This is an optimization exercise on Yosys and OpenROAD, whose aim is small area, not a production implementation. In this exercise RTL edits were held to simulation tests only and were not proved equivalent to the original. The series may have gaps, and a smaller design here may also do less where the tests do not look. No activity file was given, so power comes from the tool's default toggle rates.

--- flow/design.v ---
module Debounce_Switch
    (input i_Clk,
    input i_Rst,
    input i_Switch,
    output o_Switch);
    parameter c_DEBOUNCE_LIMIT = 250000;         
    reg r_State;
    reg [17:0] r_Count;
    always @(posedge i_Clk) begin
        if (i_Rst)
            begin
               r_Count <= 0;
               r_State <= 1'b0;
            end
        else if ((i_Switch != r_State) && (r_Count < c_DEBOUNCE_LIMIT))
            r_Count <= r_Count + 1;         
        else if (r_Count == c_DEBOUNCE_LIMIT)
            begin
               r_Count <= 0;
               r_State <= i_Switch; 
            end
        else
            r_Count <= 0;
    end
    assign o_Switch = r_State;
endmodule
module Binary_To_7Segment(
    input i_Clk,
    input [3:0] i_Binary_Num,
    output      o_Segment_A,
    output      o_Segment_B,
    output      o_Segment_C,
    output      o_Segment_D,
    output      o_Segment_E,
    output      o_Segment_F,
    output      o_Segment_G);
reg [6:0] r_Hex_Encoding;
always @(posedge i_Clk)
    begin
       case (i_Binary_Num)
        4'b0000 : r_Hex_Encoding <= 7'h7E;
        4'b0001 : r_Hex_Encoding <= 7'h30;
        4'b0010 : r_Hex_Encoding <= 7'h6D;
        4'b0011 : r_Hex_Encoding <= 7'h79;
        4'b0100 : r_Hex_Encoding <= 7'h33;
        4'b0101 : r_Hex_Encoding <= 7'h5B;
        4'b0110 : r_Hex_Encoding <= 7'h5F;
        4'b0111 : r_Hex_Encoding <= 7'h70;
        4'b1000 : r_Hex_Encoding <= 7'h7F;
        4'b1001 : r_Hex_Encoding <= 7'h7B;
        4'b1010 : r_Hex_Encoding <= 7'h77;
        4'b1011 : r_Hex_Encoding <= 7'h1F;
        4'b1100 : r_Hex_Encoding <= 7'h4E;
        4'b1101 : r_Hex_Encoding <= 7'h3D;
        4'b1110 : r_Hex_Encoding <= 7'h4F;
        4'b1111 : r_Hex_Encoding <= 7'h47;
       endcase        
    end
assign o_Segment_A = r_Hex_Encoding[6];
assign o_Segment_B = r_Hex_Encoding[5];
assign o_Segment_C = r_Hex_Encoding[4];
assign o_Segment_D = r_Hex_Encoding[3];
assign o_Segment_E = r_Hex_Encoding[2];
assign o_Segment_F = r_Hex_Encoding[1];
assign o_Segment_G = r_Hex_Encoding[0];
endmodule
module uart_recv
#(
    parameter CLKS_PER_BIT = 217                
)
(
    input i_clk,						 
    input i_rst,						 
    input i_rx_serial,					 
    output o_rx_dv,						 
  output [7:0] o_rx_byte				 
);
  localparam STATE_IDLE = 0;			 
  localparam STATE_STARTBIT = 1;		 
  localparam STATE_DATABITS = 2;		 
  localparam STATE_STOPBIT = 3;			 
  localparam STATE_CLEANUP = 4;			 
  reg [2:0] r_state;
  reg r_rx_dv;							 
  reg [7:0] r_rx_byte;					 
  reg [10:0] r_counter;					 
  reg [2:0] r_bit_index;				 
  always @(posedge i_clk)
    begin
      if (i_rst) begin
        r_state <= STATE_IDLE;
        r_rx_dv <= 0;
      end
      else
      case (r_state)
        STATE_IDLE : begin
          r_rx_dv <= 0;
          if (i_rx_serial == 0) begin
            r_state <= STATE_STARTBIT;
            r_counter <= 0;
          end
        end
        STATE_STARTBIT : begin
          if (r_counter == CLKS_PER_BIT/2)
            begin
              r_counter <= 0;
              r_state <= STATE_DATABITS;
              r_bit_index <= 0;
            end
          else
            begin
                r_counter <= r_counter + 1;
            end
        end
        STATE_DATABITS : begin
          if (r_counter == CLKS_PER_BIT)
            begin
              r_counter <= 0;
              r_rx_byte[r_bit_index] <= i_rx_serial;		 
              if (r_bit_index == 7)
                begin
                  r_state <= STATE_STOPBIT;
                end
              else
                begin
                  r_bit_index <= r_bit_index + 1;
                end
            end
          else
            begin
              r_counter <= r_counter + 1;
            end
        end
        STATE_STOPBIT : begin
          if (r_counter == CLKS_PER_BIT)
            begin
              r_rx_dv <= 1;
              r_state <= STATE_CLEANUP;          
            end
          else
            r_counter <= r_counter + 1;
        end
        STATE_CLEANUP : begin
          r_rx_dv <= 0;
          r_state <= STATE_IDLE;
        end
        default : begin
          r_state <= STATE_IDLE;
        end
      endcase
    end
  assign o_rx_dv = r_rx_dv;
  assign o_rx_byte[7:0] = r_rx_byte[7:0];
endmodule
module uart_send
  #(
    parameter CLKS_PER_BIT = 217
  )
  (
    input i_clk,				 
    input i_rst,				 
    input [7:0] i_tx_byte,		 
    input i_tx_dv,				 
    output o_tx_active,			 
    output o_tx_serial,			 
    output o_tx_done  			 
  );
  reg [7:0] r_tx_byte;			 
  reg r_tx_active;				 
  reg r_tx_done;
  reg r_tx_serial;
  reg [2:0] r_bit_index;
  reg [7:0] r_counter;
  localparam STATE_IDLE = 0;
  localparam STATE_STARTBIT = 1;
  localparam STATE_DATABITS = 2;
  localparam STATE_STOPBIT = 3;
  localparam STATE_CLEANUP = 4;
  reg [2:0] state;
  always @(posedge i_clk)
  	begin
      if (i_rst)
        begin
          state <= STATE_IDLE;
          r_tx_done <= 0;
          r_tx_active <= 0;
          r_tx_serial <= 1;
        end
      else
      case (state)
        STATE_IDLE :
          begin
            r_tx_done <= 0;
            r_tx_active <= 0;
            r_tx_serial <= 1;
            if (i_tx_dv) 
              begin
                r_tx_byte[7:0] <= i_tx_byte[7:0];
                r_tx_active <= 1;
                r_counter <= 0;
                state <= STATE_STARTBIT;
              end
          end
        STATE_STARTBIT :
          begin
            r_tx_serial <= 0;
            if (r_counter == (CLKS_PER_BIT-1)) 
              begin
                r_bit_index <= 0;
                r_counter <= 0;
                state <= STATE_DATABITS;                
              end
            else
              begin
                r_counter <= r_counter + 1;
              end
          end
        STATE_DATABITS :
          begin
            r_tx_serial <= r_tx_byte[r_bit_index];
            if (r_counter == (CLKS_PER_BIT-1)) 
              begin
                r_counter <= 0;
                if (r_bit_index == 7)
                  begin
                    state <= STATE_STOPBIT;
                  end
                else
                  begin
                   	r_bit_index <= r_bit_index + 1;
                  end
              end
            else
              begin
                r_counter <= r_counter + 1;
              end
          end
        STATE_STOPBIT :
          begin
            r_tx_serial <= 1;
            if (r_counter == (CLKS_PER_BIT-1))
              begin
                r_tx_done <= 1;
                state <= STATE_CLEANUP;
              end
            else
              begin
                r_counter <= r_counter + 1;
              end
          end
        STATE_CLEANUP :
          begin
            r_tx_done <= 0;
            r_tx_active <= 0;
            state <= STATE_IDLE;
          end
        default :
          begin
            state <= STATE_IDLE;
          end
      endcase
    end  
  assign o_tx_active = r_tx_active;
  assign o_tx_done = r_tx_done;
  assign o_tx_serial = r_tx_serial;
endmodule
module VGASyncPulseGenerator
  #(
    parameter WIDTH = 800,   
    parameter HEIGHT = 525,
    parameter WIDTH_ACTIVE = 640,
    parameter HEIGHT_ACTIVE = 480
  )
  (
    input i_clk,
    input i_rst,
    output o_hsync,
    output o_vsync,
    output [10:0] o_x,
    output [10:0] o_y,
    output o_active
  );
  reg [10:0] r_counter_x;
  reg [10:0] r_counter_y;
  always @(posedge i_clk)
    begin
      if (i_rst)
        begin
          r_counter_x <= 0;
          r_counter_y <= 0;
        end
      else if (r_counter_x < (WIDTH-1))
        begin
          r_counter_x <= r_counter_x + 1;
        end
      else
        begin
          r_counter_x <= 0;
          if (r_counter_y < (HEIGHT-1))
            begin
              r_counter_y <= r_counter_y + 1;
            end
          else
            begin
              r_counter_y <= 0;
            end           
        end
    end
  assign o_hsync = (r_counter_x < WIDTH_ACTIVE);
  assign o_vsync = (r_counter_y < HEIGHT_ACTIVE);
  assign o_x = r_counter_x;
  assign o_y = r_counter_y;
  assign o_active = (r_counter_x < WIDTH_ACTIVE) && (r_counter_y < HEIGHT_ACTIVE);
endmodule
module VGASyncPorch
  #(
    parameter WIDTH = 800,   
    parameter HEIGHT = 525,
    parameter WIDTH_ACTIVE = 640,
    parameter HEIGHT_ACTIVE = 480,
    parameter FRONT_PORCH_X = 18,
    parameter BACK_PORCH_X = 50,
    parameter FRONT_PORCH_Y = 10,
    parameter BACK_PORCH_Y = 33
  )  
  (
    input [2:0] i_red,
    input [2:0] i_green,
    input [2:0] i_blue,
    input i_active,
    input i_hsync,
    input i_vsync,
    input [10:0] i_x,
    input [10:0] i_y,
    output [2:0] o_red,
    output [2:0] o_green,
    output [2:0] o_blue,
    output reg o_hsync,
    output reg o_vsync
  );
  always @*
    begin
 		  o_hsync = (i_x < (WIDTH_ACTIVE + FRONT_PORCH_X)) || (i_x >= (WIDTH - BACK_PORCH_X));
  		o_vsync = (i_y < (HEIGHT_ACTIVE + FRONT_PORCH_Y)) | (i_y >= (HEIGHT - BACK_PORCH_Y));
    end
  assign o_red[2:0] = i_active ? i_red[2:0] : 0;
  assign o_green[2:0] = i_active ? i_green[2:0] : 0;
  assign o_blue[2:0] = i_active ? i_blue[2:0] : 0;
endmodule
module Rectangle(
    input [10:0] i_left,
    input [10:0] i_top,
    input [10:0] i_right,
    input [10:0] i_bottom,
    input [10:0] i_test_x,
    input [10:0] i_test_y,
    output o_is_xy_inside
);
    reg r_is_xy_inside;
    always @*
    begin
        r_is_xy_inside = (i_test_x >= i_left) & (i_test_x < i_right) & (i_test_y >= i_top) & (i_test_y < i_bottom);
    end
    assign o_is_xy_inside = r_is_xy_inside;
endmodule
module Sprite
    #(
        parameter WIDTH = 3,
        parameter HEIGHT = 5,
        parameter PIXEL_SIZE = 8
    )
    (
        input [(WIDTH*HEIGHT)-1:0] i_data,
        input [10:0] i_pos_x,
        input [10:0] i_pos_y,
        input [10:0] i_test_x,
        input [10:0] i_test_y,
        output o_test_result
    );
    reg r_test_result;
    always @*
    begin
        if ((i_test_x < i_pos_x) || (i_test_x >= (i_pos_x + (WIDTH * PIXEL_SIZE)) || (i_test_y < i_pos_y) || (i_test_y >= (i_pos_y + (HEIGHT * PIXEL_SIZE)))))
        begin
            r_test_result = 0;
        end
        else
        begin
            r_test_result = i_data[((HEIGHT - 1 - ((i_test_y - i_pos_y) / PIXEL_SIZE)) * WIDTH) + (WIDTH - 1 - ((i_test_x - i_pos_x) / PIXEL_SIZE))];
        end
    end
    assign o_test_result = r_test_result;
endmodule
module ScoreSprite
    #(
        parameter WIDTH = 3,
        parameter HEIGHT = 5,
        parameter PIXEL_SIZE = 8
    )
    (
        input [3:0] i_score,
        input [10:0] i_pos_x,
        input [10:0] i_pos_y,
        input [10:0] i_test_x,
        input [10:0] i_test_y,
        output o_test_result
    );
    wire w_output_active_sprite;
    wire w_output_active_sprite_0;
    wire w_output_active_sprite_1;
    wire w_output_active_sprite_2;
    wire w_output_active_sprite_3;
    wire w_output_active_sprite_4;
    wire w_output_active_sprite_5;
    wire w_output_active_sprite_6;
    wire w_output_active_sprite_7;
    wire w_output_active_sprite_8;
    wire w_output_active_sprite_9;
    Sprite #(.WIDTH(WIDTH), .HEIGHT(HEIGHT), .PIXEL_SIZE(PIXEL_SIZE)) sprite_0(
        .i_data( { 3'b111, 3'b101, 3'b101, 3'b101, 3'b111 } ),
        .i_pos_x( i_pos_x ),
        .i_pos_y( i_pos_y ),
        .i_test_x( i_test_x ),
        .i_test_y( i_test_y ),
        .o_test_result( w_output_active_sprite_0 )
    );
    Sprite #(.WIDTH(WIDTH), .HEIGHT(HEIGHT), .PIXEL_SIZE(PIXEL_SIZE)) sprite_1(
        .i_data( { 3'b010, 3'b010, 3'b010, 3'b010, 3'b010 } ),
        .i_pos_x( i_pos_x ),
        .i_pos_y( i_pos_y ),
        .i_test_x( i_test_x ),
        .i_test_y( i_test_y ),
        .o_test_result( w_output_active_sprite_1 )
    );
    Sprite #(.WIDTH(WIDTH), .HEIGHT(HEIGHT), .PIXEL_SIZE(PIXEL_SIZE)) sprite_2(
        .i_data( { 3'b111, 3'b001, 3'b111, 3'b100, 3'b111 } ),
        .i_pos_x( i_pos_x ),
        .i_pos_y( i_pos_y ),
        .i_test_x( i_test_x ),
        .i_test_y( i_test_y ),
        .o_test_result( w_output_active_sprite_2 )
    );
    Sprite #(.WIDTH(WIDTH), .HEIGHT(HEIGHT), .PIXEL_SIZE(PIXEL_SIZE)) sprite_3(
        .i_data( { 3'b111, 3'b001, 3'b111, 3'b001, 3'b111 } ),
        .i_pos_x( i_pos_x ),
        .i_pos_y( i_pos_y ),
        .i_test_x( i_test_x ),
        .i_test_y( i_test_y ),
        .o_test_result( w_output_active_sprite_3 )
    );
    Sprite #(.WIDTH(WIDTH), .HEIGHT(HEIGHT), .PIXEL_SIZE(PIXEL_SIZE)) sprite_4(
        .i_data( { 3'b101, 3'b101, 3'b111, 3'b001, 3'b001 } ),
        .i_pos_x( i_pos_x ),
        .i_pos_y( i_pos_y ),
        .i_test_x( i_test_x ),
        .i_test_y( i_test_y ),
        .o_test_result( w_output_active_sprite_4 )
    );
    Sprite #(.WIDTH(WIDTH), .HEIGHT(HEIGHT), .PIXEL_SIZE(PIXEL_SIZE)) sprite_5(
        .i_data( { 3'b111, 3'b100, 3'b111, 3'b001, 3'b111 } ),
        .i_pos_x( i_pos_x ),
        .i_pos_y( i_pos_y ),
        .i_test_x( i_test_x ),
        .i_test_y( i_test_y ),
        .o_test_result( w_output_active_sprite_5 )
    );
    Sprite #(.WIDTH(WIDTH), .HEIGHT(HEIGHT), .PIXEL_SIZE(PIXEL_SIZE)) sprite_6(
        .i_data( { 3'b111, 3'b100, 3'b111, 3'b101, 3'b111 } ),
        .i_pos_x( i_pos_x ),
        .i_pos_y( i_pos_y ),
        .i_test_x( i_test_x ),
        .i_test_y( i_test_y ),
        .o_test_result( w_output_active_sprite_6 )
    );
    Sprite #(.WIDTH(WIDTH), .HEIGHT(HEIGHT), .PIXEL_SIZE(PIXEL_SIZE)) sprite_7(
        .i_data( { 3'b111, 3'b001, 3'b001, 3'b001, 3'b001 } ),
        .i_pos_x( i_pos_x ),
        .i_pos_y( i_pos_y ),
        .i_test_x( i_test_x ),
        .i_test_y( i_test_y ),
        .o_test_result( w_output_active_sprite_7 )
    );
    Sprite #(.WIDTH(WIDTH), .HEIGHT(HEIGHT), .PIXEL_SIZE(PIXEL_SIZE)) sprite_8(
        .i_data( { 3'b111, 3'b101, 3'b111, 3'b101, 3'b111 } ),
        .i_pos_x( i_pos_x ),
        .i_pos_y( i_pos_y ),
        .i_test_x( i_test_x ),
        .i_test_y( i_test_y ),
        .o_test_result( w_output_active_sprite_8 )
    );
    Sprite #(.WIDTH(WIDTH), .HEIGHT(HEIGHT), .PIXEL_SIZE(PIXEL_SIZE)) sprite_9(
        .i_data( { 3'b111, 3'b101, 3'b111, 3'b001, 3'b001 } ),
        .i_pos_x( i_pos_x ),
        .i_pos_y( i_pos_y ),
        .i_test_x( i_test_x ),
        .i_test_y( i_test_y ),
        .o_test_result( w_output_active_sprite_9 )
    );
    reg r_output_active;
    always @*
    begin
        case (i_score)
            0: r_output_active = w_output_active_sprite_0;
            1: r_output_active = w_output_active_sprite_1;
            2: r_output_active = w_output_active_sprite_2;
            3: r_output_active = w_output_active_sprite_3;
            4: r_output_active = w_output_active_sprite_4;
            5: r_output_active = w_output_active_sprite_5;
            6: r_output_active = w_output_active_sprite_6;
            7: r_output_active = w_output_active_sprite_7;
            8: r_output_active = w_output_active_sprite_8;
            9: r_output_active = w_output_active_sprite_9;
            default: r_output_active = 1'b0;
        endcase
    end
    assign o_test_result = r_output_active;
endmodule
module pong_top
#(
    parameter CLOCK_DIVIDER_BITS = 9,
    parameter DEBOUNCE_LIMIT = 250,
    parameter FLASH_COUNTER_BITS = 14
)
(
    input i_Clk,                 
    input i_Rst,                 
    input i_UART_RX,
    output o_UART_TX,
    input i_Switch_1,
    input i_Switch_2,
    input i_Switch_3,
    input i_Switch_4,
    output o_LED_1,
    output o_LED_2,
    output o_LED_3,
    output o_LED_4,
    output o_Segment1_A,
    output o_Segment1_B,
    output o_Segment1_C,
    output o_Segment1_D,
    output o_Segment1_E,
    output o_Segment1_F,
    output o_Segment1_G,
    output o_Segment2_A,
    output o_Segment2_B,
    output o_Segment2_C,
    output o_Segment2_D,
    output o_Segment2_E,
    output o_Segment2_F,
    output o_Segment2_G,
    output o_VGA_HSync,
    output o_VGA_VSync,
    output o_VGA_Red_0,
    output o_VGA_Red_1,
    output o_VGA_Red_2,
    output o_VGA_Grn_0,
    output o_VGA_Grn_1,
    output o_VGA_Grn_2,
    output o_VGA_Blu_0,
    output o_VGA_Blu_1,
    output o_VGA_Blu_2
);
    localparam PADDLE_WIDTH = 20;
    localparam PADDLE_HEIGHT = 100;
    localparam SCREEN_WIDTH_ACTIVE = 640;
    localparam SCREEN_HEIGHT_ACTIVE = 480;
    localparam BALL_WIDTH = 20;
    localparam BALL_HEIGHT = 20;
    localparam SCORE_WIN = 9;
    assign o_LED_1 = 1'b0;
    assign o_LED_2 = 1'b0;
    assign o_LED_3 = 1'b0;
    assign o_LED_4 = 1'b0;
    wire w_reset;
    reg r_game_active;
    reg r_game_over;
    reg r_game_over_flash;
    reg [FLASH_COUNTER_BITS-1:0] r_game_over_flash_counter;
    reg [10:0] r_paddle_y_1;
    reg [3:0] r_score_1;
    reg [10:0] r_paddle_y_2;
    reg [3:0] r_score_2;
    reg [10:0] r_ball_x;
    reg [10:0] r_ball_y;
    reg [10:0] r_ball_last_x;
    reg [10:0] r_ball_last_y;
    wire w_Switch_1;
    wire w_Switch_2;
    wire w_Switch_3;
    wire w_Switch_4;
    Debounce_Switch #(.c_DEBOUNCE_LIMIT(DEBOUNCE_LIMIT)) debounce_switch_1(
        .i_Clk(i_Clk),
        .i_Rst(i_Rst),
        .i_Switch(i_Switch_1),
        .o_Switch(w_Switch_1)
    );
    Debounce_Switch #(.c_DEBOUNCE_LIMIT(DEBOUNCE_LIMIT)) debounce_switch_2(
        .i_Clk(i_Clk),
        .i_Rst(i_Rst),
        .i_Switch(i_Switch_2),
        .o_Switch(w_Switch_2)
    );
    Debounce_Switch #(.c_DEBOUNCE_LIMIT(DEBOUNCE_LIMIT)) debounce_switch_3(
        .i_Clk(i_Clk),
        .i_Rst(i_Rst),
        .i_Switch(i_Switch_3),
        .o_Switch(w_Switch_3)
    );
    Debounce_Switch #(.c_DEBOUNCE_LIMIT(DEBOUNCE_LIMIT)) debounce_switch_4(
        .i_Clk(i_Clk),
        .i_Rst(i_Rst),
        .i_Switch(i_Switch_4),
        .o_Switch(w_Switch_4)
    );
    wire w_Segment1_A;
    wire w_Segment1_B;
    wire w_Segment1_C;
    wire w_Segment1_D;
    wire w_Segment1_E;
    wire w_Segment1_F;
    wire w_Segment1_G;
    Binary_To_7Segment score_7segment_1(
        .i_Clk(i_Clk),
        .i_Binary_Num(r_score_1),
        .o_Segment_A(w_Segment1_A),
        .o_Segment_B(w_Segment1_B),
        .o_Segment_C(w_Segment1_C),
        .o_Segment_D(w_Segment1_D),
        .o_Segment_E(w_Segment1_E),
        .o_Segment_F(w_Segment1_F),
        .o_Segment_G(w_Segment1_G)
    );
    wire w_game_over_flash;
    assign w_game_over_flash = r_game_over & r_game_over_flash;
    assign o_Segment1_A = ~w_Segment1_A | w_game_over_flash;
    assign o_Segment1_B = ~w_Segment1_B | w_game_over_flash;
    assign o_Segment1_C = ~w_Segment1_C | w_game_over_flash;
    assign o_Segment1_D = ~w_Segment1_D | w_game_over_flash;
    assign o_Segment1_E = ~w_Segment1_E | w_game_over_flash;
    assign o_Segment1_F = ~w_Segment1_F | w_game_over_flash;
    assign o_Segment1_G = ~w_Segment1_G | w_game_over_flash;
    wire w_Segment2_A;
    wire w_Segment2_B;
    wire w_Segment2_C;
    wire w_Segment2_D;
    wire w_Segment2_E;
    wire w_Segment2_F;
    wire w_Segment2_G;
    Binary_To_7Segment score_7segment_2(
        .i_Clk(i_Clk),
        .i_Binary_Num(r_score_2),
        .o_Segment_A(w_Segment2_A),
        .o_Segment_B(w_Segment2_B),
        .o_Segment_C(w_Segment2_C),
        .o_Segment_D(w_Segment2_D),
        .o_Segment_E(w_Segment2_E),
        .o_Segment_F(w_Segment2_F),
        .o_Segment_G(w_Segment2_G)
    );
    assign o_Segment2_A = ~w_Segment2_A | w_game_over_flash;
    assign o_Segment2_B = ~w_Segment2_B | w_game_over_flash;
    assign o_Segment2_C = ~w_Segment2_C | w_game_over_flash;
    assign o_Segment2_D = ~w_Segment2_D | w_game_over_flash;
    assign o_Segment2_E = ~w_Segment2_E | w_game_over_flash;
    assign o_Segment2_F = ~w_Segment2_F | w_game_over_flash;
    assign o_Segment2_G = ~w_Segment2_G | w_game_over_flash;
    wire w_RX_DV;
    wire [7:0] w_RX_Byte;
    wire w_TX_Active;
    wire w_TX_Serial;
    wire w_TX_Done;
    uart_recv uart_recv_inst(
        .i_clk(i_Clk),
        .i_rst(i_Rst),
        .i_rx_serial(i_UART_RX),
        .o_rx_dv(w_RX_DV),
        .o_rx_byte(w_RX_Byte)
    );
    uart_send uart_send_inst(
        .i_clk(i_Clk),
        .i_rst(i_Rst),
        .i_tx_dv(w_RX_DV),               
        .i_tx_byte(w_RX_Byte),           
        .o_tx_active(w_TX_Active),
        .o_tx_serial(w_TX_Serial),
        .o_tx_done(w_TX_Done)
    );
    assign o_UART_TX = w_TX_Active ? w_TX_Serial : 1'b1;
    assign w_reset = w_RX_DV;
    wire w_hsync;
    wire w_vsync;
    wire [10:0] w_x;
    wire [10:0] w_y;
    wire w_active;
    wire [2:0] w_red;
    wire [2:0] w_green;
    wire [2:0] w_blue;
    wire [2:0] w_output_red;
    wire [2:0] w_output_green;
    wire [2:0] w_output_blue;
    wire w_output_hsync;
    wire w_output_vsync;
    VGASyncPulseGenerator uut_syncpulse(
        .i_clk(i_Clk),
        .i_rst(i_Rst),
        .o_hsync(w_hsync),
        .o_vsync(w_vsync),
        .o_x(w_x),
        .o_y(w_y),
        .o_active(w_active)
    );
    VGASyncPorch uut_syncporch(
        .i_red(w_red),
        .i_green(w_green),
        .i_blue(w_blue),
        .i_active(w_active),
        .i_hsync(w_hsync),
        .i_vsync(w_vsync),
        .i_x(w_x),
        .i_y(w_y),
        .o_red(w_output_red),
        .o_green(w_output_green),
        .o_blue(w_output_blue),
        .o_hsync(w_output_hsync),
        .o_vsync(w_output_vsync)
    );
    assign o_VGA_HSync = w_output_hsync;
    assign o_VGA_VSync = w_output_vsync;
    assign o_VGA_Red_0 = w_output_red[0];
    assign o_VGA_Red_1 = w_output_red[1];
    assign o_VGA_Red_2 = w_output_red[2];
    assign o_VGA_Grn_0 = w_output_green[0];
    assign o_VGA_Grn_1 = w_output_green[1];
    assign o_VGA_Grn_2 = w_output_green[2];
    assign o_VGA_Blu_0 = w_output_blue[0];
    assign o_VGA_Blu_1 = w_output_blue[1];
    assign o_VGA_Blu_2 = w_output_blue[2];
    reg [CLOCK_DIVIDER_BITS-1:0] clock_divider;
    always @(posedge i_Clk)
    begin
        clock_divider <= clock_divider + 1;
        if (i_Rst)
        begin
            clock_divider <= 0;
            r_paddle_y_1 <= (SCREEN_HEIGHT_ACTIVE - PADDLE_HEIGHT) / 2;
            r_paddle_y_2 <= (SCREEN_HEIGHT_ACTIVE - PADDLE_HEIGHT) / 2;
            r_ball_x <= (SCREEN_WIDTH_ACTIVE - BALL_WIDTH) / 2;
            r_ball_y <= (SCREEN_HEIGHT_ACTIVE - BALL_HEIGHT) / 2;
            r_ball_last_x <= ((SCREEN_WIDTH_ACTIVE - BALL_WIDTH) / 2) - 1;
            r_ball_last_y <= ((SCREEN_HEIGHT_ACTIVE - BALL_HEIGHT) / 2) - 1;
            r_score_1 <= 0;
            r_score_2 <= 0;
            r_game_active <= 1;
            r_game_over <= 0;
            r_game_over_flash <= 0;
            r_game_over_flash_counter <= 0;
        end
        else if (w_reset) 
        begin
            r_paddle_y_1 <= (SCREEN_HEIGHT_ACTIVE - PADDLE_HEIGHT) / 2;
            r_paddle_y_2 <= (SCREEN_HEIGHT_ACTIVE - PADDLE_HEIGHT) / 2;
            r_ball_x <= (SCREEN_WIDTH_ACTIVE - BALL_WIDTH) / 2;
            r_ball_y <= (SCREEN_HEIGHT_ACTIVE - BALL_HEIGHT) / 2;
            r_score_1 <= 0;
            r_score_2 <= 0;
            r_game_active <= 1;
            r_game_over <= 0;
        end
        else if (r_game_over) begin
            r_game_over_flash_counter <= r_game_over_flash_counter + 1;
            if (&r_game_over_flash_counter == 1) 
            begin
                r_game_over_flash <= ~r_game_over_flash;
            end
        end
        else if ((r_score_1 == SCORE_WIN) || (r_score_2 == SCORE_WIN))
        begin
            r_game_active <= 0;
            r_game_over <= 1;
        end
        else
        begin
            if (&clock_divider == 1)
            begin
                r_ball_last_x <= r_ball_x;
                r_ball_last_y <= r_ball_y;
                if (r_ball_x > r_ball_last_x)
                begin
                    if (r_ball_x == SCREEN_WIDTH_ACTIVE)
                    begin
                        r_score_1 <= r_score_1 + 1;
                        r_ball_x <= SCREEN_WIDTH_ACTIVE / 2;
                        r_ball_y <= SCREEN_HEIGHT_ACTIVE / 2;
                    end
                    else if ((r_ball_x >= (SCREEN_WIDTH_ACTIVE - BALL_WIDTH)) && ((r_ball_y + BALL_HEIGHT) > r_paddle_y_2) && (((r_ball_y + BALL_HEIGHT) - r_paddle_y_2) < (PADDLE_HEIGHT + BALL_HEIGHT)))
                    begin
                        r_ball_x <= r_ball_x - 1;
                    end
                    else
                    begin
                        r_ball_x <= r_ball_x + 1;
                    end
                end
                else if (r_ball_x < r_ball_last_x)
                begin
                    if (r_ball_x == 0)
                    begin
                        r_score_2 <= r_score_2 + 1;
                        r_ball_x <= SCREEN_WIDTH_ACTIVE / 2;
                        r_ball_y <= SCREEN_HEIGHT_ACTIVE / 2;
                    end
                    else if ((r_ball_x <= BALL_WIDTH) && ((r_ball_y + BALL_HEIGHT) > r_paddle_y_1) && (((r_ball_y + BALL_HEIGHT) - r_paddle_y_1) < (PADDLE_HEIGHT + BALL_HEIGHT)))
                    begin
                        r_ball_x <= r_ball_x + 1;
                    end
                    else
                    begin
                        r_ball_x <= r_ball_x - 1;
                    end
                end
                if (r_ball_y > r_ball_last_y)
                begin
                    if (r_ball_y >= (SCREEN_HEIGHT_ACTIVE - BALL_HEIGHT))
                    begin
                        r_ball_y <= r_ball_y - 1;
                    end
                    else
                    begin
                        r_ball_y <= r_ball_y + 1;
                    end
                end
                else if (r_ball_y < r_ball_last_y)
                begin
                    if (r_ball_y == 0)
                    begin
                        r_ball_y <= r_ball_y + 1;
                    end
                    else
                    begin
                        r_ball_y <= r_ball_y - 1;
                    end
                end
                if (w_Switch_1)
                begin
                    if (r_paddle_y_1 > 0)
                        r_paddle_y_1 <= r_paddle_y_1 - 1;
                end
                else if (w_Switch_2)
                begin
                    if (r_paddle_y_1 < (SCREEN_HEIGHT_ACTIVE - PADDLE_HEIGHT))
                        r_paddle_y_1 <= r_paddle_y_1 + 1;
                end
                if (w_Switch_3)
                begin
                    if (r_paddle_y_2 > 0)
                        r_paddle_y_2 <= r_paddle_y_2 - 1;
                end
                else if (w_Switch_4)
                begin
                    if (r_paddle_y_2 < (SCREEN_HEIGHT_ACTIVE - PADDLE_HEIGHT))
                        r_paddle_y_2 <= r_paddle_y_2 + 1;
                end
            end
        end
    end
    wire output_active;
    wire output_active_paddle1;
    wire output_active_paddle2;
    wire output_active_ball;
    Rectangle rectangle_paddle1(
        .i_left(0),
        .i_right(PADDLE_WIDTH),
        .i_top(r_paddle_y_1),
        .i_bottom(r_paddle_y_1 + PADDLE_HEIGHT),
        .i_test_x(w_x),
        .i_test_y(w_y),
        .o_is_xy_inside(output_active_paddle1)
    );
    Rectangle rectangle_paddle2(
        .i_left(SCREEN_WIDTH_ACTIVE-PADDLE_WIDTH),
        .i_right(SCREEN_WIDTH_ACTIVE),
        .i_top(r_paddle_y_2),
        .i_bottom(r_paddle_y_2 + PADDLE_HEIGHT),
        .i_test_x(w_x),
        .i_test_y(w_y),
        .o_is_xy_inside(output_active_paddle2)
    );
    Rectangle rectangle_ball(
        .i_left(r_ball_x),
        .i_right(r_ball_x + BALL_WIDTH),
        .i_top(r_ball_y),
        .i_bottom(r_ball_y + BALL_HEIGHT),
        .i_test_x(w_x),
        .i_test_y(w_y),
        .o_is_xy_inside(output_active_ball)
    );
    wire w_output_active_sprite_1;
    wire w_output_active_sprite_2;
    ScoreSprite score_sprite_1(
        .i_score( r_score_1 ),
        .i_pos_x( (SCREEN_WIDTH_ACTIVE / 2) - (4*8) ),
        .i_pos_y( 20 ),
        .i_test_x( w_x ),
        .i_test_y( w_y ),
        .o_test_result( w_output_active_sprite_1 )
    );
    ScoreSprite score_sprite_2(
        .i_score( r_score_2 ),
        .i_pos_x( SCREEN_WIDTH_ACTIVE / 2 ),
        .i_pos_y( 20 ),
        .i_test_x( w_x ),
        .i_test_y( w_y ),
        .o_test_result( w_output_active_sprite_2 )
    );
    assign output_active = output_active_paddle1 | output_active_paddle2 | (r_game_active & output_active_ball) | w_output_active_sprite_1 | w_output_active_sprite_2;
    assign w_red = output_active ? 3'b111 : 3'b000;
    assign w_green = output_active ? 3'b111 : 3'b000;
    assign w_blue = output_active ? 3'b111 : 3'b000;
endmodule
--- flow/run.sh ---
#!/bin/bash
# synth_recipe.tcl (not shown) runs the flow's synth.tcl, then flattens the netlist and writes it again
# the make line also repeats each setting of config.mk as NAME=value (left out here)
make -C /OpenROAD-flow-scripts/flow DESIGN_CONFIG=/design/flow/config.mk WORK_HOME=/design/flow/orfs CLKGATE_MAP_FILE= SYNTH_SCRIPT=/design/flow/synth_recipe.tcl finish
--- flow/config.mk ---
export PLATFORM = sky130hd
export DESIGN_NAME = pong_top
export DESIGN_NICKNAME = pong_top
export VERILOG_FILES = /design/flow/design.v
export SDC_FILE = /design/flow/constraint.sdc
export NUM_CORES = 4
export LEC_CHECK = 0
export CAP_MARGIN = 20
export CORE_MARGIN = 2
export CORE_UTILIZATION = 40
export SLEW_MARGIN = 20
--- flow/constraint.sdc ---
create_clock -name core_clock -period 40.0 [get_ports {i_Clk}]
set_input_delay 8.0000 -clock core_clock [delete_from_list [all_inputs] [get_ports {i_Clk}]]
set_output_delay 8.0000 -clock core_clock [all_outputs]
set_load 0.01 [all_outputs]
Figure 1. Clock wiring as the flow saved it (run 1).
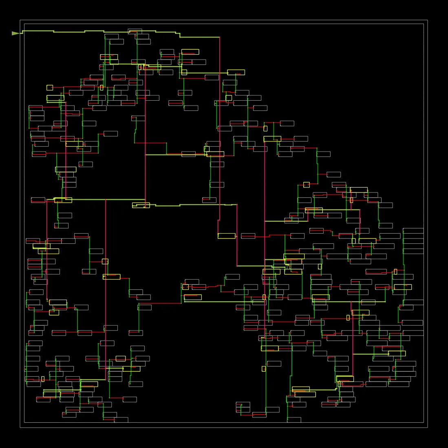
total CTS buffers: 31
clock buffers: 39
clock sinks: 262
insertion delay to the later sink of the worst-skew pair: 0.58 ns

Figure 2. Clock distribution (run 1).
(2 px per um)
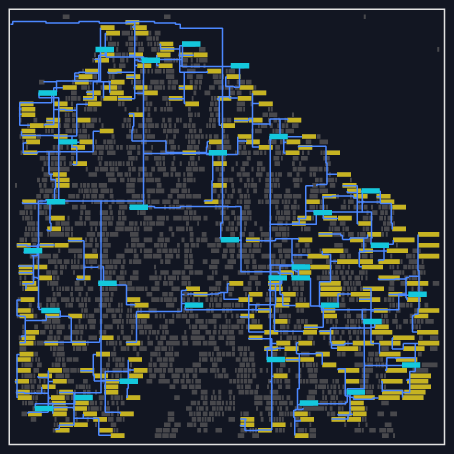
[blue] clock wires | length: 3,930 um
[yellow] flip-flops | count: 262
[cyan] clock-net drivers | count: 31
flops lie	widely spread
clock power share: 46.5%
Clk. pwr: 0.288 mW
final clock skew: 0.0222 ns

Figure 3. Port wiring (run 1).
(3 px per um)
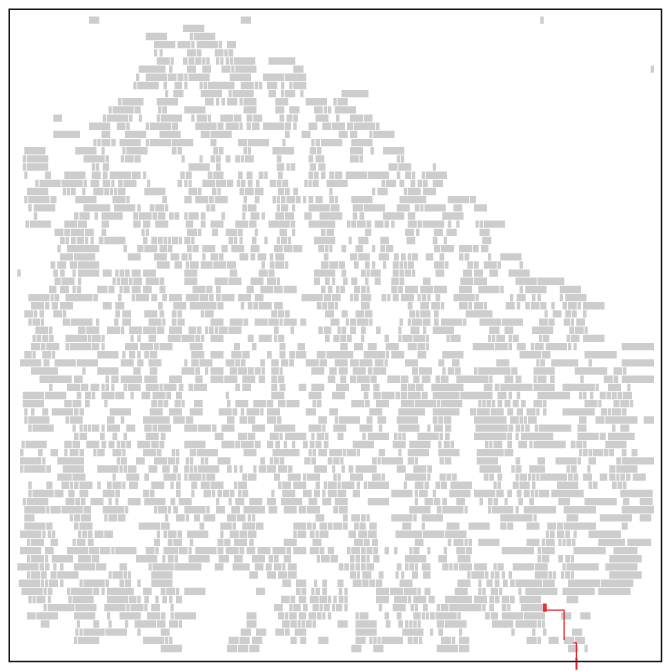
colour	port	bits	direction	end cells	wire
red	o_Segment2_G	1	output	1	22.8 um
Boundary Pins: 37
number of port buffers: 32

==> results.txt, run 1 <==
Synth Area in Adders=16.0%; number of violations of the max-capacitance limit=0; part of the cycle the worst path needs=37.8%; power per standard cell area=30.9 nW/um2; number of buffers added to fix hold violations after cts=0; total negative slack=0 ns; part of the Yosys area used for sequential elements=31.2%; combined area of the multi-input logic cells=11,700 um2; first-pass GRT wire length=71,900 um; overall global routing resource usage=18.1%; fraction of area in multi-input gates=58.3%; largest area contributor in the netlist=dfxtp_1; Detail Placement HPWL=32,000 um; vias in the first global route=14.7k; total met2 wirelength after detailed routing=20,400 um; number of antenna violations at the first check in global routing=0; standard-cell rows=78; distinct cell type count of the synthesized netlist=85; total number of vias=15.1k; leading post-synthesis cells by instance count=nor2_1, ha_1, dfxtp_1, nand2_1, inv_1; number of slew-limit violations in the final report=0; Max stage delay cell, worst path=xnor2_1; time the worst path needs with I/O delays and setup=15.12 ns; Resize count post-CTS=0; Clock Pin Slew Worst Setup and Hold Paths=0.06 ns; final hold vios=0; final cell count without fillers=2,809; Bufs on Longest Clock Path=3; FF-to-FF path depth=19; total grt overflow=0; floorplan die area=47,000 um2; IR Drop Worst-Case VDD=0.0340 mV; largest contributor to cell area by class=multi-input combinational cells; number of DRC violations after detailed routing=0; post-CTS setup-driven buffer insertion count=0; Worst Path Arrival=7.12 ns; main combinational cell family by area after synthesis=simple AND/OR/NAND/NOR gates; leading cell types in the layout, fill and taps excluded=nor2_1, ha_1, dfxtp_1; Final Cell Area=20,000 um2; dominant synthesized flop cell=dfxtp_1; footprint of the flip-flops and latches=5660 um2; data required time of the critical path=32.00 ns; hold path cells=0; CTS HTree Levels=1; fraction of the mapped netlist area in compound gates=15.8%; number of detailed-routing iterations run before antenna repair=5; internal reg-to-reg setup slack=34.41 ns; fraction of layout cells with a size suffix above 1=4.12%; start point of the worst hold path=uart_recv_inst.r_rx_byte[0]; mean instance size in the synthesized netlist=8.38 um2; highest clock frequency the design can meet=66.2 MHz; static leakage=8.06 nW; layout net count=2,422; sequential cell count=262; number of non-clock inverters=147; number of buffers and inverters on the critical path=3; Filler Cells Inserted=4,446; worst reg2reg startpoint=r_ball_y[2]; post-synthesis sequential element count=262; count of plain and timing-repair buffers in the layout=40; critical path start-end classification=reg2out; largest driver fanout on the critical path=15; Netlist Area Pre-Place=18,100 um2; Crit Reg-Reg Endpoint=r_ball_x[4]; HP Class=reg2reg; largest net degree at the start of global routing=45; number of DRC markers after the initial detailed-route iteration=861; highest metal layer used by the detailed router=met4; antenna diode count=0; drt via density=5.38; actual slew at the worst max-slew pin=1.05 ns; dominant cell by count in the synthesized netlist=nor2_1; total number of yosys warnings=22; crit path cell chain=inv_1, ha_1, xnor2_1, inv_1, ha_1, xnor2_1, fa_1, ha_1, xnor2_1, nor2b_1, nand2_1, nand3_1, nand3b_1, a31oi_1, a21oi_1, or4_1, a211oi_2, clkdlybuf4s50_1; leading cell type in the layout, fill and taps excluded=nor2_1; fraction of synthesized cell area taken by the top area cell type=24.4%; critical path capture point type=output pin; clock network contribution to total cell area=5.15%; Signal buf overhead=1.87%; simple-gate portion of the synthesized area=20.5%; tap cell count=600; per-cell routed wire length=15.3 um; cells after synthesis=2,163; Core Footprint=45,100 um2; worst-case hold path end point=uart_send_inst.r_tx_byte[0]; leading cell types by total area after synthesis=dfxtp_1, ha_1, edfxtp_1, xnor2_1, nor2_1; RSZ-0062 raised after global routing=false; worst rel slew slack=29.4%; parity-gate share of the synthesized area counting xor and xnor cells=8.59%; Final Hold Slack=0.447 ns; number of enable flip-flop cells after synthesis=41; wire length on met3=1720 um; multi-input combinational cell count=1,704; wirelength, routed=43,100 um; gp weighted congestion=0.836; async set or reset register ratio after synthesis=0%; Setup violations, final=0; result of the run=timing/DRC/antenna clean; Layout Area Growth over Synthesis=10.6%; effective utilization at floorplan=40.2%; Die W=217 um; count of placed standard cells including taps=2,753; clock tree root buffer cell=clkbuf_16; cell class contributing the biggest share of worst-path delay=XOR/XNOR gates; placed instance area=19,000 um2; antenna violation net count after detailed routing=0; portion of netlist area occupied by mux cells=2.51%; final core occ=44.5%; largest stage delay on the critical path=0.85 ns; register share of the cell area=28.2%; die height=217 um; TritonCTS clock tree=built; DRT met1 WL=19,800 um; sort of element at the start of the critical path=flip-flop
==> run 1: per-stage QoR <==
stage               power, mW  setup WS [ns]
floorplan               0.326          26.92
global placement        0.336          25.83
detailed placement      0.337          25.58
CTS                     0.628          24.93
global route            0.645          24.50
finish                  0.620          24.88
==> run 1: report_power, final <==
part,internal (mW),leakage [nW],switching (mW)
registers,0.279,2.18,0.0104
clock network,0.172,0.501,0.116
logic,0.0164,5.38,0.0257
==> run 1: routing by layer <==
metal / vias up / track usage, %
met5: - / 0
met1: 7079 / 23.1
met4: 0 / 6.03
li1: 7661 / -
met3: 78 / 2.64
met2: 287 / 31.4
==> run 1: how the worst max path moves through the flow <==
stage,end,slack [ns],depth (start not counted),from
finish,o_VGA_Red_2,24.88,18,uut_syncpulse.r_counter_y[2]
global route,o_VGA_Red_1,24.50,18,uut_syncpulse.r_counter_y[3]
detailed placement,o_VGA_Red_2,25.58,18,uut_syncpulse.r_counter_y[2]
global placement,o_VGA_Red_0,25.83,18,uut_syncpulse.r_counter_y[2]
CTS,o_VGA_Red_2,24.93,18,uut_syncpulse.r_counter_y[2]
floorplan,o_VGA_Blu_1,26.92,17,uut_syncpulse.r_counter_y[2]
==> run 2: a larger rewrite; changed files in full <==
==> flow/design.v <==
module Debounce_Switch
    (input i_Clk,
    input i_Rst,
    input i_Switch,
    output o_Switch);
    reg r_State;
    reg [7:0] r_Count;
    wire [7:0] w_Next = {r_Count[6:0], ~(r_Count[7] ^ r_Count[5] ^ r_Count[4] ^ r_Count[3])};
    always @(posedge i_Clk) begin
        if (i_Rst) begin
            r_Count <= 0;
            r_State <= 1'b0;
        end else if (r_Count == 8'b11011000) begin
            r_Count <= 0;
            r_State <= i_Switch;
        end else if (i_Switch != r_State)
            r_Count <= w_Next;
        else
            r_Count <= 0;
    end
    assign o_Switch = r_State;
endmodule
module pong_top
(
    input i_Clk,                 
    input i_Rst,                 
    input i_UART_RX,
    output o_UART_TX,
    input i_Switch_1,
    input i_Switch_2,
    input i_Switch_3,
    input i_Switch_4,
    output o_LED_1,
    output o_LED_2,
    output o_LED_3,
    output o_LED_4,
    output o_Segment1_A,
    output o_Segment1_B,
    output o_Segment1_C,
    output o_Segment1_D,
    output o_Segment1_E,
    output o_Segment1_F,
    output o_Segment1_G,
    output o_Segment2_A,
    output o_Segment2_B,
    output o_Segment2_C,
    output o_Segment2_D,
    output o_Segment2_E,
    output o_Segment2_F,
    output o_Segment2_G,
    output o_VGA_HSync,
    output o_VGA_VSync,
    output o_VGA_Red_0,
    output o_VGA_Red_1,
    output o_VGA_Red_2,
    output o_VGA_Grn_0,
    output o_VGA_Grn_1,
    output o_VGA_Grn_2,
    output o_VGA_Blu_0,
    output o_VGA_Blu_1,
    output o_VGA_Blu_2
);
    assign o_LED_1 = 1'b0;
    assign o_LED_2 = 1'b0;
    assign o_LED_3 = 1'b0;
    assign o_LED_4 = 1'b0;
    function [9:0] inc10;
        input [9:0] a;
        integer i;
        reg c;
        begin
            c = 1'b1;
            for (i = 0; i < 10; i = i + 1) begin
                inc10[i] = a[i] ^ c;
                c = c & a[i];
            end
        end
    endfunction
    function [9:0] updn10;
        input [9:0] a;
        input dn;
        integer i;
        reg c;
        begin
            c = 1'b1;
            for (i = 0; i < 10; i = i + 1) begin
                updn10[i] = a[i] ^ c;
                c = c & (a[i] ^ dn);
            end
        end
    endfunction
    function [9:0] sub10;
        input [9:0] a;
        input [9:0] b;
        integer i;
        reg c;
        begin
            c = 1'b1;
            for (i = 0; i < 10; i = i + 1) begin
                sub10[i] = a[i] ^ ~b[i] ^ c;
                c = (a[i] & ~b[i]) | (c & (a[i] | ~b[i]));
            end
        end
    endfunction
    wire w_Switch_1, w_Switch_2, w_Switch_3, w_Switch_4;
    Debounce_Switch debounce_switch_1(.i_Clk(i_Clk), .i_Rst(i_Rst), .i_Switch(i_Switch_1), .o_Switch(w_Switch_1));
    Debounce_Switch debounce_switch_2(.i_Clk(i_Clk), .i_Rst(i_Rst), .i_Switch(i_Switch_2), .o_Switch(w_Switch_2));
    Debounce_Switch debounce_switch_3(.i_Clk(i_Clk), .i_Rst(i_Rst), .i_Switch(i_Switch_3), .o_Switch(w_Switch_3));
    Debounce_Switch debounce_switch_4(.i_Clk(i_Clk), .i_Rst(i_Rst), .i_Switch(i_Switch_4), .o_Switch(w_Switch_4));
    reg [3:0] r_rx_phase;
    reg [7:0] r_rx_count;
    reg [7:0] r_rx_byte;
    wire w_rx_end = (r_rx_count == 8'b01110011);
    wire [7:0] w_rx_next = {r_rx_count[6:0], ~(r_rx_count[7] ^ r_rx_count[5] ^ r_rx_count[4] ^ r_rx_count[3])};
    wire w_rx_dv = (r_rx_phase == 4'd11);
    always @(posedge i_Clk) begin
        if (i_Rst)
            r_rx_phase <= 4'd0;
        else if (r_rx_phase == 4'd0) begin
            if (!i_UART_RX) begin
                r_rx_phase <= 4'd1;
                r_rx_count <= 8'b10010000;
            end
        end else if (r_rx_phase == 4'd11)
            r_rx_phase <= 4'd0;
        else if (w_rx_end) begin
            r_rx_count <= 8'd0;
            r_rx_phase <= r_rx_phase + 1'b1;
            if (r_rx_phase != 4'd10)
                r_rx_byte <= {i_UART_RX, r_rx_byte[7:1]};
        end else
            r_rx_count <= w_rx_next;
    end
    reg [3:0] r_tx_phase;
    reg [7:0] r_tx_count;
    reg [7:0] r_tx_byte;
    reg r_tx_serial;
    wire w_tx_end = (r_tx_count == 8'b10111001);
    wire [7:0] w_tx_next = {r_tx_count[6:0], ~(r_tx_count[7] ^ r_tx_count[5] ^ r_tx_count[4] ^ r_tx_count[3])};
    always @(posedge i_Clk) begin
        if (i_Rst) begin
            r_tx_phase <= 4'd0;
            r_tx_serial <= 1'b1;
        end else if (r_tx_phase == 4'd0) begin
            r_tx_serial <= 1'b1;
            if (w_rx_dv) begin
                r_tx_byte <= r_rx_byte;
                r_tx_count <= 8'd0;
                r_tx_phase <= 4'd1;
            end
        end else if (r_tx_phase == 4'd11)
            r_tx_phase <= 4'd0;
        else begin
            if (r_tx_phase == 4'd1)
                r_tx_serial <= 1'b0;
            else if (r_tx_phase == 4'd10)
                r_tx_serial <= 1'b1;
            else
                r_tx_serial <= r_tx_byte[r_tx_phase[2:0] - 3'd2];
            if (w_tx_end) begin
                r_tx_count <= 8'd0;
                r_tx_phase <= r_tx_phase + 1'b1;
            end else
                r_tx_count <= w_tx_next;
        end
    end
    assign o_UART_TX = r_tx_serial;
    reg [9:0] r_x;
    reg [9:0] r_y;
    wire w_x_last = r_x[9] & r_x[8] & (&r_x[4:0]);       
    wire w_y_last = r_y[9] & r_y[3] & r_y[2];             
    always @(posedge i_Clk) begin
        if (i_Rst) begin
            r_x <= 0;
            r_y <= 0;
        end else if (w_x_last) begin
            r_x <= 0;
            if (w_y_last)
                r_y <= 0;
            else
                r_y <= inc10(r_y);
        end else
            r_x <= inc10(r_x);
    end
    wire w_x_active = ~(r_x[9] & (r_x[8] | r_x[7]));                   
    wire w_y_active = ~(r_y[9] | (r_y[8] & r_y[7] & r_y[6] & r_y[5]));   
    assign o_VGA_HSync = (r_x < 658) | (r_x >= 750);
    assign o_VGA_VSync = ~(r_y[9:1] == 9'd245);                        
    reg [3:0] r_div;
    reg [8:0] r_paddle_1;
    reg [8:0] r_paddle_2;
    reg [9:0] r_ball_x;
    reg [8:0] r_ball_y;
    reg r_dx_p, r_dx_n, r_dy_p, r_dy_n;
    reg r_rx_p, r_rx_n, r_ry_p, r_ry_n;
    reg [3:0] r_sd1;
    reg [3:0] r_sd2;
    reg r_zero;
    reg r_inc1, r_inc2;
    reg r_game_over;
    reg r_flash_state;
    reg [13:0] r_flash;
    wire [13:0] w_flash_next = {r_flash[12:0], ~(r_flash[13] ^ r_flash[12] ^ r_flash[11] ^ r_flash[1]) ^ (&r_flash[12:0])};
    wire [3:0] w_score_1 = r_zero ? 4'd0 : (r_inc1 ? inc10({6'd0, r_sd1}) : r_sd1);
    wire [3:0] w_score_2 = r_zero ? 4'd0 : (r_inc2 ? inc10({6'd0, r_sd2}) : r_sd2);
    wire w_tick = (&r_div) & (&r_x[4:0]);
    wire w_win = (w_score_1[3] & w_score_1[0]) | (w_score_2[3] & w_score_2[0]);
    wire w_bx_right_edge = r_ball_x[9] & r_ball_x[7];         
    wire w_bx_left_edge = (r_ball_x == 0);
    wire [8:0] w_hit_pad = r_dx_p ? r_paddle_2 : r_paddle_1;
    wire [9:0] w_hit_d = sub10({1'b0, r_ball_y}, {1'b0, w_hit_pad});
    wire w_hit_y = (w_hit_d < 100) | (w_hit_d >= 1005);
    wire w_hit = w_hit_y & (r_dx_p ? (r_ball_x >= 620) : (r_ball_x <= 20));
    wire w_by_bottom = r_ball_y[8] & r_ball_y[7] & r_ball_y[6] & r_ball_y[3] & r_ball_y[2];   
    wire w_by_top = (r_ball_y == 0);
    wire w_goal_1 = r_dx_p & w_bx_right_edge;
    wire w_goal_2 = r_dx_n & w_bx_left_edge;
    wire w_tick_play = ~i_Rst & ~w_rx_dv & ~r_game_over & ~w_win & w_tick;
    wire [9:0] w_bx_step = updn10(r_ball_x, r_dx_n ^ w_hit);
    wire [9:0] w_by_step = updn10({1'b0, r_ball_y}, r_dy_p ? w_by_bottom : ~w_by_top);
    wire [9:0] w_p1_step = updn10({1'b0, r_paddle_1}, w_Switch_1);
    wire [9:0] w_p2_step = updn10({1'b0, r_paddle_2}, w_Switch_3);
    wire w_p1_limit_lo = (r_paddle_1 == 0);
    wire w_p1_limit_hi = r_paddle_1[8] & r_paddle_1[6] & r_paddle_1[5] & r_paddle_1[4] & r_paddle_1[3] & r_paddle_1[2];   
    wire w_p2_limit_lo = (r_paddle_2 == 0);
    wire w_p2_limit_hi = r_paddle_2[8] & r_paddle_2[6] & r_paddle_2[5] & r_paddle_2[4] & r_paddle_2[3] & r_paddle_2[2];
    always @(posedge i_Clk) begin
        if (&r_x[4:0]) r_div <= r_div + 1'b1;
        r_sd1 <= w_score_1;
        r_sd2 <= w_score_2;
        r_inc1 <= w_tick_play & w_goal_1;
        r_inc2 <= w_tick_play & w_goal_2;
        r_zero <= i_Rst | w_rx_dv;
        if (i_Rst) begin
            r_div <= 0;
            r_paddle_1 <= 190;
            r_paddle_2 <= 190;
            r_ball_x <= 310;
            r_ball_y <= 230;
            r_dx_p <= 1'b1; r_dx_n <= 1'b0;
            r_dy_p <= 1'b1; r_dy_n <= 1'b0;
            r_rx_p <= 1'b1; r_rx_n <= 1'b0;
            r_ry_p <= 1'b1; r_ry_n <= 1'b0;
            r_game_over <= 1'b0;
            r_flash <= 0;
            r_flash_state <= 1'b0;
        end else if (w_rx_dv) begin
            r_paddle_1 <= 190;
            r_paddle_2 <= 190;
            r_ball_x <= 310;
            r_ball_y <= 230;
            r_dx_p <= r_rx_p; r_dx_n <= r_rx_n;
            r_dy_p <= r_ry_p; r_dy_n <= r_ry_n;
            r_game_over <= 1'b0;
        end else if (r_game_over) begin
            r_flash <= w_flash_next;
            if (r_flash == 14'b10000000000000)
                r_flash_state <= ~r_flash_state;
        end else if (w_win)
            r_game_over <= 1'b1;
        else if (w_tick) begin
            r_rx_p <= (r_ball_x < 310);
            r_rx_n <= (r_ball_x > 310);
            r_ry_p <= (r_ball_y < 230);
            r_ry_n <= (r_ball_y > 230);
            if (r_dx_p | r_dx_n) begin
                if (w_goal_1 | w_goal_2) begin
                    r_ball_x <= 320;
                    r_dx_p <= w_goal_2; r_dx_n <= w_goal_1;
                end else begin
                    r_ball_x <= w_bx_step;
                    r_dx_p <= r_dx_p ^ w_hit; r_dx_n <= r_dx_n ^ w_hit;
                end
            end
            if (r_dy_p | r_dy_n) begin
                r_ball_y <= w_by_step[8:0];
                if (r_dy_p ? w_by_bottom : w_by_top) begin
                    r_dy_p <= r_dy_n; r_dy_n <= r_dy_p;
                end
            end else if (w_goal_1 | w_goal_2) begin
                r_ball_y <= 240;
                r_dy_p <= (r_ball_y < 240);
                r_dy_n <= (r_ball_y > 240);
            end
            if (w_Switch_1 ? ~w_p1_limit_lo : (w_Switch_2 & ~w_p1_limit_hi))
                r_paddle_1 <= w_p1_step[8:0];
            if (w_Switch_3 ? ~w_p2_limit_lo : (w_Switch_4 & ~w_p2_limit_hi))
                r_paddle_2 <= w_p2_step[8:0];
        end
    end
    wire w_r_sd1_A = (r_sd1[1]) | (r_sd1[3]) | (r_sd1[0] & r_sd1[2]) | (~r_sd1[0] & ~r_sd1[2]);
    wire w_r_sd1_B = (~r_sd1[2]) | (~r_sd1[0] & ~r_sd1[1]) | (r_sd1[0] & r_sd1[1]);
    wire w_r_sd1_C = (~r_sd1[1]) | (r_sd1[2]) | (r_sd1[0]);
    wire w_r_sd1_D = (~r_sd1[0] & ~r_sd1[2]) | (r_sd1[3]) | (r_sd1[1] & ~r_sd1[2]) | (~r_sd1[0] & r_sd1[1]) | (r_sd1[0] & ~r_sd1[1] & r_sd1[2]);
    wire w_r_sd1_E = (~r_sd1[0] & ~r_sd1[2]) | (~r_sd1[0] & r_sd1[1]);
    wire w_r_sd1_F = (~r_sd1[0] & ~r_sd1[1]) | (r_sd1[3]) | (~r_sd1[1] & r_sd1[2]) | (~r_sd1[0] & r_sd1[2]);
    wire w_r_sd1_G = (r_sd1[3]) | (~r_sd1[0] & r_sd1[2]) | (r_sd1[1] & ~r_sd1[2]) | (~r_sd1[1] & r_sd1[2]);
    wire w_r_sd2_A = (r_sd2[1]) | (r_sd2[3]) | (r_sd2[0] & r_sd2[2]) | (~r_sd2[0] & ~r_sd2[2]);
    wire w_r_sd2_B = (~r_sd2[2]) | (~r_sd2[0] & ~r_sd2[1]) | (r_sd2[0] & r_sd2[1]);
    wire w_r_sd2_C = (~r_sd2[1]) | (r_sd2[2]) | (r_sd2[0]);
    wire w_r_sd2_D = (~r_sd2[0] & ~r_sd2[2]) | (r_sd2[3]) | (r_sd2[1] & ~r_sd2[2]) | (~r_sd2[0] & r_sd2[1]) | (r_sd2[0] & ~r_sd2[1] & r_sd2[2]);
    wire w_r_sd2_E = (~r_sd2[0] & ~r_sd2[2]) | (~r_sd2[0] & r_sd2[1]);
    wire w_r_sd2_F = (~r_sd2[0] & ~r_sd2[1]) | (r_sd2[3]) | (~r_sd2[1] & r_sd2[2]) | (~r_sd2[0] & r_sd2[2]);
    wire w_r_sd2_G = (r_sd2[3]) | (~r_sd2[0] & r_sd2[2]) | (r_sd2[1] & ~r_sd2[2]) | (~r_sd2[1] & r_sd2[2]);
    wire w_flash_on = r_game_over & r_flash_state;
    assign o_Segment1_A = ~w_r_sd1_A | w_flash_on;
    assign o_Segment1_B = ~w_r_sd1_B | w_flash_on;
    assign o_Segment1_C = ~w_r_sd1_C | w_flash_on;
    assign o_Segment1_D = ~w_r_sd1_D | w_flash_on;
    assign o_Segment1_E = ~w_r_sd1_E | w_flash_on;
    assign o_Segment1_F = ~w_r_sd1_F | w_flash_on;
    assign o_Segment1_G = ~w_r_sd1_G | w_flash_on;
    assign o_Segment2_A = ~w_r_sd2_A | w_flash_on;
    assign o_Segment2_B = ~w_r_sd2_B | w_flash_on;
    assign o_Segment2_C = ~w_r_sd2_C | w_flash_on;
    assign o_Segment2_D = ~w_r_sd2_D | w_flash_on;
    assign o_Segment2_E = ~w_r_sd2_E | w_flash_on;
    assign o_Segment2_F = ~w_r_sd2_F | w_flash_on;
    assign o_Segment2_G = ~w_r_sd2_G | w_flash_on;
    wire w_pad_col_1 = (r_x < 20);
    wire w_pad_col_2 = (r_x >= 620);
    wire [8:0] w_pad = w_pad_col_1 ? r_paddle_1 : r_paddle_2;
    wire [9:0] w_pad_dy = sub10(r_y, {1'b0, w_pad});
    wire [9:0] w_ball_dx = sub10(r_x, r_ball_x);
    wire [9:0] w_ball_dy = sub10(r_y, {1'b0, r_ball_y});
    wire w_paddle_on = (w_pad_col_1 | w_pad_col_2) && (w_pad_dy < 100);
    wire w_ball_on = ~r_game_over && (w_ball_dx < 20) && (w_ball_dy < 20);
    wire w_digit_x = ((r_x[9:5] == 5'd9) | (r_x[9:5] == 5'd10)) & ~(r_x[4] & r_x[3]);
    wire w_digit_y = (r_y >= 20) & (r_y < 60);
    wire [3:0] w_digit = r_x[6] ? w_score_2 : w_score_1;
    wire w_row_0 = (~r_y[4]) | (r_y[2] & r_y[3]) | (~r_y[2] & ~r_y[3]);
    wire w_row_1 = (r_y[2] & r_y[3]) | (~r_y[2] & ~r_y[3]);
    wire w_row_2 = (r_y[4] & r_y[5]) | (r_y[2] & r_y[3] & r_y[5]);
    wire w_digit_pix = (~w_row_1 & w_digit[1] & ~w_digit[2]) | (~r_x[3] & ~w_digit[0] & ~w_digit[1] & ~w_digit[2]) | (~w_row_1 & w_digit[0] & ~w_digit[1] & w_digit[2]) | (~w_row_1 & ~w_row_2 & w_digit[3]) | (r_x[4] & w_digit[0] & w_digit[1]) | (~w_row_1 & ~w_digit[0] & w_digit[1]) | (r_x[3] & w_digit[0] & ~w_digit[1] & ~w_digit[2] & ~w_digit[3]) | (r_x[4] & w_row_2 & w_digit[2]) | (r_x[4] & w_digit[3]) | (~w_row_0 & ~w_digit[0] & ~w_digit[2]) | (~w_row_0 & ~w_row_2 & w_digit[1]) | (~r_x[3] & ~w_row_2 & ~w_digit[0] & ~w_digit[1]) | (~r_x[3] & ~r_x[4] & ~w_digit[0] & w_digit[1] & w_digit[2]) | (~r_x[3] & ~w_row_2 & w_digit[3]) | (r_x[4] & ~w_row_2 & w_digit[1] & ~w_digit[2]) | (w_row_0 & ~w_row_1 & ~w_digit[1] & w_digit[2]) | (~r_x[3] & ~r_x[4] & ~w_row_2 & ~w_digit[1] & w_digit[2]) | (~r_x[3] & ~r_x[4] & w_row_2 & ~w_digit[0] & w_digit[1]);
    wire w_digit_on = w_digit_x & w_digit_y & w_digit_pix;
    wire w_pixel = w_x_active & w_y_active & (w_paddle_on | w_ball_on | w_digit_on);
    assign {o_VGA_Red_0, o_VGA_Red_1, o_VGA_Red_2} = {3{w_pixel}};
    assign {o_VGA_Grn_0, o_VGA_Grn_1, o_VGA_Grn_2} = {3{w_pixel}};
    assign {o_VGA_Blu_0, o_VGA_Blu_1, o_VGA_Blu_2} = {3{w_pixel}};
endmodule
==> flow/config.mk <==
export PLATFORM = sky130hd
export DESIGN_NAME = pong_top
export DESIGN_NICKNAME = pong_top
export VERILOG_FILES = /design/flow/design.v
export SDC_FILE = /design/flow/constraint.sdc
export NUM_CORES = 4
export LEC_CHECK = 0
export CAP_MARGIN = 20
export CORE_MARGIN = 2
export CORE_UTILIZATION = 60
export CTS_BUF_LIST = sky130_fd_sc_hd__clkbuf_8
export CTS_CLUSTER_SIZE = 20
export SLEW_MARGIN = 20
Figure 4. Clock wiring as the flow saved it (run 2).
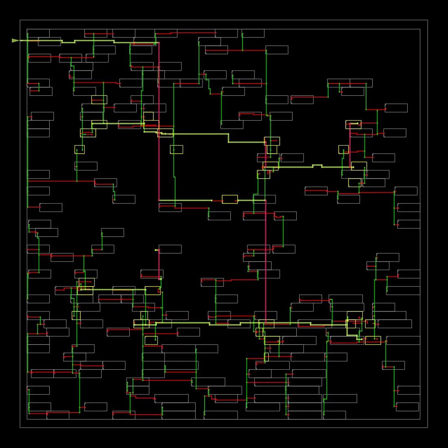
Clk. pwr: 0.117 mW
final clock skew: 0.0174 ns

Figure 5. Placement by cell class (run 2).
(3 px per um)
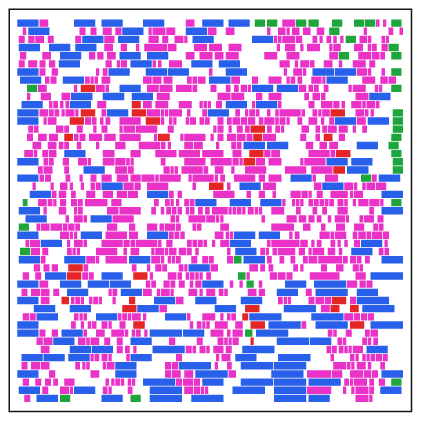
colour	class	cells	share of their area
blue	registers	173	36%
green	remaining buffers and delay cells	36	3.3%
magenta	remaining logic cells	867	57%
red	clock drivers and dummy loads	32	3.5%

==> run 2 against run 1 <==
Still clean on timing, DRC and antenna; clock power is 59% lower; combinational power is 48% lower; synthesized area is 44% lower; clock-buffer cell count is 21 lower; hold slack worse by 0.011 ns; non-clock buffer count is 4 lower; register-to-register slack worse by 0.29 ns; utilization is 21 points higher; routed wire length is 52% lower; critical path type unchanged; critical endpoint is now o_VGA_Red_0; largest power group unchanged; highest routed layer unchanged.
==> results.txt, run 2 <==
number of antenna violations at the first check in global routing=0 (unchanged); internal reg-to-reg setup slack=34.12 ns (-0.29 ns); CTS HTree Levels=4 (+3); number of slew-limit violations in the final report=0 (unchanged); Top power group=sequential cells; die height=134 um (-38%); Max stage delay cell, worst path=o32ai_1; hold path cells=0 (unchanged); drt via density=5.74 (+6.8%); total negative slack=0 ns (unchanged); Filler Cells Inserted=1,423 (-68%); Final Power=0.326 mW (-47%); Boundary Pins=37 (unchanged); number of buffers added to fix hold violations after cts=0 (unchanged); clock tree root buffer cell=clkbuf_8; critical path start-end classification=reg2out; Clock Pin Slew Worst Setup and Hold Paths=0.10 ns (+0.04 ns); highest clock frequency the design can meet=66.8 MHz (+0.99%); number of DRC violations after detailed routing=0 (unchanged); count of placed standard cells including taps=1,296 (-53%); RSZ-0062 raised after global routing=false; number of violations of the max-capacitance limit=0 (unchanged); Crit path depth=20 (+2); cell class contributing the biggest share of worst-path delay=adder cells; TritonCTS clock tree=built; number of detailed-routing iterations run before antenna repair=5 (unchanged); sequential power share=57.4% (+11 points); number of DRC markers after the initial detailed-route iteration=466 (-46%); FF-to-FF path depth=18 (-1); Resize count post-CTS=0 (unchanged); vias in the first global route=7,149 (-51%); standard-cell rows=47 (-40%); per-cell routed wire length=15.7 um (+2.3%); net switching component of the power=0.0870 mW (-43%); clock sinks=173 (-34%); Die W=134 um (-38%); dominant cell by count in the synthesized netlist=dfxtp_1; critical path capture point type=output pin; total number of yosys warnings=2 (-91%); Setup violations, final=0 (unchanged); part of the Yosys area used for sequential elements=37.6% (+6.4 points); antenna diode count=0 (unchanged); cells after synthesis=1,108 (-49%); fraction of layout cells with a size suffix above 1=6.59% (+2.5 points); endpoint of the worst setup timing path=o_VGA_Red_0; post-synthesis sequential element count=173 (-34%); placed instance area=10,300 um2 (-46%); first-pass GRT wire length=35,000 um (-51%); layout net count=1,173 (-52%); Worst Path Arrival=6.97 ns (-0.15 ns); power per standard cell area=30.4 nW/um2 (-1.5%); power drawn by the sequential cells=0.187 mW (-35%); data required time of the critical path=32.00 ns (about the same); gp weighted congestion=0.918 (+9.8%); effective utilization at floorplan=61.2% (+21 points); number of enable flip-flop cells after synthesis=32 (-22%); mean instance size in the synthesized netlist=9.09 um2 (+8.4%); Bufs on Longest Clock Path=2 (-1); static leakage=4.09 nW (-49%); total CTS buffers=17 (-45%); final cell count without fillers=1,328 (-53%); start point of the worst hold path=r_rx_byte[0]; number of buffers and inverters on the critical path=3 (unchanged); largest area contributor in the netlist=dfxtp_1; dominant synthesized flop cell=dfxtp_1; Final Cell Area=10,700 um2 (-47%); largest driver fanout on the critical path=10 (-5); floorplan die area=17,800 um2 (-62%); part of the cycle the worst path needs=37.4% (-0.37 points); Crit Reg-Reg Endpoint=r_ball_x[5]; actual slew at the worst max-slew pin=1.13 ns (+0.0764 ns); Final Hold Slack=0.436 ns (-0.0105 ns); power attributed to combinational cells=0.0220 mW (-48%); number of port buffers=32 (unchanged); total grt overflow=0 (unchanged); time the worst path needs with I/O delays and setup=14.97 ns (-0.148 ns); async set or reset register ratio after synthesis=0% (unchanged); distinct cell type count of the synthesized netlist=79 (-7.1%); IR Drop Worst-Case VDD=0.0323 mV (-4.9%); fraction of synthesized cell area taken by the top area cell type=28.0% (+3.6 points); largest stage delay on the critical path=0.91 ns (+0.06 ns); sort of element at the start of the critical path=flip-flop; Layout Area Growth over Synthesis=6.35%; overall global routing resource usage=24.3% (+6.2 points); worst rel slew slack=24.6% (-4.8 points); result of the run=timing/DRC/antenna clean
Figure 6. Clock distribution (run 2).
(4 px per um)
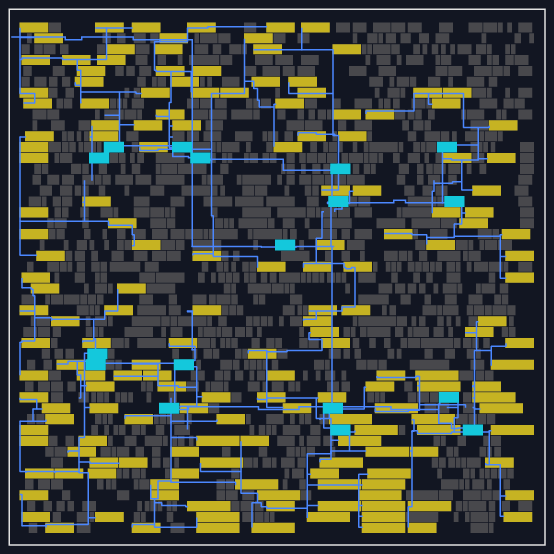
clock power share: 35.9%
insertion delay to the later sink of the worst-skew pair: 0.46 ns

Figure 7. Wiring heat map (run 2).
(3 px per um) The die is cut into 27 by 27 equal tiles; black is low, pale yellow is high, scaled to the fullest tile. Values are wire area over tile area, all layers added.
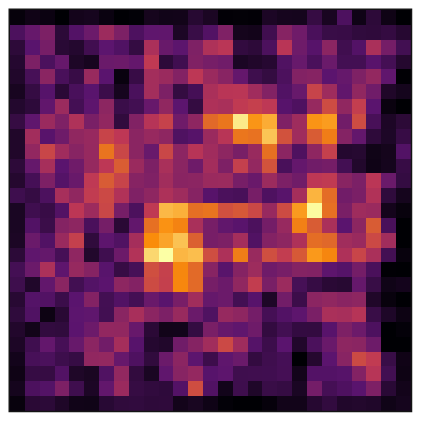
densest ninth of the die	centre
tiles over half the peak	13%
fullest tile	0.63
mean over tiles	0.18
nearly empty tiles	3.3%

-- run 2: cell count changes in the layout (fill, tap and decap cells not counted), moves of 48 or more --
cell and change:
nand2_1 -48, dfxtp_1 -80, xnor2_1 -81, inv_1 -90
nand3_1 -59, ha_1 -183, nor2_1 -159
-- run 2: final cells by class --
cell class	count	area, um2	area share [%]
Multi-Input combinational cell	813	5730	53.5
Sequential cell	173	3780	35.3
Timing Repair Buffer	36	345	3.22
Tap cell	220	275	2.57
Clock buffer	18	248	2.31
Inverter	54	203	1.89
Clock inverter	14	121	1.13
-- run 2: metrics by stage --
stage          util [%]  setup WS [ns]
2_1_floorplan         -          26.37
3_3_place_gp       62.8          25.74
3_5_place_dp       62.8          25.59
4_1_cts            65.0          25.03
5_1_grt            65.0          24.57
6_report           65.0          25.03
-- run 2: kinds of logic after synthesis --
logic type,synth area share [%]
other,0.0372
flip-flops,37.6
AND/OR/NAND/NOR,22.3
multiplexers,4.68
AO/OA/AOI/OAI,12.5
XOR/XNOR,6.19
buffers and inverters,5.65
adder cells (fa/ha/maj),11.1
-- run 2: per-layer routing --
metal	wire [um]	track usage, %
met1	10300	33.9
met2	9460	38.5
met3	807	5.14
met4	328	6.68
met5	0	0
==> run 3, diff against run 2 <==
--- a/flow/design.v
+++ b/flow/design.v
@@ -112,21 +112,22 @@
     reg [7:0] r_rx_byte;
     wire w_rx_end = (r_rx_count == 8'b01110011);
     wire [7:0] w_rx_next = {r_rx_count[6:0], ~(r_rx_count[7] ^ r_rx_count[5] ^ r_rx_count[4] ^ r_rx_count[3])};
-    wire w_rx_dv = (r_rx_phase == 4'd11);
+    wire w_rx_idle = (r_rx_phase == 4'd2);
+    wire w_rx_dv = (r_rx_phase == 4'd1);
     always @(posedge i_Clk) begin
         if (i_Rst)
-            r_rx_phase <= 4'd0;
-        else if (r_rx_phase == 4'd0) begin
+            r_rx_phase <= 4'd2;
+        else if (w_rx_idle) begin
             if (!i_UART_RX) begin
-                r_rx_phase <= 4'd1;
+                r_rx_phase <= 4'd7;
                 r_rx_count <= 8'b10010000;
             end
-        end else if (r_rx_phase == 4'd11)
-            r_rx_phase <= 4'd0;
+        end else if (w_rx_dv)
+            r_rx_phase <= 4'd2;
         else if (w_rx_end) begin
             r_rx_count <= 8'd0;
             r_rx_phase <= r_rx_phase + 1'b1;
-            if (r_rx_phase != 4'd10)
+            if (r_rx_phase != 4'd0)
                 r_rx_byte <= {i_UART_RX, r_rx_byte[7:1]};
         end else
             r_rx_count <= w_rx_next;
@@ -137,26 +138,23 @@
     reg r_tx_serial;
     wire w_tx_end = (r_tx_count == 8'b10111001);
     wire [7:0] w_tx_next = {r_tx_count[6:0], ~(r_tx_count[7] ^ r_tx_count[5] ^ r_tx_count[4] ^ r_tx_count[3])};
+    wire w_tx_idle = (r_tx_phase == 4'd2);
     always @(posedge i_Clk) begin
+        if (w_tx_idle)
+            r_tx_byte <= r_rx_byte;
         if (i_Rst) begin
-            r_tx_phase <= 4'd0;
+            r_tx_phase <= 4'd2;
             r_tx_serial <= 1'b1;
-        end else if (r_tx_phase == 4'd0) begin
+        end else if (w_tx_idle) begin
             r_tx_serial <= 1'b1;
             if (w_rx_dv) begin
-                r_tx_byte <= r_rx_byte;
                 r_tx_count <= 8'd0;
-                r_tx_phase <= 4'd1;
+                r_tx_phase <= 4'd7;
             end
-        end else if (r_tx_phase == 4'd11)
-            r_tx_phase <= 4'd0;
+        end else if (r_tx_phase == 4'd1)
+            r_tx_phase <= 4'd2;
         else begin
-            if (r_tx_phase == 4'd1)
-                r_tx_serial <= 1'b0;
-            else if (r_tx_phase == 4'd10)
-                r_tx_serial <= 1'b1;
-            else
-                r_tx_serial <= r_tx_byte[r_tx_phase[2:0] - 3'd2];
+            r_tx_serial <= r_tx_phase[3] ? r_tx_byte[r_tx_phase[2:0]] : (r_tx_phase != 4'd7);
             if (w_tx_end) begin
                 r_tx_count <= 8'd0;
                 r_tx_phase <= r_tx_phase + 1'b1;
@@ -207,10 +205,8 @@
     wire w_win = (w_score_1[3] & w_score_1[0]) | (w_score_2[3] & w_score_2[0]);
     wire w_bx_right_edge = r_ball_x[9] & r_ball_x[7];         
     wire w_bx_left_edge = (r_ball_x == 0);
-    wire [8:0] w_hit_pad = r_dx_p ? r_paddle_2 : r_paddle_1;
-    wire [9:0] w_hit_d = sub10({1'b0, r_ball_y}, {1'b0, w_hit_pad});
-    wire w_hit_y = (w_hit_d < 100) | (w_hit_d >= 1005);
-    wire w_hit = w_hit_y & (r_dx_p ? (r_ball_x >= 620) : (r_ball_x <= 20));
+    reg r_hit_y;
+    wire w_hit = r_hit_y & (r_dx_p ? (r_ball_x >= 620) : (r_ball_x <= 20));
     wire w_by_bottom = r_ball_y[8] & r_ball_y[7] & r_ball_y[6] & r_ball_y[3] & r_ball_y[2];   
     wire w_by_top = (r_ball_y == 0);
     wire w_goal_1 = r_dx_p & w_bx_right_edge;
@@ -318,9 +314,13 @@
     assign o_Segment2_F = ~w_r_sd2_F | w_flash_on;
     assign o_Segment2_G = ~w_r_sd2_G | w_flash_on;
     wire w_pad_col_1 = (r_x < 20);
-    wire w_pad_col_2 = (r_x >= 620);
-    wire [8:0] w_pad = w_pad_col_1 ? r_paddle_1 : r_paddle_2;
-    wire [9:0] w_pad_dy = sub10(r_y, {1'b0, w_pad});
+    wire w_pad_col_2 = (r_x >= 620) & w_x_active;
+    wire w_pad_free = ~(w_pad_col_1 | w_pad_col_2);
+    wire [8:0] w_pad = (w_pad_free ? r_dx_p : ~w_pad_col_1) ? r_paddle_2 : r_paddle_1;
+    wire [9:0] w_pad_dy = sub10(w_pad_free ? {1'b0, r_ball_y} : r_y, {1'b0, w_pad});
+    always @(posedge i_Clk)
+        if (w_pad_free)
+            r_hit_y <= (w_pad_dy < 100) | (w_pad_dy >= 1005);
     wire [9:0] w_ball_dx = sub10(r_x, r_ball_x);
     wire [9:0] w_ball_dy = sub10(r_y, {1'b0, r_ball_y});
     wire w_paddle_on = (w_pad_col_1 | w_pad_col_2) && (w_pad_dy < 100);
--- a/flow/config.mk
+++ b/flow/config.mk
@@ -8,6 +8,7 @@
 export CAP_MARGIN = 20
 export CORE_MARGIN = 2
 export CORE_UTILIZATION = 60
-export CTS_BUF_LIST = sky130_fd_sc_hd__clkbuf_8
-export CTS_CLUSTER_SIZE = 20
+export CTS_BUF_LIST = sky130_fd_sc_hd__clkbuf_16
+export CTS_CLUSTER_DIAMETER = 150
+export CTS_CLUSTER_SIZE = 50
 export SLEW_MARGIN = 20
Figure 8. Placement by cell class (run 3).
(3 px per um)
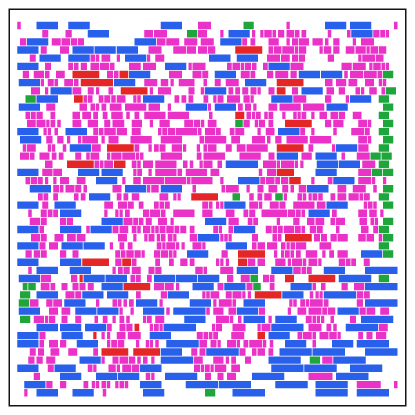
colour	class	cells	share of their area
red	clock drivers and dummy loads	32	5.5%
magenta	remaining logic cells	848	54%
blue	registers	174	37%
green	remaining buffers and delay cells	38	3.5%

Figure 9. Clock wiring as the flow saved it (run 3).
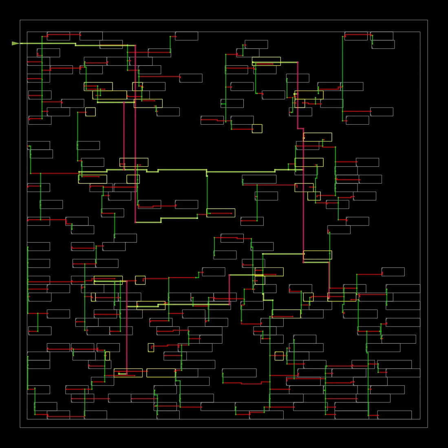
total CTS buffers: 17
final clock skew: 0.00949 ns
insertion delay to the later sink of the worst-skew pair: 0.44 ns
clock sinks: 174
sequential cell count: 174

==> run 3 against run 2 <==
Die area down 2.8%; first-iteration DRC count up 29%; routed wire length up 0.11%; sequential power up 13%; sequential cell count up 1; synthesized cell count down 2.1%; critical path type unchanged; largest power group unchanged.
==> results.txt, run 3 <==
Setup violations, final=0 (unchanged); static leakage=4.15 nW (+1.5%); endpoint of the worst setup timing path=o_VGA_Grn_2; effective utilization at floorplan=61.6% (+0.40 points); CTS HTree Levels=4 (unchanged); footprint of the flip-flops and latches=3810 um2 (+0.79%); highest metal layer used by the detailed router=met4; parity-gate share of the synthesized area counting xor and xnor cells=6.18% (-0.0075 points); antenna violation net count after detailed routing=0; simple-gate portion of the synthesized area=22.4% (+0.18 points); largest driver fanout on the critical path=12 (+2); number of buffers added to fix hold violations after cts=0 (unchanged); met3 Use GR=4.67% (-0.47 points); dominant cell type by count on the critical path=fa_1; total number of yosys warnings=2 (unchanged); Largest register FFs=14; vias in the first global route=7,076 (-1.0%); portion of netlist area occupied by mux cells=3.83% (-0.86 points); fraction of the mapped netlist area in compound gates=13.3% (+0.74 points); Worst Path Arrival=7.17 ns (+0.20 ns); wirelength, routed=20,900 um; total negative slack=0 ns (unchanged); fraction of synthesized cell area taken by the top area cell type=28.9% (+0.84 points); die height=132 um (-1.4%); distinct cell type count of the synthesized netlist=81 (+2.5%); gp weighted congestion=0.916 (-0.27%); Clock Pin Slew Worst Setup and Hold Paths=0.07 ns (-0.03 ns); sort of element at the start of the critical path=flip-flop; hold path cells=0 (unchanged); leading cell types by total area after synthesis=dfxtp_1, edfxtp_1, ha_1, fa_1, nand2_1; worst-case hold path end point=r_tx_byte[0]; leading cell types in the layout, fill and taps excluded=dfxtp_1, nand2_1, nor2_1; TritonCTS clock tree=built; highest clock frequency the design can meet=65.9 MHz (-1.4%); final core occ=67.3% (+2.3 points); post-CTS setup-driven buffer insertion count=0; RSZ-0062 raised after global routing=false; drt via density=5.82 (+1.3%); async set or reset register ratio after synthesis=0% (unchanged); number of enable flip-flop cells after synthesis=33 (+3.1%); DRT met1 WL=9730 um (-5.1%); part of the Yosys area used for sequential elements=39.0% (+1.4 points); Crit Reg-Reg Endpoint=r_hit_y; number of detailed-routing iterations run before antenna repair=5 (unchanged); leading post-synthesis cells by instance count=dfxtp_1, nand2_1, nor2_1, a21oi_1, inv_1; start point of the worst hold path=r_rx_byte[0]; largest area contributor in the netlist=dfxtp_1; Filler Cells Inserted=1,355 (-4.8%); total grt overflow=0 (unchanged); Max stage delay cell, worst path=a21oi_1; combined area of the multi-input logic cells=5470 um2 (-4.6%); number of port buffers=32 (unchanged); cell class contributing the biggest share of worst-path delay=adder cells; Final Hold Slack=0.440 ns (+0.00381 ns); total met2 wirelength after detailed routing=9970 um (+5.4%); HP Class=reg2reg; fraction of layout cells with a size suffix above 1=5.77% (-0.82 points); mean instance size in the synthesized netlist=9.01 um2 (-0.84%); main combinational cell family by area after synthesis=simple AND/OR/NAND/NOR gates; standard-cell rows=46 (-2.1%); floorplan die area=17,300 um2 (-2.8%); Die W=132 um (-1.4%); number of DRC violations after detailed routing=0 (unchanged); critical path start-end classification=reg2out; Resize count post-CTS=0 (unchanged); actual slew at the worst max-slew pin=1.02 ns (-0.104 ns); first-pass GRT wire length=35,100 um (+0.41%); IR Drop Worst-Case VDD=0.0283 mV (-12%); crit path cell chain=a21oi_1, nor3_1, nand2_1, nand2_1, a21oi_1, mux2_2, ha_1, inv_1, fa_1, fa_1, fa_1, inv_1, fa_1, fa_1, fa_1, fa_1, inv_1, fa_1, inv_1, o311ai_0, nor3_1, a21oi_1, o22ai_1, clkdlybuf4s50_1; number of violations of the max-capacitance limit=0 (unchanged); layout net count=1,149 (-2.0%); dominant synthesized flop cell=dfxtp_1; worst reg2reg startpoint=r_x[4]; GR met2 Demand/Resource=41.0% (+2.5 points); worst rel slew slack=31.2% (+6.7 points); Netlist Area Pre-Place=9780 um2; wire length on met3=784 um (-2.9%); final hold vios=0; grt peak-use layer=met2; number of DRC markers after the initial detailed-route iteration=601 (+29%); Detail Placement HPWL=15,000 um; leading cell type in the layout, fill and taps excluded=dfxtp_1; post-synthesis sequential element count=174 (+0.58%); Boundary Pins=37 (unchanged); pre-CTS setup slack=25.34 ns (-0.252 ns); clock tree root buffer cell=clkbuf_16; FF-to-FF path depth=21 (+3); result of the run=timing/DRC/antenna clean; register name with the most flops=r_flash; data required time of the critical path=32.00 ns (about the same); GR Util met1=33.3% (-0.62 points); Crit. Startpoint=r_x[4]; power per standard cell area=40.4 nW/um2 (+33%); Final Power=0.432 mW (+33%); antenna diode count=0 (unchanged); time the worst path needs with I/O delays and setup=15.18 ns (+0.206 ns); dominant cell by count in the synthesized netlist=dfxtp_1; cells after synthesis=1,085 (-2.1%); Worst Setup Slack, final=24.83 ns (-0.206 ns); number of antenna violations at the first check in global routing=0 (unchanged); largest stage delay on the critical path=0.78 ns (-0.13 ns); critical path capture point type=output pin; number of slew-limit violations in the final report=0 (unchanged); Core Footprint=15,900 um2; Layout Area Growth over Synthesis=9.37%; Synth Area in Adders=9.95% (-1.1 points); Bufs on Longest Clock Path=2 (unchanged); part of the cycle the worst path needs=37.9% (+0.51 points); Crit path depth=24 (+20%); internal reg-to-reg setup slack=34.43 ns (+0.31 ns); number of buffers and inverters on the critical path=5 (+2); largest net degree at the start of global routing=38
Figure 10. Wiring heat map (run 3).
(3 px per um) The die is cut into 26 by 26 equal tiles; black is low, pale yellow is high, scaled to the fullest tile. Values are wire area over tile area, all layers added.
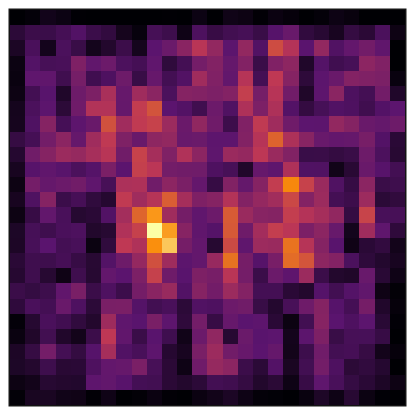
emptiest ninth of the die	lower right
nearly empty tiles	5.6%
tiles over half the peak	5.9%
mean over tiles	0.19
densest ninth of the die	centre
total number of vias: 7,612
per-cell routed wire length: 16.0 um
overall global routing resource usage: 24.9%

Figure 11. Port wiring (run 3).
(4 px per um)
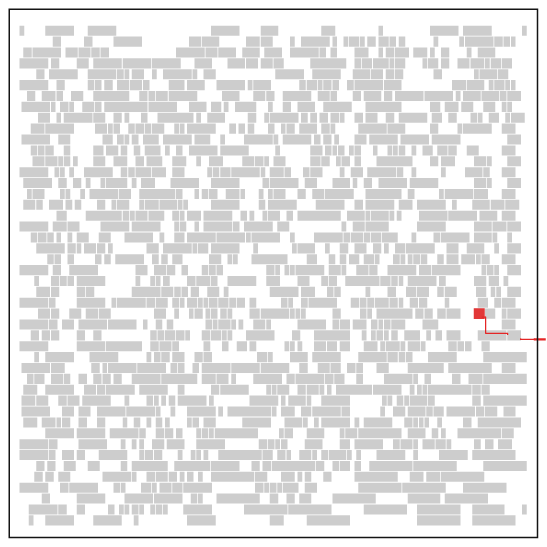
colour	port	bits	direction	end cells	wire
red	o_Segment2_G	1	output	1	14.5 um

-- run 3: cell count changes after synthesis, sizes merged, moves of 5 or more --
| cell | previous run | this run |
|---|---|---|
| nor4b | 0 | 5 |
| nand2 | 111 | 104 |
| buf | 36 | 27 |
| fa | 29 | 22 |
| nor3 | 37 | 28 |
| or3 | 7 | 14 |
| o211ai | 4 | 10 |
| nand3b | 5 | 0 |
-- run 3: cell type report --
| class | instances | area share [%] |
|---|---|---|
| flip-flops and latches | 174 | 35.7 |
| repair buffers | 38 | 3.37 |
| well taps | 216 | 2.53 |
| clock buffers | 17 | 3.98 |
| multi-input cells | 794 | 51.2 |
| inverters | 54 | 1.90 |
| clock inverters | 15 | 1.40 |
-- run 3: power by group --
part / leakage (nW) / internal, mW / switching [mW]
clock network: 0.285 / 0.0877 / 0.0752
logic: 2.41 / 0.0237 / 0.0341
registers: 1.46 / 0.199 / 0.0122
total: 4.15 / 0.311 / 0.121
-- run 3: per-stage QoR --
step	area, um2	std cells
4_1_cts	10700	1308
6_report	10700	1308
3_3_place_gp	10100	1276
5_1_grt	10700	1308
3_5_place_dp	10100	1276
2_1_floorplan	9790	1088
==> run 4, diff against run 3 <==
--- a/flow/config.mk
+++ b/flow/config.mk
@@ -8,7 +8,7 @@
 export CAP_MARGIN = 20
 export CORE_MARGIN = 2
 export CORE_UTILIZATION = 60
-export CTS_BUF_LIST = sky130_fd_sc_hd__clkbuf_16
-export CTS_CLUSTER_DIAMETER = 150
-export CTS_CLUSTER_SIZE = 50
+export CTS_BUF_LIST = sky130_fd_sc_hd__clkbuf_8
+export CTS_CLUSTER_DIAMETER = 80
+export CTS_CLUSTER_SIZE = 30
 export SLEW_MARGIN = 20
Figure 12. Clock distribution (run 4).
(4 px per um)
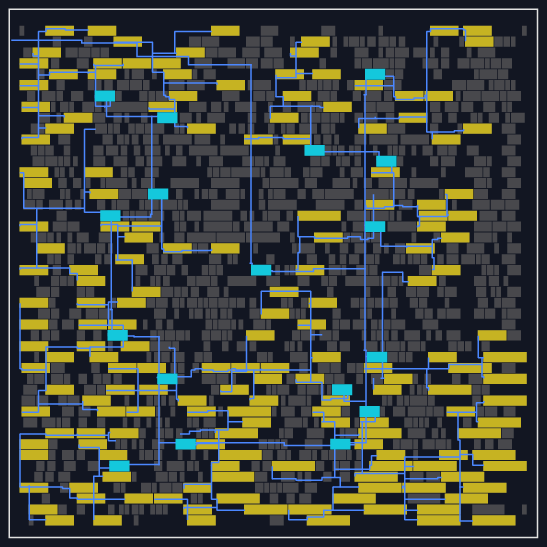
insertion delay to the later sink of the worst-skew pair: 0.47 ns
Clk. pwr: 0.120 mW

Figure 13. Port wiring (run 4).
(4 px per um)
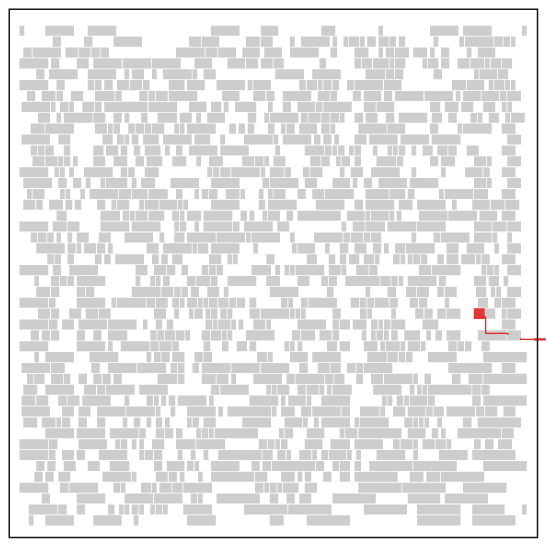
colour	port	bits	direction	end cells	wire
red	o_Segment2_G	1	output	1	14.5 um

==> run 4 against run 3 <==
Still clean on timing, DRC and antenna; combinational power about the same; worst setup slack worse by 0.049 ns; total power down 9.9%; sequential share of layout area up 0.65 points; clock power down 26%; global-route usage down 0.47 points; register-to-register slack about the same; cell count unchanged; critical path type unchanged; largest power group unchanged.
==> results.txt, run 4 <==
result of the run=timing/DRC/antenna clean; Detail Placement HPWL=15,000 um (unchanged); time the worst path needs with I/O delays and setup=15.22 ns (+0.0488 ns); largest area contributor in the netlist=dfxtp_1; drt via density=5.81 (-0.11%); part of the Yosys area used for sequential elements=39.0% (unchanged); Core Footprint=15,900 um2 (unchanged); net switching component of the power=0.115 mW (-5.2%); Worst Path Arrival=7.22 ns (+0.05 ns); number of buffers added to fix hold violations after cts=0 (unchanged); number of enable flip-flop cells after synthesis=33 (unchanged); largest net degree at the start of global routing=38 (unchanged); floorplan die area=17,300 um2 (unchanged); Netlist Area Pre-Place=9780 um2 (unchanged); number of buffers and inverters on the critical path=5 (unchanged); Layout Area Growth over Synthesis=7.41%; fraction of the mapped netlist area in compound gates=13.3% (unchanged); power per standard cell area=37.1 nW/um2 (-8.3%); number of detailed-routing iterations run before antenna repair=5 (unchanged); final hold vios=0 (unchanged); effective utilization at floorplan=61.6% (unchanged); largest driver fanout on the critical path=12 (unchanged); Bufs on Longest Clock Path=2 (unchanged); total negative slack=0 ns (unchanged); sequential power share=54.3% (+5.3 points); power drawn by the sequential cells=0.212 mW (about the same); Top power group=sequential cells; fraction of layout cells with a size suffix above 1=5.77% (unchanged); wirelength, routed=20,600 um (-1.5%); number of DRC violations after detailed routing=0 (unchanged); Clock Pin Slew Worst Setup and Hold Paths=0.10 ns (+0.03 ns); leading cell types by total area after synthesis=dfxtp_1, edfxtp_1, ha_1, fa_1, nand2_1; internal power of the cells=0.274 mW (-12%); total number of vias=7,604 (-0.11%); leading cell types in the layout, fill and taps excluded=dfxtp_1, nand2_1, nor2_1; gp weighted congestion=0.916 (unchanged); cell class contributing the biggest share of worst-path delay=adder cells; worst rel slew slack=30.7% (-0.55 points); dominant cell type by count on the critical path=fa_1; portion of netlist area occupied by mux cells=3.83% (unchanged); switching portion of total power=29.6% (+1.5 points); Max stage delay cell, worst path=a21oi_1; fraction of synthesized cell area taken by the top area cell type=28.9% (unchanged); Final Power=0.389 mW (-9.9%); count of placed standard cells including taps=1,276 (unchanged); static leakage=4.06 nW (-2.1%); total grt overflow=0 (unchanged); final cell count without fillers=1,308 (unchanged); cells after synthesis=1,085 (unchanged); total number of yosys warnings=2 (unchanged); dominant cell by count in the synthesized netlist=dfxtp_1; dominant synthesized flop cell=dfxtp_1; largest stage delay on the critical path=0.78 ns (about the same); critical path start-end classification=reg2out; number of port buffers=32 (unchanged); clock power share=30.9% (-6.8 points); layout net count=1,149 (unchanged); vias in the first global route=7,036 (-0.57%); crit path cell chain=a21oi_1, nor3_1, nand2_1, nand2_1, a21oi_1, mux2_2, ha_1, inv_1, fa_1, fa_1, fa_1, inv_1, fa_1, fa_1, fa_1, fa_1, inv_1, fa_1, inv_1, o311ai_0, nor3_1, a21oi_1, o22ai_1, clkdlybuf4s50_1; async set or reset register ratio after synthesis=0% (unchanged); share of power burned in combinational logic=14.8% (+1.4 points); critical path capture point type=output pin; total CTS buffers=17 (unchanged); Resize count post-CTS=0 (unchanged); antenna violation net count after detailed routing=0 (unchanged); main combinational cell family by area after synthesis=simple AND/OR/NAND/NOR gates; overall global routing resource usage=24.4% (-0.47 points); simple-gate portion of the synthesized area=22.4% (unchanged); first-pass GRT wire length=34,600 um (-1.7%); Setup violations, final=0 (unchanged); TritonCTS clock tree=built; RSZ-0062 raised after global routing=false; die height=132 um (unchanged); Largest register FFs=14 (unchanged); data required time of the critical path=32.00 ns (about the same); parity-gate share of the synthesized area counting xor and xnor cells=6.18% (unchanged); sort of element at the start of the critical path=flip-flop; part of the cycle the worst path needs=38.1% (+0.12 points); number of antenna violations at the first check in global routing=0 (unchanged); clock sinks=174 (unchanged); leading cell type in the layout, fill and taps excluded=dfxtp_1; leading post-synthesis cells by instance count=dfxtp_1, nand2_1, nor2_1, a21oi_1, inv_1; antenna diode count=0 (unchanged); register name with the most flops=r_flash; number of slew-limit violations in the final report=0 (unchanged); Die W=132 um (unchanged); clock tree root buffer cell=clkbuf_8; distinct cell type count of the synthesized netlist=81 (unchanged); number of violations of the max-capacitance limit=0 (unchanged)
Figure 14. Clock wiring as the flow saved it (run 4).
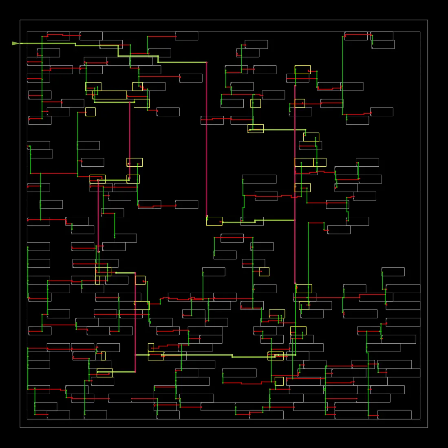
final clock skew: 0.0173 ns
clock buffers: 17

Figure 15. Wiring heat map (run 4).
(3 px per um) The die is cut into 26 by 26 equal tiles; black is low, pale yellow is high, scaled to the fullest tile. Values are wire area over tile area, all layers added.
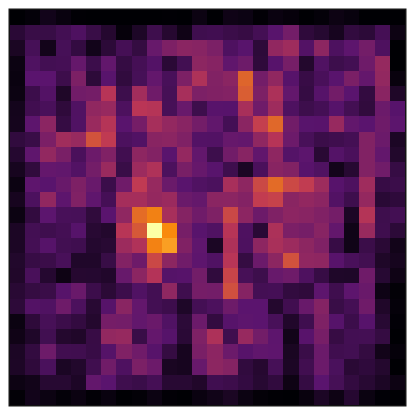
nearly empty tiles	5.8%
tiles over half the peak	3.7%
fullest tile	0.82
mean over tiles	0.19
densest ninth of the die	centre

## run 4: through the flow
stage	hold WS, ns	setup WS, ns	cell area (um2)	util, %
CTS	0.457	24.80	10500	66.1
detailed placement	0.435	25.34	10100	63.6
finish	0.448	24.78	10500	66.1
global placement	0.411	25.51	10100	63.6
global route	0.467	24.20	10500	66.1
floorplan	0.400	26.33	9790	-
## run 4: final cells by class
| cell class | count | area, um2 |
|---|---|---|
| Tap cell | 216 | 270 |
| Inverter | 54 | 203 |
| Timing Repair Buffer | 38 | 360 |
| Clock inverter | 15 | 150 |
| Sequential cell | 174 | 3810 |
| Multi-Input combinational cell | 794 | 5470 |
| Fill cell | 1370 | 5380 |
| Clock buffer | 17 | 234 |
## run 4: routing by layer
metal,part of all wire (%),GRT usage (%)
met5,0,0
met3,3.6,4.05
met4,2.1,8.82
met1,47,32.7
met2,47,39.8
## run 4: worst paths after layout
kind | startpoint | endpoint | slack, ns | cells after the start
worst min register to register | r_rx_byte[0] | r_tx_byte[0] | 0.45 | 0
worst max register to register | r_x[3] | r_hit_y | 34.42 | 21
worst min-delay path | r_rx_byte[0] | r_tx_byte[0] | 0.45 | 0
worst max-delay path | r_x[3] | o_VGA_Grn_2 | 24.78 | 24
==> run 5, diff against run 4 <==
==> flow/flow/run.sh (new file) <==
#!/bin/bash
# Standard layout, with the port buffers made from the smallest buffer cell.
set -euo pipefail
export BUFFER_PORTS_ARGS="-buffer_cell sky130_fd_sc_hd__buf_1"
bash standard.sh > standard.log 2>&1
==> flow/standard.sh (new file) <==
#!/bin/bash
# synth_recipe.tcl (not shown) runs the flow's synth.tcl, then flattens the netlist and writes it again
# the make line also repeats each setting of config.mk as NAME=value (left out here)
make -C /OpenROAD-flow-scripts/flow DESIGN_CONFIG=/design/flow/config.mk WORK_HOME=/design/flow/orfs CLKGATE_MAP_FILE= SYNTH_SCRIPT=/design/flow/synth_recipe.tcl "${@:-finish}"
--- a/flow/config.mk
+++ b/flow/config.mk
@@ -9,6 +9,5 @@
 export CORE_MARGIN = 2
 export CORE_UTILIZATION = 60
 export CTS_BUF_LIST = sky130_fd_sc_hd__clkbuf_8
-export CTS_CLUSTER_DIAMETER = 80
-export CTS_CLUSTER_SIZE = 30
+export CTS_CLUSTER_SIZE = 20
 export SLEW_MARGIN = 20
removed: flow/run.sh
Figure 16. Wiring heat map (run 5).
(3 px per um) The die is cut into 26 by 26 equal tiles; black is low, pale yellow is high, scaled to the fullest tile. Values are wire area over tile area, all layers added.
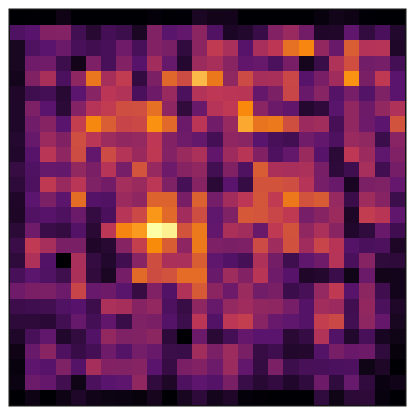
nearly empty tiles	4.9%
mean over tiles	0.18
fullest tile	0.61
wirelength, routed: 20,500 um
overall global routing resource usage: 24.1%
total number of vias: 7,564
per-cell routed wire length: 15.7 um

Figure 17. Port wiring (run 5).
(4 px per um)
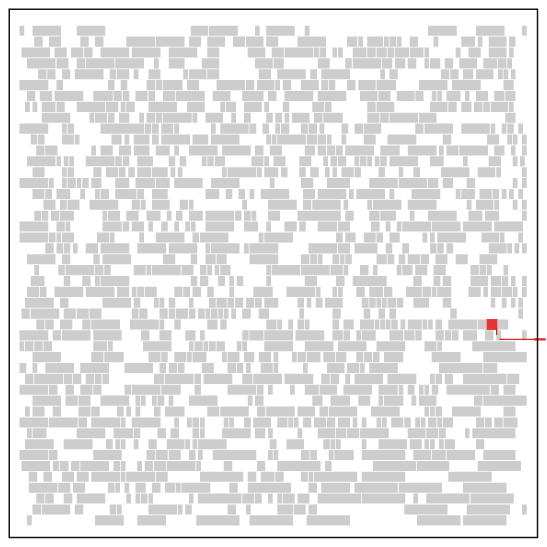

==> run 5 against run 4 <==
Still clean on timing, DRC and antenna; hold slack gained 0.00073 ns; register-to-register slack gained 0.02 ns; clock power is essentially flat; global-route usage shrank 0.24 points; sequential share of layout area grew 0.70 points; via count shrank 0.53%; synthesized area is the same; combinational power shrank 1%; clock-buffer cell count grew 1; synthesized cell count is the same; cell count shrank 0.23%; largest power group unchanged.
==> results.txt, run 5 <==
result of the run=timing/DRC/antenna clean; footprint of the flip-flops and latches=3810 um2 (unchanged); worst-case hold path end point=r_tx_byte[0]; data required time of the critical path=32.00 ns (about the same); register name with the most flops=r_flash; total CTS buffers=17 (unchanged); leading post-synthesis cells by instance count=dfxtp_1, nand2_1, nor2_1, a21oi_1, inv_1; final hold vios=0 (unchanged); leading cell types by total area after synthesis=dfxtp_1, edfxtp_1, ha_1, fa_1, nand2_1; gp weighted congestion=0.883 (-3.5%); Crit path depth=24 (unchanged); number of port buffers=32 (unchanged); dominant cell type by count on the critical path=fa_1; distinct cell type count of the synthesized netlist=81 (unchanged); total number of yosys warnings=2 (unchanged); crit path cell chain=a21oi_1, nor3_1, nand2_1, nand2_1, a21oi_1, mux2_2, ha_1, inv_1, fa_1, fa_1, fa_1, inv_1, fa_1, fa_1, fa_1, fa_1, inv_1, fa_1, inv_1, o311ai_0, nor3_1, a21oi_1, o22ai_1, buf_1; Crit Reg-Reg Endpoint=r_hit_y; async set or reset register ratio after synthesis=0% (unchanged); number of DRC violations after detailed routing=0 (unchanged); Bufs on Longest Clock Path=2 (unchanged); total negative slack=0 ns (unchanged); internal reg-to-reg setup slack=34.44 ns (+0.02 ns); met3 Use GR=3.90% (-0.15 points); RSZ-0062 raised after global routing=false; dominant synthesized flop cell=dfxtp_1; wire length on met3=594 um (-21%); FF-to-FF path depth=21 (unchanged); effective utilization at floorplan=61.6% (unchanged); clock sinks=174 (unchanged); endpoint of the worst setup timing path=o_VGA_Grn_2; Crit. Startpoint=r_x[3]; Worst Path Arrival=6.72 ns (-0.50 ns); pre-CTS setup slack=25.83 ns (+0.491 ns); Die W=132 um (unchanged); antenna diode count=0 (unchanged); power per standard cell area=37.9 nW/um2 (+2.2%); sort of element at the start of the critical path=flip-flop; Setup violations, final=0 (unchanged); cell class contributing the biggest share of worst-path delay=adder cells; share of power burned in combinational logic=14.6% (-0.2 points); highest metal layer used by the detailed router=met4; number of violations of the max-capacitance limit=0 (unchanged); Filler Cells Inserted=1,444 (+5.4%); sequential power share=54.1% (-0.2 points); antenna violation net count after detailed routing=0 (unchanged); vias in the first global route=6,996 (-0.57%); drt via density=5.80 (-0.30%); switching portion of total power=29.3% (-0.26 points); static leakage=3.98 nW (-1.9%); Layout Area Growth over Synthesis=5.39%; Clock Pin Slew Worst Setup and Hold Paths=0.10 ns (about the same); Core Footprint=15,900 um2 (unchanged); part of the Yosys area used for sequential elements=39.0% (unchanged); die height=132 um (unchanged); insertion delay to the later sink of the worst-skew pair=0.47 ns (about the same); worst reg2reg startpoint=r_x[3]; number of detailed-routing iterations run before antenna repair=5 (unchanged); leading cell types in the layout, fill and taps excluded=dfxtp_1, nand2_1, nor2_1; dominant cell by count in the synthesized netlist=dfxtp_1; clock tree root buffer cell=clkbuf_8; first-pass GRT wire length=34,100 um (-1.2%); hold path cells=0 (unchanged); part of the cycle the worst path needs=36.8% (-1.3 points)
Figure 18. Placement by cell class (run 5).
(3 px per um)
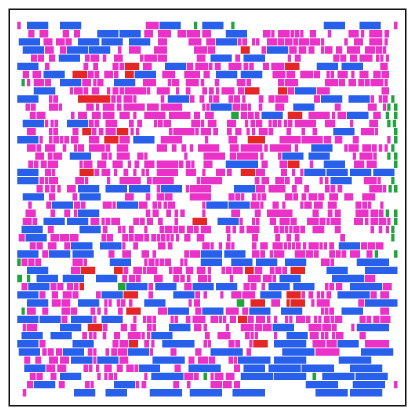
colour	class	cells	share of their area
magenta	remaining logic cells	848	57%
blue	registers	174	38%
red	clock drivers and dummy loads	32	3.9%
green	remaining buffers and delay cells	35	1.4%
final core occ: 64.9%
register share of the cell area: 37.0%
standard-cell rows: 46

Figure 19. Clock distribution (run 5).
(4 px per um)
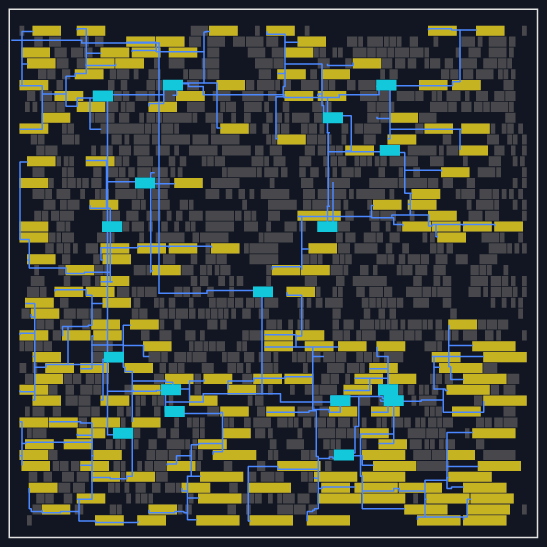
final clock skew: 0.0113 ns
clock power share: 31.3%
Clk. pwr: 0.122 mW

[run 5: kinds of logic after synthesis]
kind of cell    synth area share (%)
mux                             3.83
other cells                   0.0383
buf+inv                         5.30
simple gates                    22.4
fa+ha+maj                       9.95
flops                           39.0
xor+xnor                        6.18
compound gates                  13.3
[run 5: per-stage QoR]
| step | area [um2] | total power, mW | instances |
|---|---|---|---|
| floorplan | 9790 | 0.258 | 1088 |
| global placement | 9890 | 0.271 | 1273 |
| detailed placement | 9890 | 0.272 | 1273 |
| CTS | 10300 | 0.395 | 1305 |
| global route | 10300 | 0.412 | 1305 |
| finish | 10300 | 0.390 | 1305 |
[run 5: power by group through the flow]
stage	logic, mW	registers, mW	clock network, mW
floorplan	0.0473	0.210	0
global placement	0.0561	0.215	0
detailed placement	0.0566	0.215	0
CTS	0.0570	0.211	0.126
global route	0.0653	0.214	0.132
finish	0.0570	0.211	0.122
[run 5: cell type report]
cell class	instances	share of cell area (%)
clock inverter	14	1.43
sequential	174	37.0
timing repair buffer	35	1.40
inverter	54	1.97
tap	216	2.62
clock buffer	18	2.40
multi-input combinational	794	53.2
==> run 6, diff against run 5 <==
==> flow/flow/run.sh (replaced) <==
#!/bin/bash
# Standard layout, with the port buffers made from the smallest buffer cell
# and larger clock-tree sink clusters.
set -euo pipefail
export BUFFER_PORTS_ARGS="-buffer_cell sky130_fd_sc_hd__buf_1"
export CTS_ARGS="-sink_clustering_enable -repair_clock_nets -sink_clustering_size 40 -sink_clustering_max_diameter 200 -buf_list sky130_fd_sc_hd__clkbuf_8 -sink_buffer_max_cap_derate 1.0"
bash standard.sh > standard.log 2>&1
Figure 20. Clock wiring as the flow saved it (run 6).
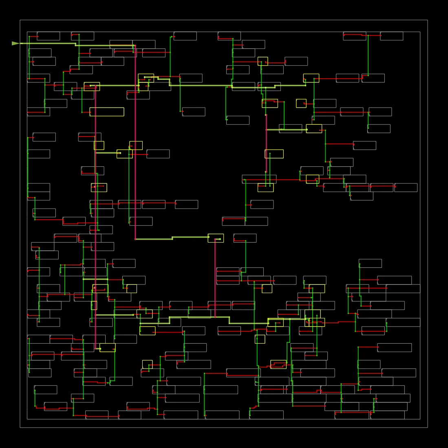
clock buffers: 18

==> run 6 against run 5 <==
Still clean on timing, DRC and antenna; sequential power barely moved; clock-buffer cell count did not move; cell area unchanged; first-iteration DRC count unchanged; synthesized cell count is the same; die area unchanged; sequential cell count did not move; sequential share of layout area stayed put; clock power about the same; hold slack stayed put; non-clock buffer count unchanged; fmax stayed put; critical path type unchanged.
==> results.txt, run 6 <==
result of the run=timing/DRC/antenna clean; sort of element at the start of the critical path=flip-flop; antenna violation net count after detailed routing=0 (unchanged); gp weighted congestion=0.883 (unchanged); TritonCTS clock tree=built; Detail Placement HPWL=15,000 um; final clock skew=0.0113 ns (unchanged); fraction of synthesized cell area taken by the top area cell type=28.9%; clock tree root buffer cell=clkbuf_8; actual slew at the worst max-slew pin=1.03 ns; Netlist Area Pre-Place=9780 um2; part of the cycle the worst path needs=36.8% (unchanged); parity-gate share of the synthesized area counting xor and xnor cells=6.18% (unchanged); floorplan die area=17,300 um2; final hold vios=0 (unchanged); insertion delay to the later sink of the worst-skew pair=0.47 ns (about the same); largest driver fanout on the critical path=12; total CTS buffers=17 (unchanged); met3 Use GR=3.90% (unchanged); number of port buffers=32 (unchanged); wirelength, routed=20,500 um (unchanged); standard-cell rows=46 (unchanged); vias in the first global route=6,996 (unchanged); number of buffers and inverters on the critical path=5; power per standard cell area=37.9 nW/um2 (unchanged); total negative slack=0 ns (unchanged); leading post-synthesis cells by instance count=dfxtp_1, nand2_1, nor2_1, a21oi_1, inv_1; Setup violations, final=0 (unchanged); Largest register FFs=14; number of buffers added to fix hold violations after cts=0; number of DRC markers after the initial detailed-route iteration=506; wire length on met3=594 um (unchanged); Resize count post-CTS=0; largest area contributor in the netlist=dfxtp_1; grt peak-use layer=met2; Crit path depth=24 (unchanged); register name with the most flops=r_flash; total number of yosys warnings=2 (unchanged); cell class contributing the biggest share of worst-path delay=adder cells; post-synthesis sequential element count=174; FF-to-FF path depth=21 (unchanged); CTS HTree Levels=4; fraction of layout cells with a size suffix above 1=5.69%; Max stage delay cell, worst path=a21oi_1; data required time of the critical path=32.00 ns (about the same); total met2 wirelength after detailed routing=9660 um; HP Class=reg2reg; footprint of the flip-flops and latches=3810 um2 (unchanged); highest clock frequency the design can meet=67.9 MHz; antenna diode count=0 (unchanged); first-pass GRT wire length=34,100 um (unchanged); hold path cells=0 (unchanged); worst rel slew slack=30.8%; number of violations of the max-capacitance limit=0 (unchanged); simple-gate portion of the synthesized area=22.4% (unchanged); final core occ=64.9% (unchanged); start point of the worst hold path=r_rx_byte[0]; distinct cell type count of the synthesized netlist=81 (unchanged); highest metal layer used by the detailed router=met4; async set or reset register ratio after synthesis=0% (unchanged); effective utilization at floorplan=61.6% (unchanged); RSZ-0062 raised after global routing=false; worst-case hold path end point=r_tx_byte[0]; Layout Area Growth over Synthesis=5.39% (unchanged); Filler Cells Inserted=1,444 (unchanged); Crit. Startpoint=r_x[3]; leading cell types by total area after synthesis=dfxtp_1, edfxtp_1, ha_1, fa_1, nand2_1; Bufs on Longest Clock Path=2 (unchanged); number of slew-limit violations in the final report=0; leading cell type in the layout, fill and taps excluded=dfxtp_1; drt via density=5.80 (unchanged); dominant cell by count in the synthesized netlist=dfxtp_1; static leakage=3.98 nW (unchanged); Core Footprint=15,900 um2 (unchanged); mean instance size in the synthesized netlist=9.01 um2; main combinational cell family by area after synthesis=simple AND/OR/NAND/NOR gates; Clock Pin Slew Worst Setup and Hold Paths=0.10 ns (about the same); DRT met1 WL=9890 um; cells after synthesis=1,085; clock sinks=174 (unchanged); number of enable flip-flop cells after synthesis=33; Synth Area in Adders=9.95% (unchanged); crit path cell chain=a21oi_1, nor3_1, nand2_1, nand2_1, a21oi_1, mux2_2, ha_1, inv_1, fa_1, fa_1, fa_1, inv_1, fa_1, fa_1, fa_1, fa_1, inv_1, fa_1, inv_1, o311ai_0, nor3_1, a21oi_1, o22ai_1, buf_1; part of the Yosys area used for sequential elements=39.0% (unchanged); largest stage delay on the critical path=0.79 ns; Boundary Pins=37; post-CTS setup-driven buffer insertion count=0; number of antenna violations at the first check in global routing=0; leading cell types in the layout, fill and taps excluded=dfxtp_1, nand2_1, nor2_1; dominant synthesized flop cell=dfxtp_1; endpoint of the worst setup timing path=o_VGA_Grn_2; Worst Path Arrival=6.72 ns (about the same); GR met2 Demand/Resource=39.8%; dominant cell type by count on the critical path=fa_1; die height=132 um (unchanged); fraction of the mapped netlist area in compound gates=13.3% (unchanged); Crit Reg-Reg Endpoint=r_hit_y; internal reg-to-reg setup slack=34.44 ns (about the same); GR Util met1=32.6%; time the worst path needs with I/O delays and setup=14.72 ns; total grt overflow=0; total number of vias=7,564 (unchanged); IR Drop Worst-Case VDD=0.0277 mV; per-cell routed wire length=15.7 um (unchanged); Die W=132 um (unchanged); critical path start-end classification=reg2out; overall global routing resource usage=24.1% (unchanged); critical path capture point type=output pin; largest net degree at the start of global routing=39; portion of netlist area occupied by mux cells=3.83% (unchanged); layout net count=1,146; number of detailed-routing iterations run before antenna repair=5 (unchanged); worst reg2reg startpoint=r_x[3]; number of DRC violations after detailed routing=0 (unchanged); combined area of the multi-input logic cells=5480 um2
-- run 6: cell families after synthesis --
kind of cell,count (synthesis)
AO/OA/AOI/OAI,203
buffers and inverters,120
other,1
adder cells (fa/ha/maj),65
AND/OR/NAND/NOR,419
multiplexers,34
XOR/XNOR,69
flip-flops,174
-- run 6: report_power, final --
part / switching (mW) / internal [mW] / total, mW / leakage (nW)
registers: 0.0119 / 0.199 / 0.211 / 1.46
clock network: 0.0688 / 0.0534 / 0.122 / 0.208
logic: 0.0338 / 0.0233 / 0.0570 / 2.32
total: 0.114 / 0.276 / 0.390 / 3.98
-- run 6: layout make-up --
class / count / share of cell area (%)
clock buffer: 18 / 2.40
tap: 216 / 2.62
multi-input combinational: 794 / 53.2
inverter: 54 / 1.97
clock inverter: 14 / 1.43
sequential: 174 / 37.0
timing repair buffer: 35 / 1.40
-- run 6: per-stage QoR --
stage               instance area (um2)  hold slack (ns)  total power, mW  setup slack (ns)  cells
finish                            10300            0.448            0.390             25.28   1305
global route                      10300            0.464            0.412             24.77   1305
CTS                               10300            0.448            0.395             25.30   1305
detailed placement                 9890            0.423            0.272             25.83   1273
global placement                   9890            0.417            0.271             25.97   1273
floorplan                          9790            0.400            0.258             26.33   1088
==> run 7, diff against run 6 <==
==> flow/flow/run.sh (replaced) <==
#!/bin/bash
# Standard layout, with the port buffers made from the smallest buffer cell
# and larger clock-tree sink clusters.
set -euo pipefail
export BUFFER_PORTS_ARGS="-buffer_cell sky130_fd_sc_hd__buf_1"
export CTS_ARGS="-sink_clustering_enable -repair_clock_nets -sink_clustering_size 40 -sink_clustering_max_diameter 200 -buf_list sky130_fd_sc_hd__clkbuf_8 -sink_buffer_max_cap_derate 1.0 -root_buf sky130_fd_sc_hd__clkbuf_8 -sink_clustering_levels 1"
bash standard.sh > standard.log 2>&1
==> run 7 against run 6 <==
Still clean; critical path depth unchanged; fmax unchanged; first-iteration DRC count unchanged; clock power about the same.
==> results.txt, run 7 <==
critical path start-end classification=reg2out; Crit path depth=24 (unchanged); register name with the most flops=r_flash; Worst Setup Slack, final=25.28 ns (unchanged); dominant cell by count in the synthesized netlist=dfxtp_1; number of enable flip-flop cells after synthesis=33 (unchanged); fraction of synthesized cell area taken by the top area cell type=28.9% (unchanged); worst reg2reg startpoint=r_x[3]; grt peak-use layer=met2; number of detailed-routing iterations run before antenna repair=5 (unchanged); Signal buf overhead=1.40% (unchanged); largest driver fanout on the critical path=12 (unchanged); Worst Path Arrival=6.72 ns (about the same); wirelength, routed=20,500 um (unchanged); number of DRC markers after the initial detailed-route iteration=506 (unchanged); time the worst path needs with I/O delays and setup=14.72 ns (unchanged); Layout Area Growth over Synthesis=5.39% (unchanged); part of the cycle the worst path needs=36.8% (unchanged); highest clock frequency the design can meet=67.9 MHz (unchanged); total number of yosys warnings=2 (unchanged); total CTS buffers=17 (unchanged); number of slew-limit violations in the final report=0 (unchanged); floorplan die area=17,300 um2 (unchanged); leading cell types in the layout, fill and taps excluded=dfxtp_1, nand2_1, nor2_1; CTS HTree Levels=4 (unchanged); total met2 wirelength after detailed routing=9660 um (unchanged); critical path capture point type=output pin; fraction of area in multi-input gates=53.2% (unchanged); Filler Cells Inserted=1,444 (unchanged); count of plain and timing-repair buffers in the layout=35 (unchanged); antenna diode count=0 (unchanged); worst-case hold path end point=r_tx_byte[0]; Clock Pin Slew Worst Setup and Hold Paths=0.10 ns (about the same); number of buffers added to fix hold violations after cts=0 (unchanged); part of the Yosys area used for sequential elements=39.0% (unchanged); Core Footprint=15,900 um2 (unchanged); post-synthesis sequential element count=174 (unchanged); highest metal layer used by the detailed router=met4; leading cell type in the layout, fill and taps excluded=dfxtp_1; clock network contribution to total cell area=3.84% (unchanged); static leakage=3.98 nW (unchanged); antenna violation net count after detailed routing=0 (unchanged); Setup violations, final=0 (unchanged); async set or reset register ratio after synthesis=0% (unchanged); register share of the cell area=37.0% (unchanged); total number of vias=7,564 (unchanged); die height=132 um (unchanged); number of antenna violations at the first check in global routing=0 (unchanged); wire length on met3=594 um (unchanged); post-CTS setup-driven buffer insertion count=0 (unchanged); effective utilization at floorplan=61.6% (unchanged); dominant cell type by count on the critical path=fa_1; cell class contributing the biggest share of worst-path delay=adder cells; fraction of the mapped netlist area in compound gates=13.3% (unchanged); Crit. Startpoint=r_x[3]; met3 Use GR=3.90% (unchanged); clock tree root buffer cell=clkbuf_8; cells after synthesis=1,085 (unchanged); main combinational cell family by area after synthesis=simple AND/OR/NAND/NOR gates; count of placed standard cells including taps=1,273 (unchanged); simple-gate portion of the synthesized area=22.4% (unchanged); FF-to-FF path depth=21 (unchanged); Final Cell Area=10,300 um2 (unchanged); insertion delay to the later sink of the worst-skew pair=0.47 ns (about the same); gp weighted congestion=0.883 (unchanged); pre-CTS setup slack=25.83 ns (unchanged); tap cell count=216 (unchanged); Final Hold Slack=0.448 ns (unchanged); largest contributor to cell area by class=multi-input combinational cells; final cell count without fillers=1,305 (unchanged); TritonCTS clock tree=built; parity-gate share of the synthesized area counting xor and xnor cells=6.18% (unchanged); hold path cells=0 (unchanged); actual slew at the worst max-slew pin=1.03 ns (unchanged); Crit Reg-Reg Endpoint=r_hit_y; final core occ=64.9% (unchanged); drt via density=5.80 (unchanged); number of DRC violations after detailed routing=0 (unchanged); footprint of the flip-flops and latches=3810 um2 (unchanged); Resize count post-CTS=0 (unchanged); combined area of the multi-input logic cells=5480 um2 (unchanged); data required time of the critical path=32.00 ns (about the same); fraction of layout cells with a size suffix above 1=5.69% (unchanged); largest net degree at the start of global routing=39 (unchanged); Synth Area in Adders=9.95% (unchanged); sequential cell count=174 (unchanged); final hold vios=0 (unchanged); largest stage delay on the critical path=0.79 ns (about the same); leading post-synthesis cells by instance count=dfxtp_1, nand2_1, nor2_1, a21oi_1, inv_1; clock sinks=174 (unchanged); power per standard cell area=37.9 nW/um2 (unchanged); layout net count=1,146 (unchanged); GR Util met1=32.6% (unchanged); Boundary Pins=37 (unchanged); portion of netlist area occupied by mux cells=3.83% (unchanged); multi-input combinational cell count=794 (unchanged); internal reg-to-reg setup slack=34.44 ns (about the same); endpoint of the worst setup timing path=o_VGA_Grn_2; Largest register FFs=14 (unchanged); RSZ-0062 raised after global routing=false; overall global routing resource usage=24.1% (unchanged); vias in the first global route=6,996 (unchanged); GR met2 Demand/Resource=39.8% (unchanged); result of the run=timing/DRC/antenna clean; Die W=132 um (unchanged); Final Power=0.390 mW (unchanged); Bufs on Longest Clock Path=2 (unchanged); placed instance area=9890 um2 (unchanged); per-cell routed wire length=15.7 um (unchanged); distinct cell type count of the synthesized netlist=81 (unchanged); standard-cell rows=46 (unchanged); final clock skew=0.0113 ns (unchanged); number of non-clock inverters=54 (unchanged); crit path cell chain=a21oi_1, nor3_1, nand2_1, nand2_1, a21oi_1, mux2_2, ha_1, inv_1, fa_1, fa_1, fa_1, inv_1, fa_1, fa_1, fa_1, fa_1, inv_1, fa_1, inv_1, o311ai_0, nor3_1, a21oi_1, o22ai_1, buf_1; HP Class=reg2reg; IR Drop Worst-Case VDD=0.0277 mV (unchanged); sort of element at the start of the critical path=flip-flop; mean instance size in the synthesized netlist=9.01 um2 (unchanged); first-pass GRT wire length=34,100 um (unchanged); start point of the worst hold path=r_rx_byte[0]; Netlist Area Pre-Place=9780 um2 (unchanged); Max stage delay cell, worst path=a21oi_1; leading cell types by total area after synthesis=dfxtp_1, edfxtp_1, ha_1, fa_1, nand2_1; worst rel slew slack=30.8% (unchanged); largest area contributor in the netlist=dfxtp_1; Detail Placement HPWL=15,000 um (unchanged); number of buffers and inverters on the critical path=5 (unchanged); dominant synthesized flop cell=dfxtp_1; total negative slack=0 ns (unchanged); clock buffers=18 (unchanged); number of port buffers=32 (unchanged); total grt overflow=0 (unchanged); number of violations of the max-capacitance limit=0 (unchanged); DRT met1 WL=9890 um (unchanged)
-- run 7: cell counts after synthesis --
Identical to the previous run, type by type.
-- run 7: cells by family (layout without fill, tap and decap cells) --
logic type / Yosys count / in the layout
AO/OA/AOI/OAI: 203 / 203
XOR/XNOR: 69 / 69
adder cells (fa/ha/maj): 65 / 65
buffers and inverters: 120 / 121
flip-flops: 174 / 174
multiplexers: 34 / 34
other: 1 / 4
AND/OR/NAND/NOR: 419 / 419
-- run 7: report_power, final --
part	internal (mW)	switching, mW	leakage (nW)
combinational	0.0233	0.0338	2.32
sequential	0.199	0.0119	1.46
clock	0.0534	0.0688	0.208
total	0.276	0.114	3.98
-- run 7: worst register-to-register path, stage by stage, from the launching register on --
cell and delay (ns):
dfxtp_1 0.45, a21oi_1 0.20, nor3_1 0.09, nand2_1 0.07, nand2_1 0.05, a21oi_1 0.79, mux2_2 0.42, ha_1 0.17
inv_1 0.06, fa_1 0.22, fa_1 0.21, fa_1 0.18, inv_1 0.05, fa_1 0.39, fa_1 0.40, fa_1 0.40
fa_1 0.37, inv_1 0.08, fa_1 0.40, inv_1 0.07, o311ai_0 0.15, mux2i_1 0.19

## separate check: timing with driven ports
Ports are ideal in the flow. The routed layouts listed here were re-timed in OpenROAD.
Step 1 (the two cells are an assumption about what drives the block):
set clk [get_ports {i_Clk}]
set_driving_cell -lib_cell sky130_fd_sc_hd__clkbuf_16 $clk
set_driving_cell -lib_cell sky130_fd_sc_hd__buf_2 [delete_from_list [all_inputs] $clk]
Step 2 times the ports against the registers' clock, not the clock port: input delays grow and output delays shrink by t, the midpoint of the rising clock arrivals with the driver on.
Slacks: ideal ports / drivers / drivers and shift; pairs: ideal ports / drivers.
run	shift t [ns]	slack for setup (ns)	hold slack, ns	worst data-port slew with drivers (ns)
run 1	0.625	24.883 / 24.828 / 25.453	0.447 / 0.447 / 0.447	0.06
run 2	0.492	25.031 / 24.992 / 25.484	0.436 / 0.436 / 0.436	0.05
run 3	0.482	24.825 / 24.782 / 25.264	0.440 / 0.440 / 0.440	0.05
run 4	0.501	24.776 / 24.737 / 25.238	0.448 / 0.448 / 0.448	0.05
run 5	0.502	25.278 / 25.237 / 25.740	0.448 / 0.448 / 0.448	0.05
run 6	0.502	25.278 / 25.237 / 25.740	0.448 / 0.448 / 0.448	0.05
run 7	0.502	25.278 / 25.237 / 25.740	0.448 / 0.448 / 0.448	0.05
After both steps setup and hold are still met in every run listed.
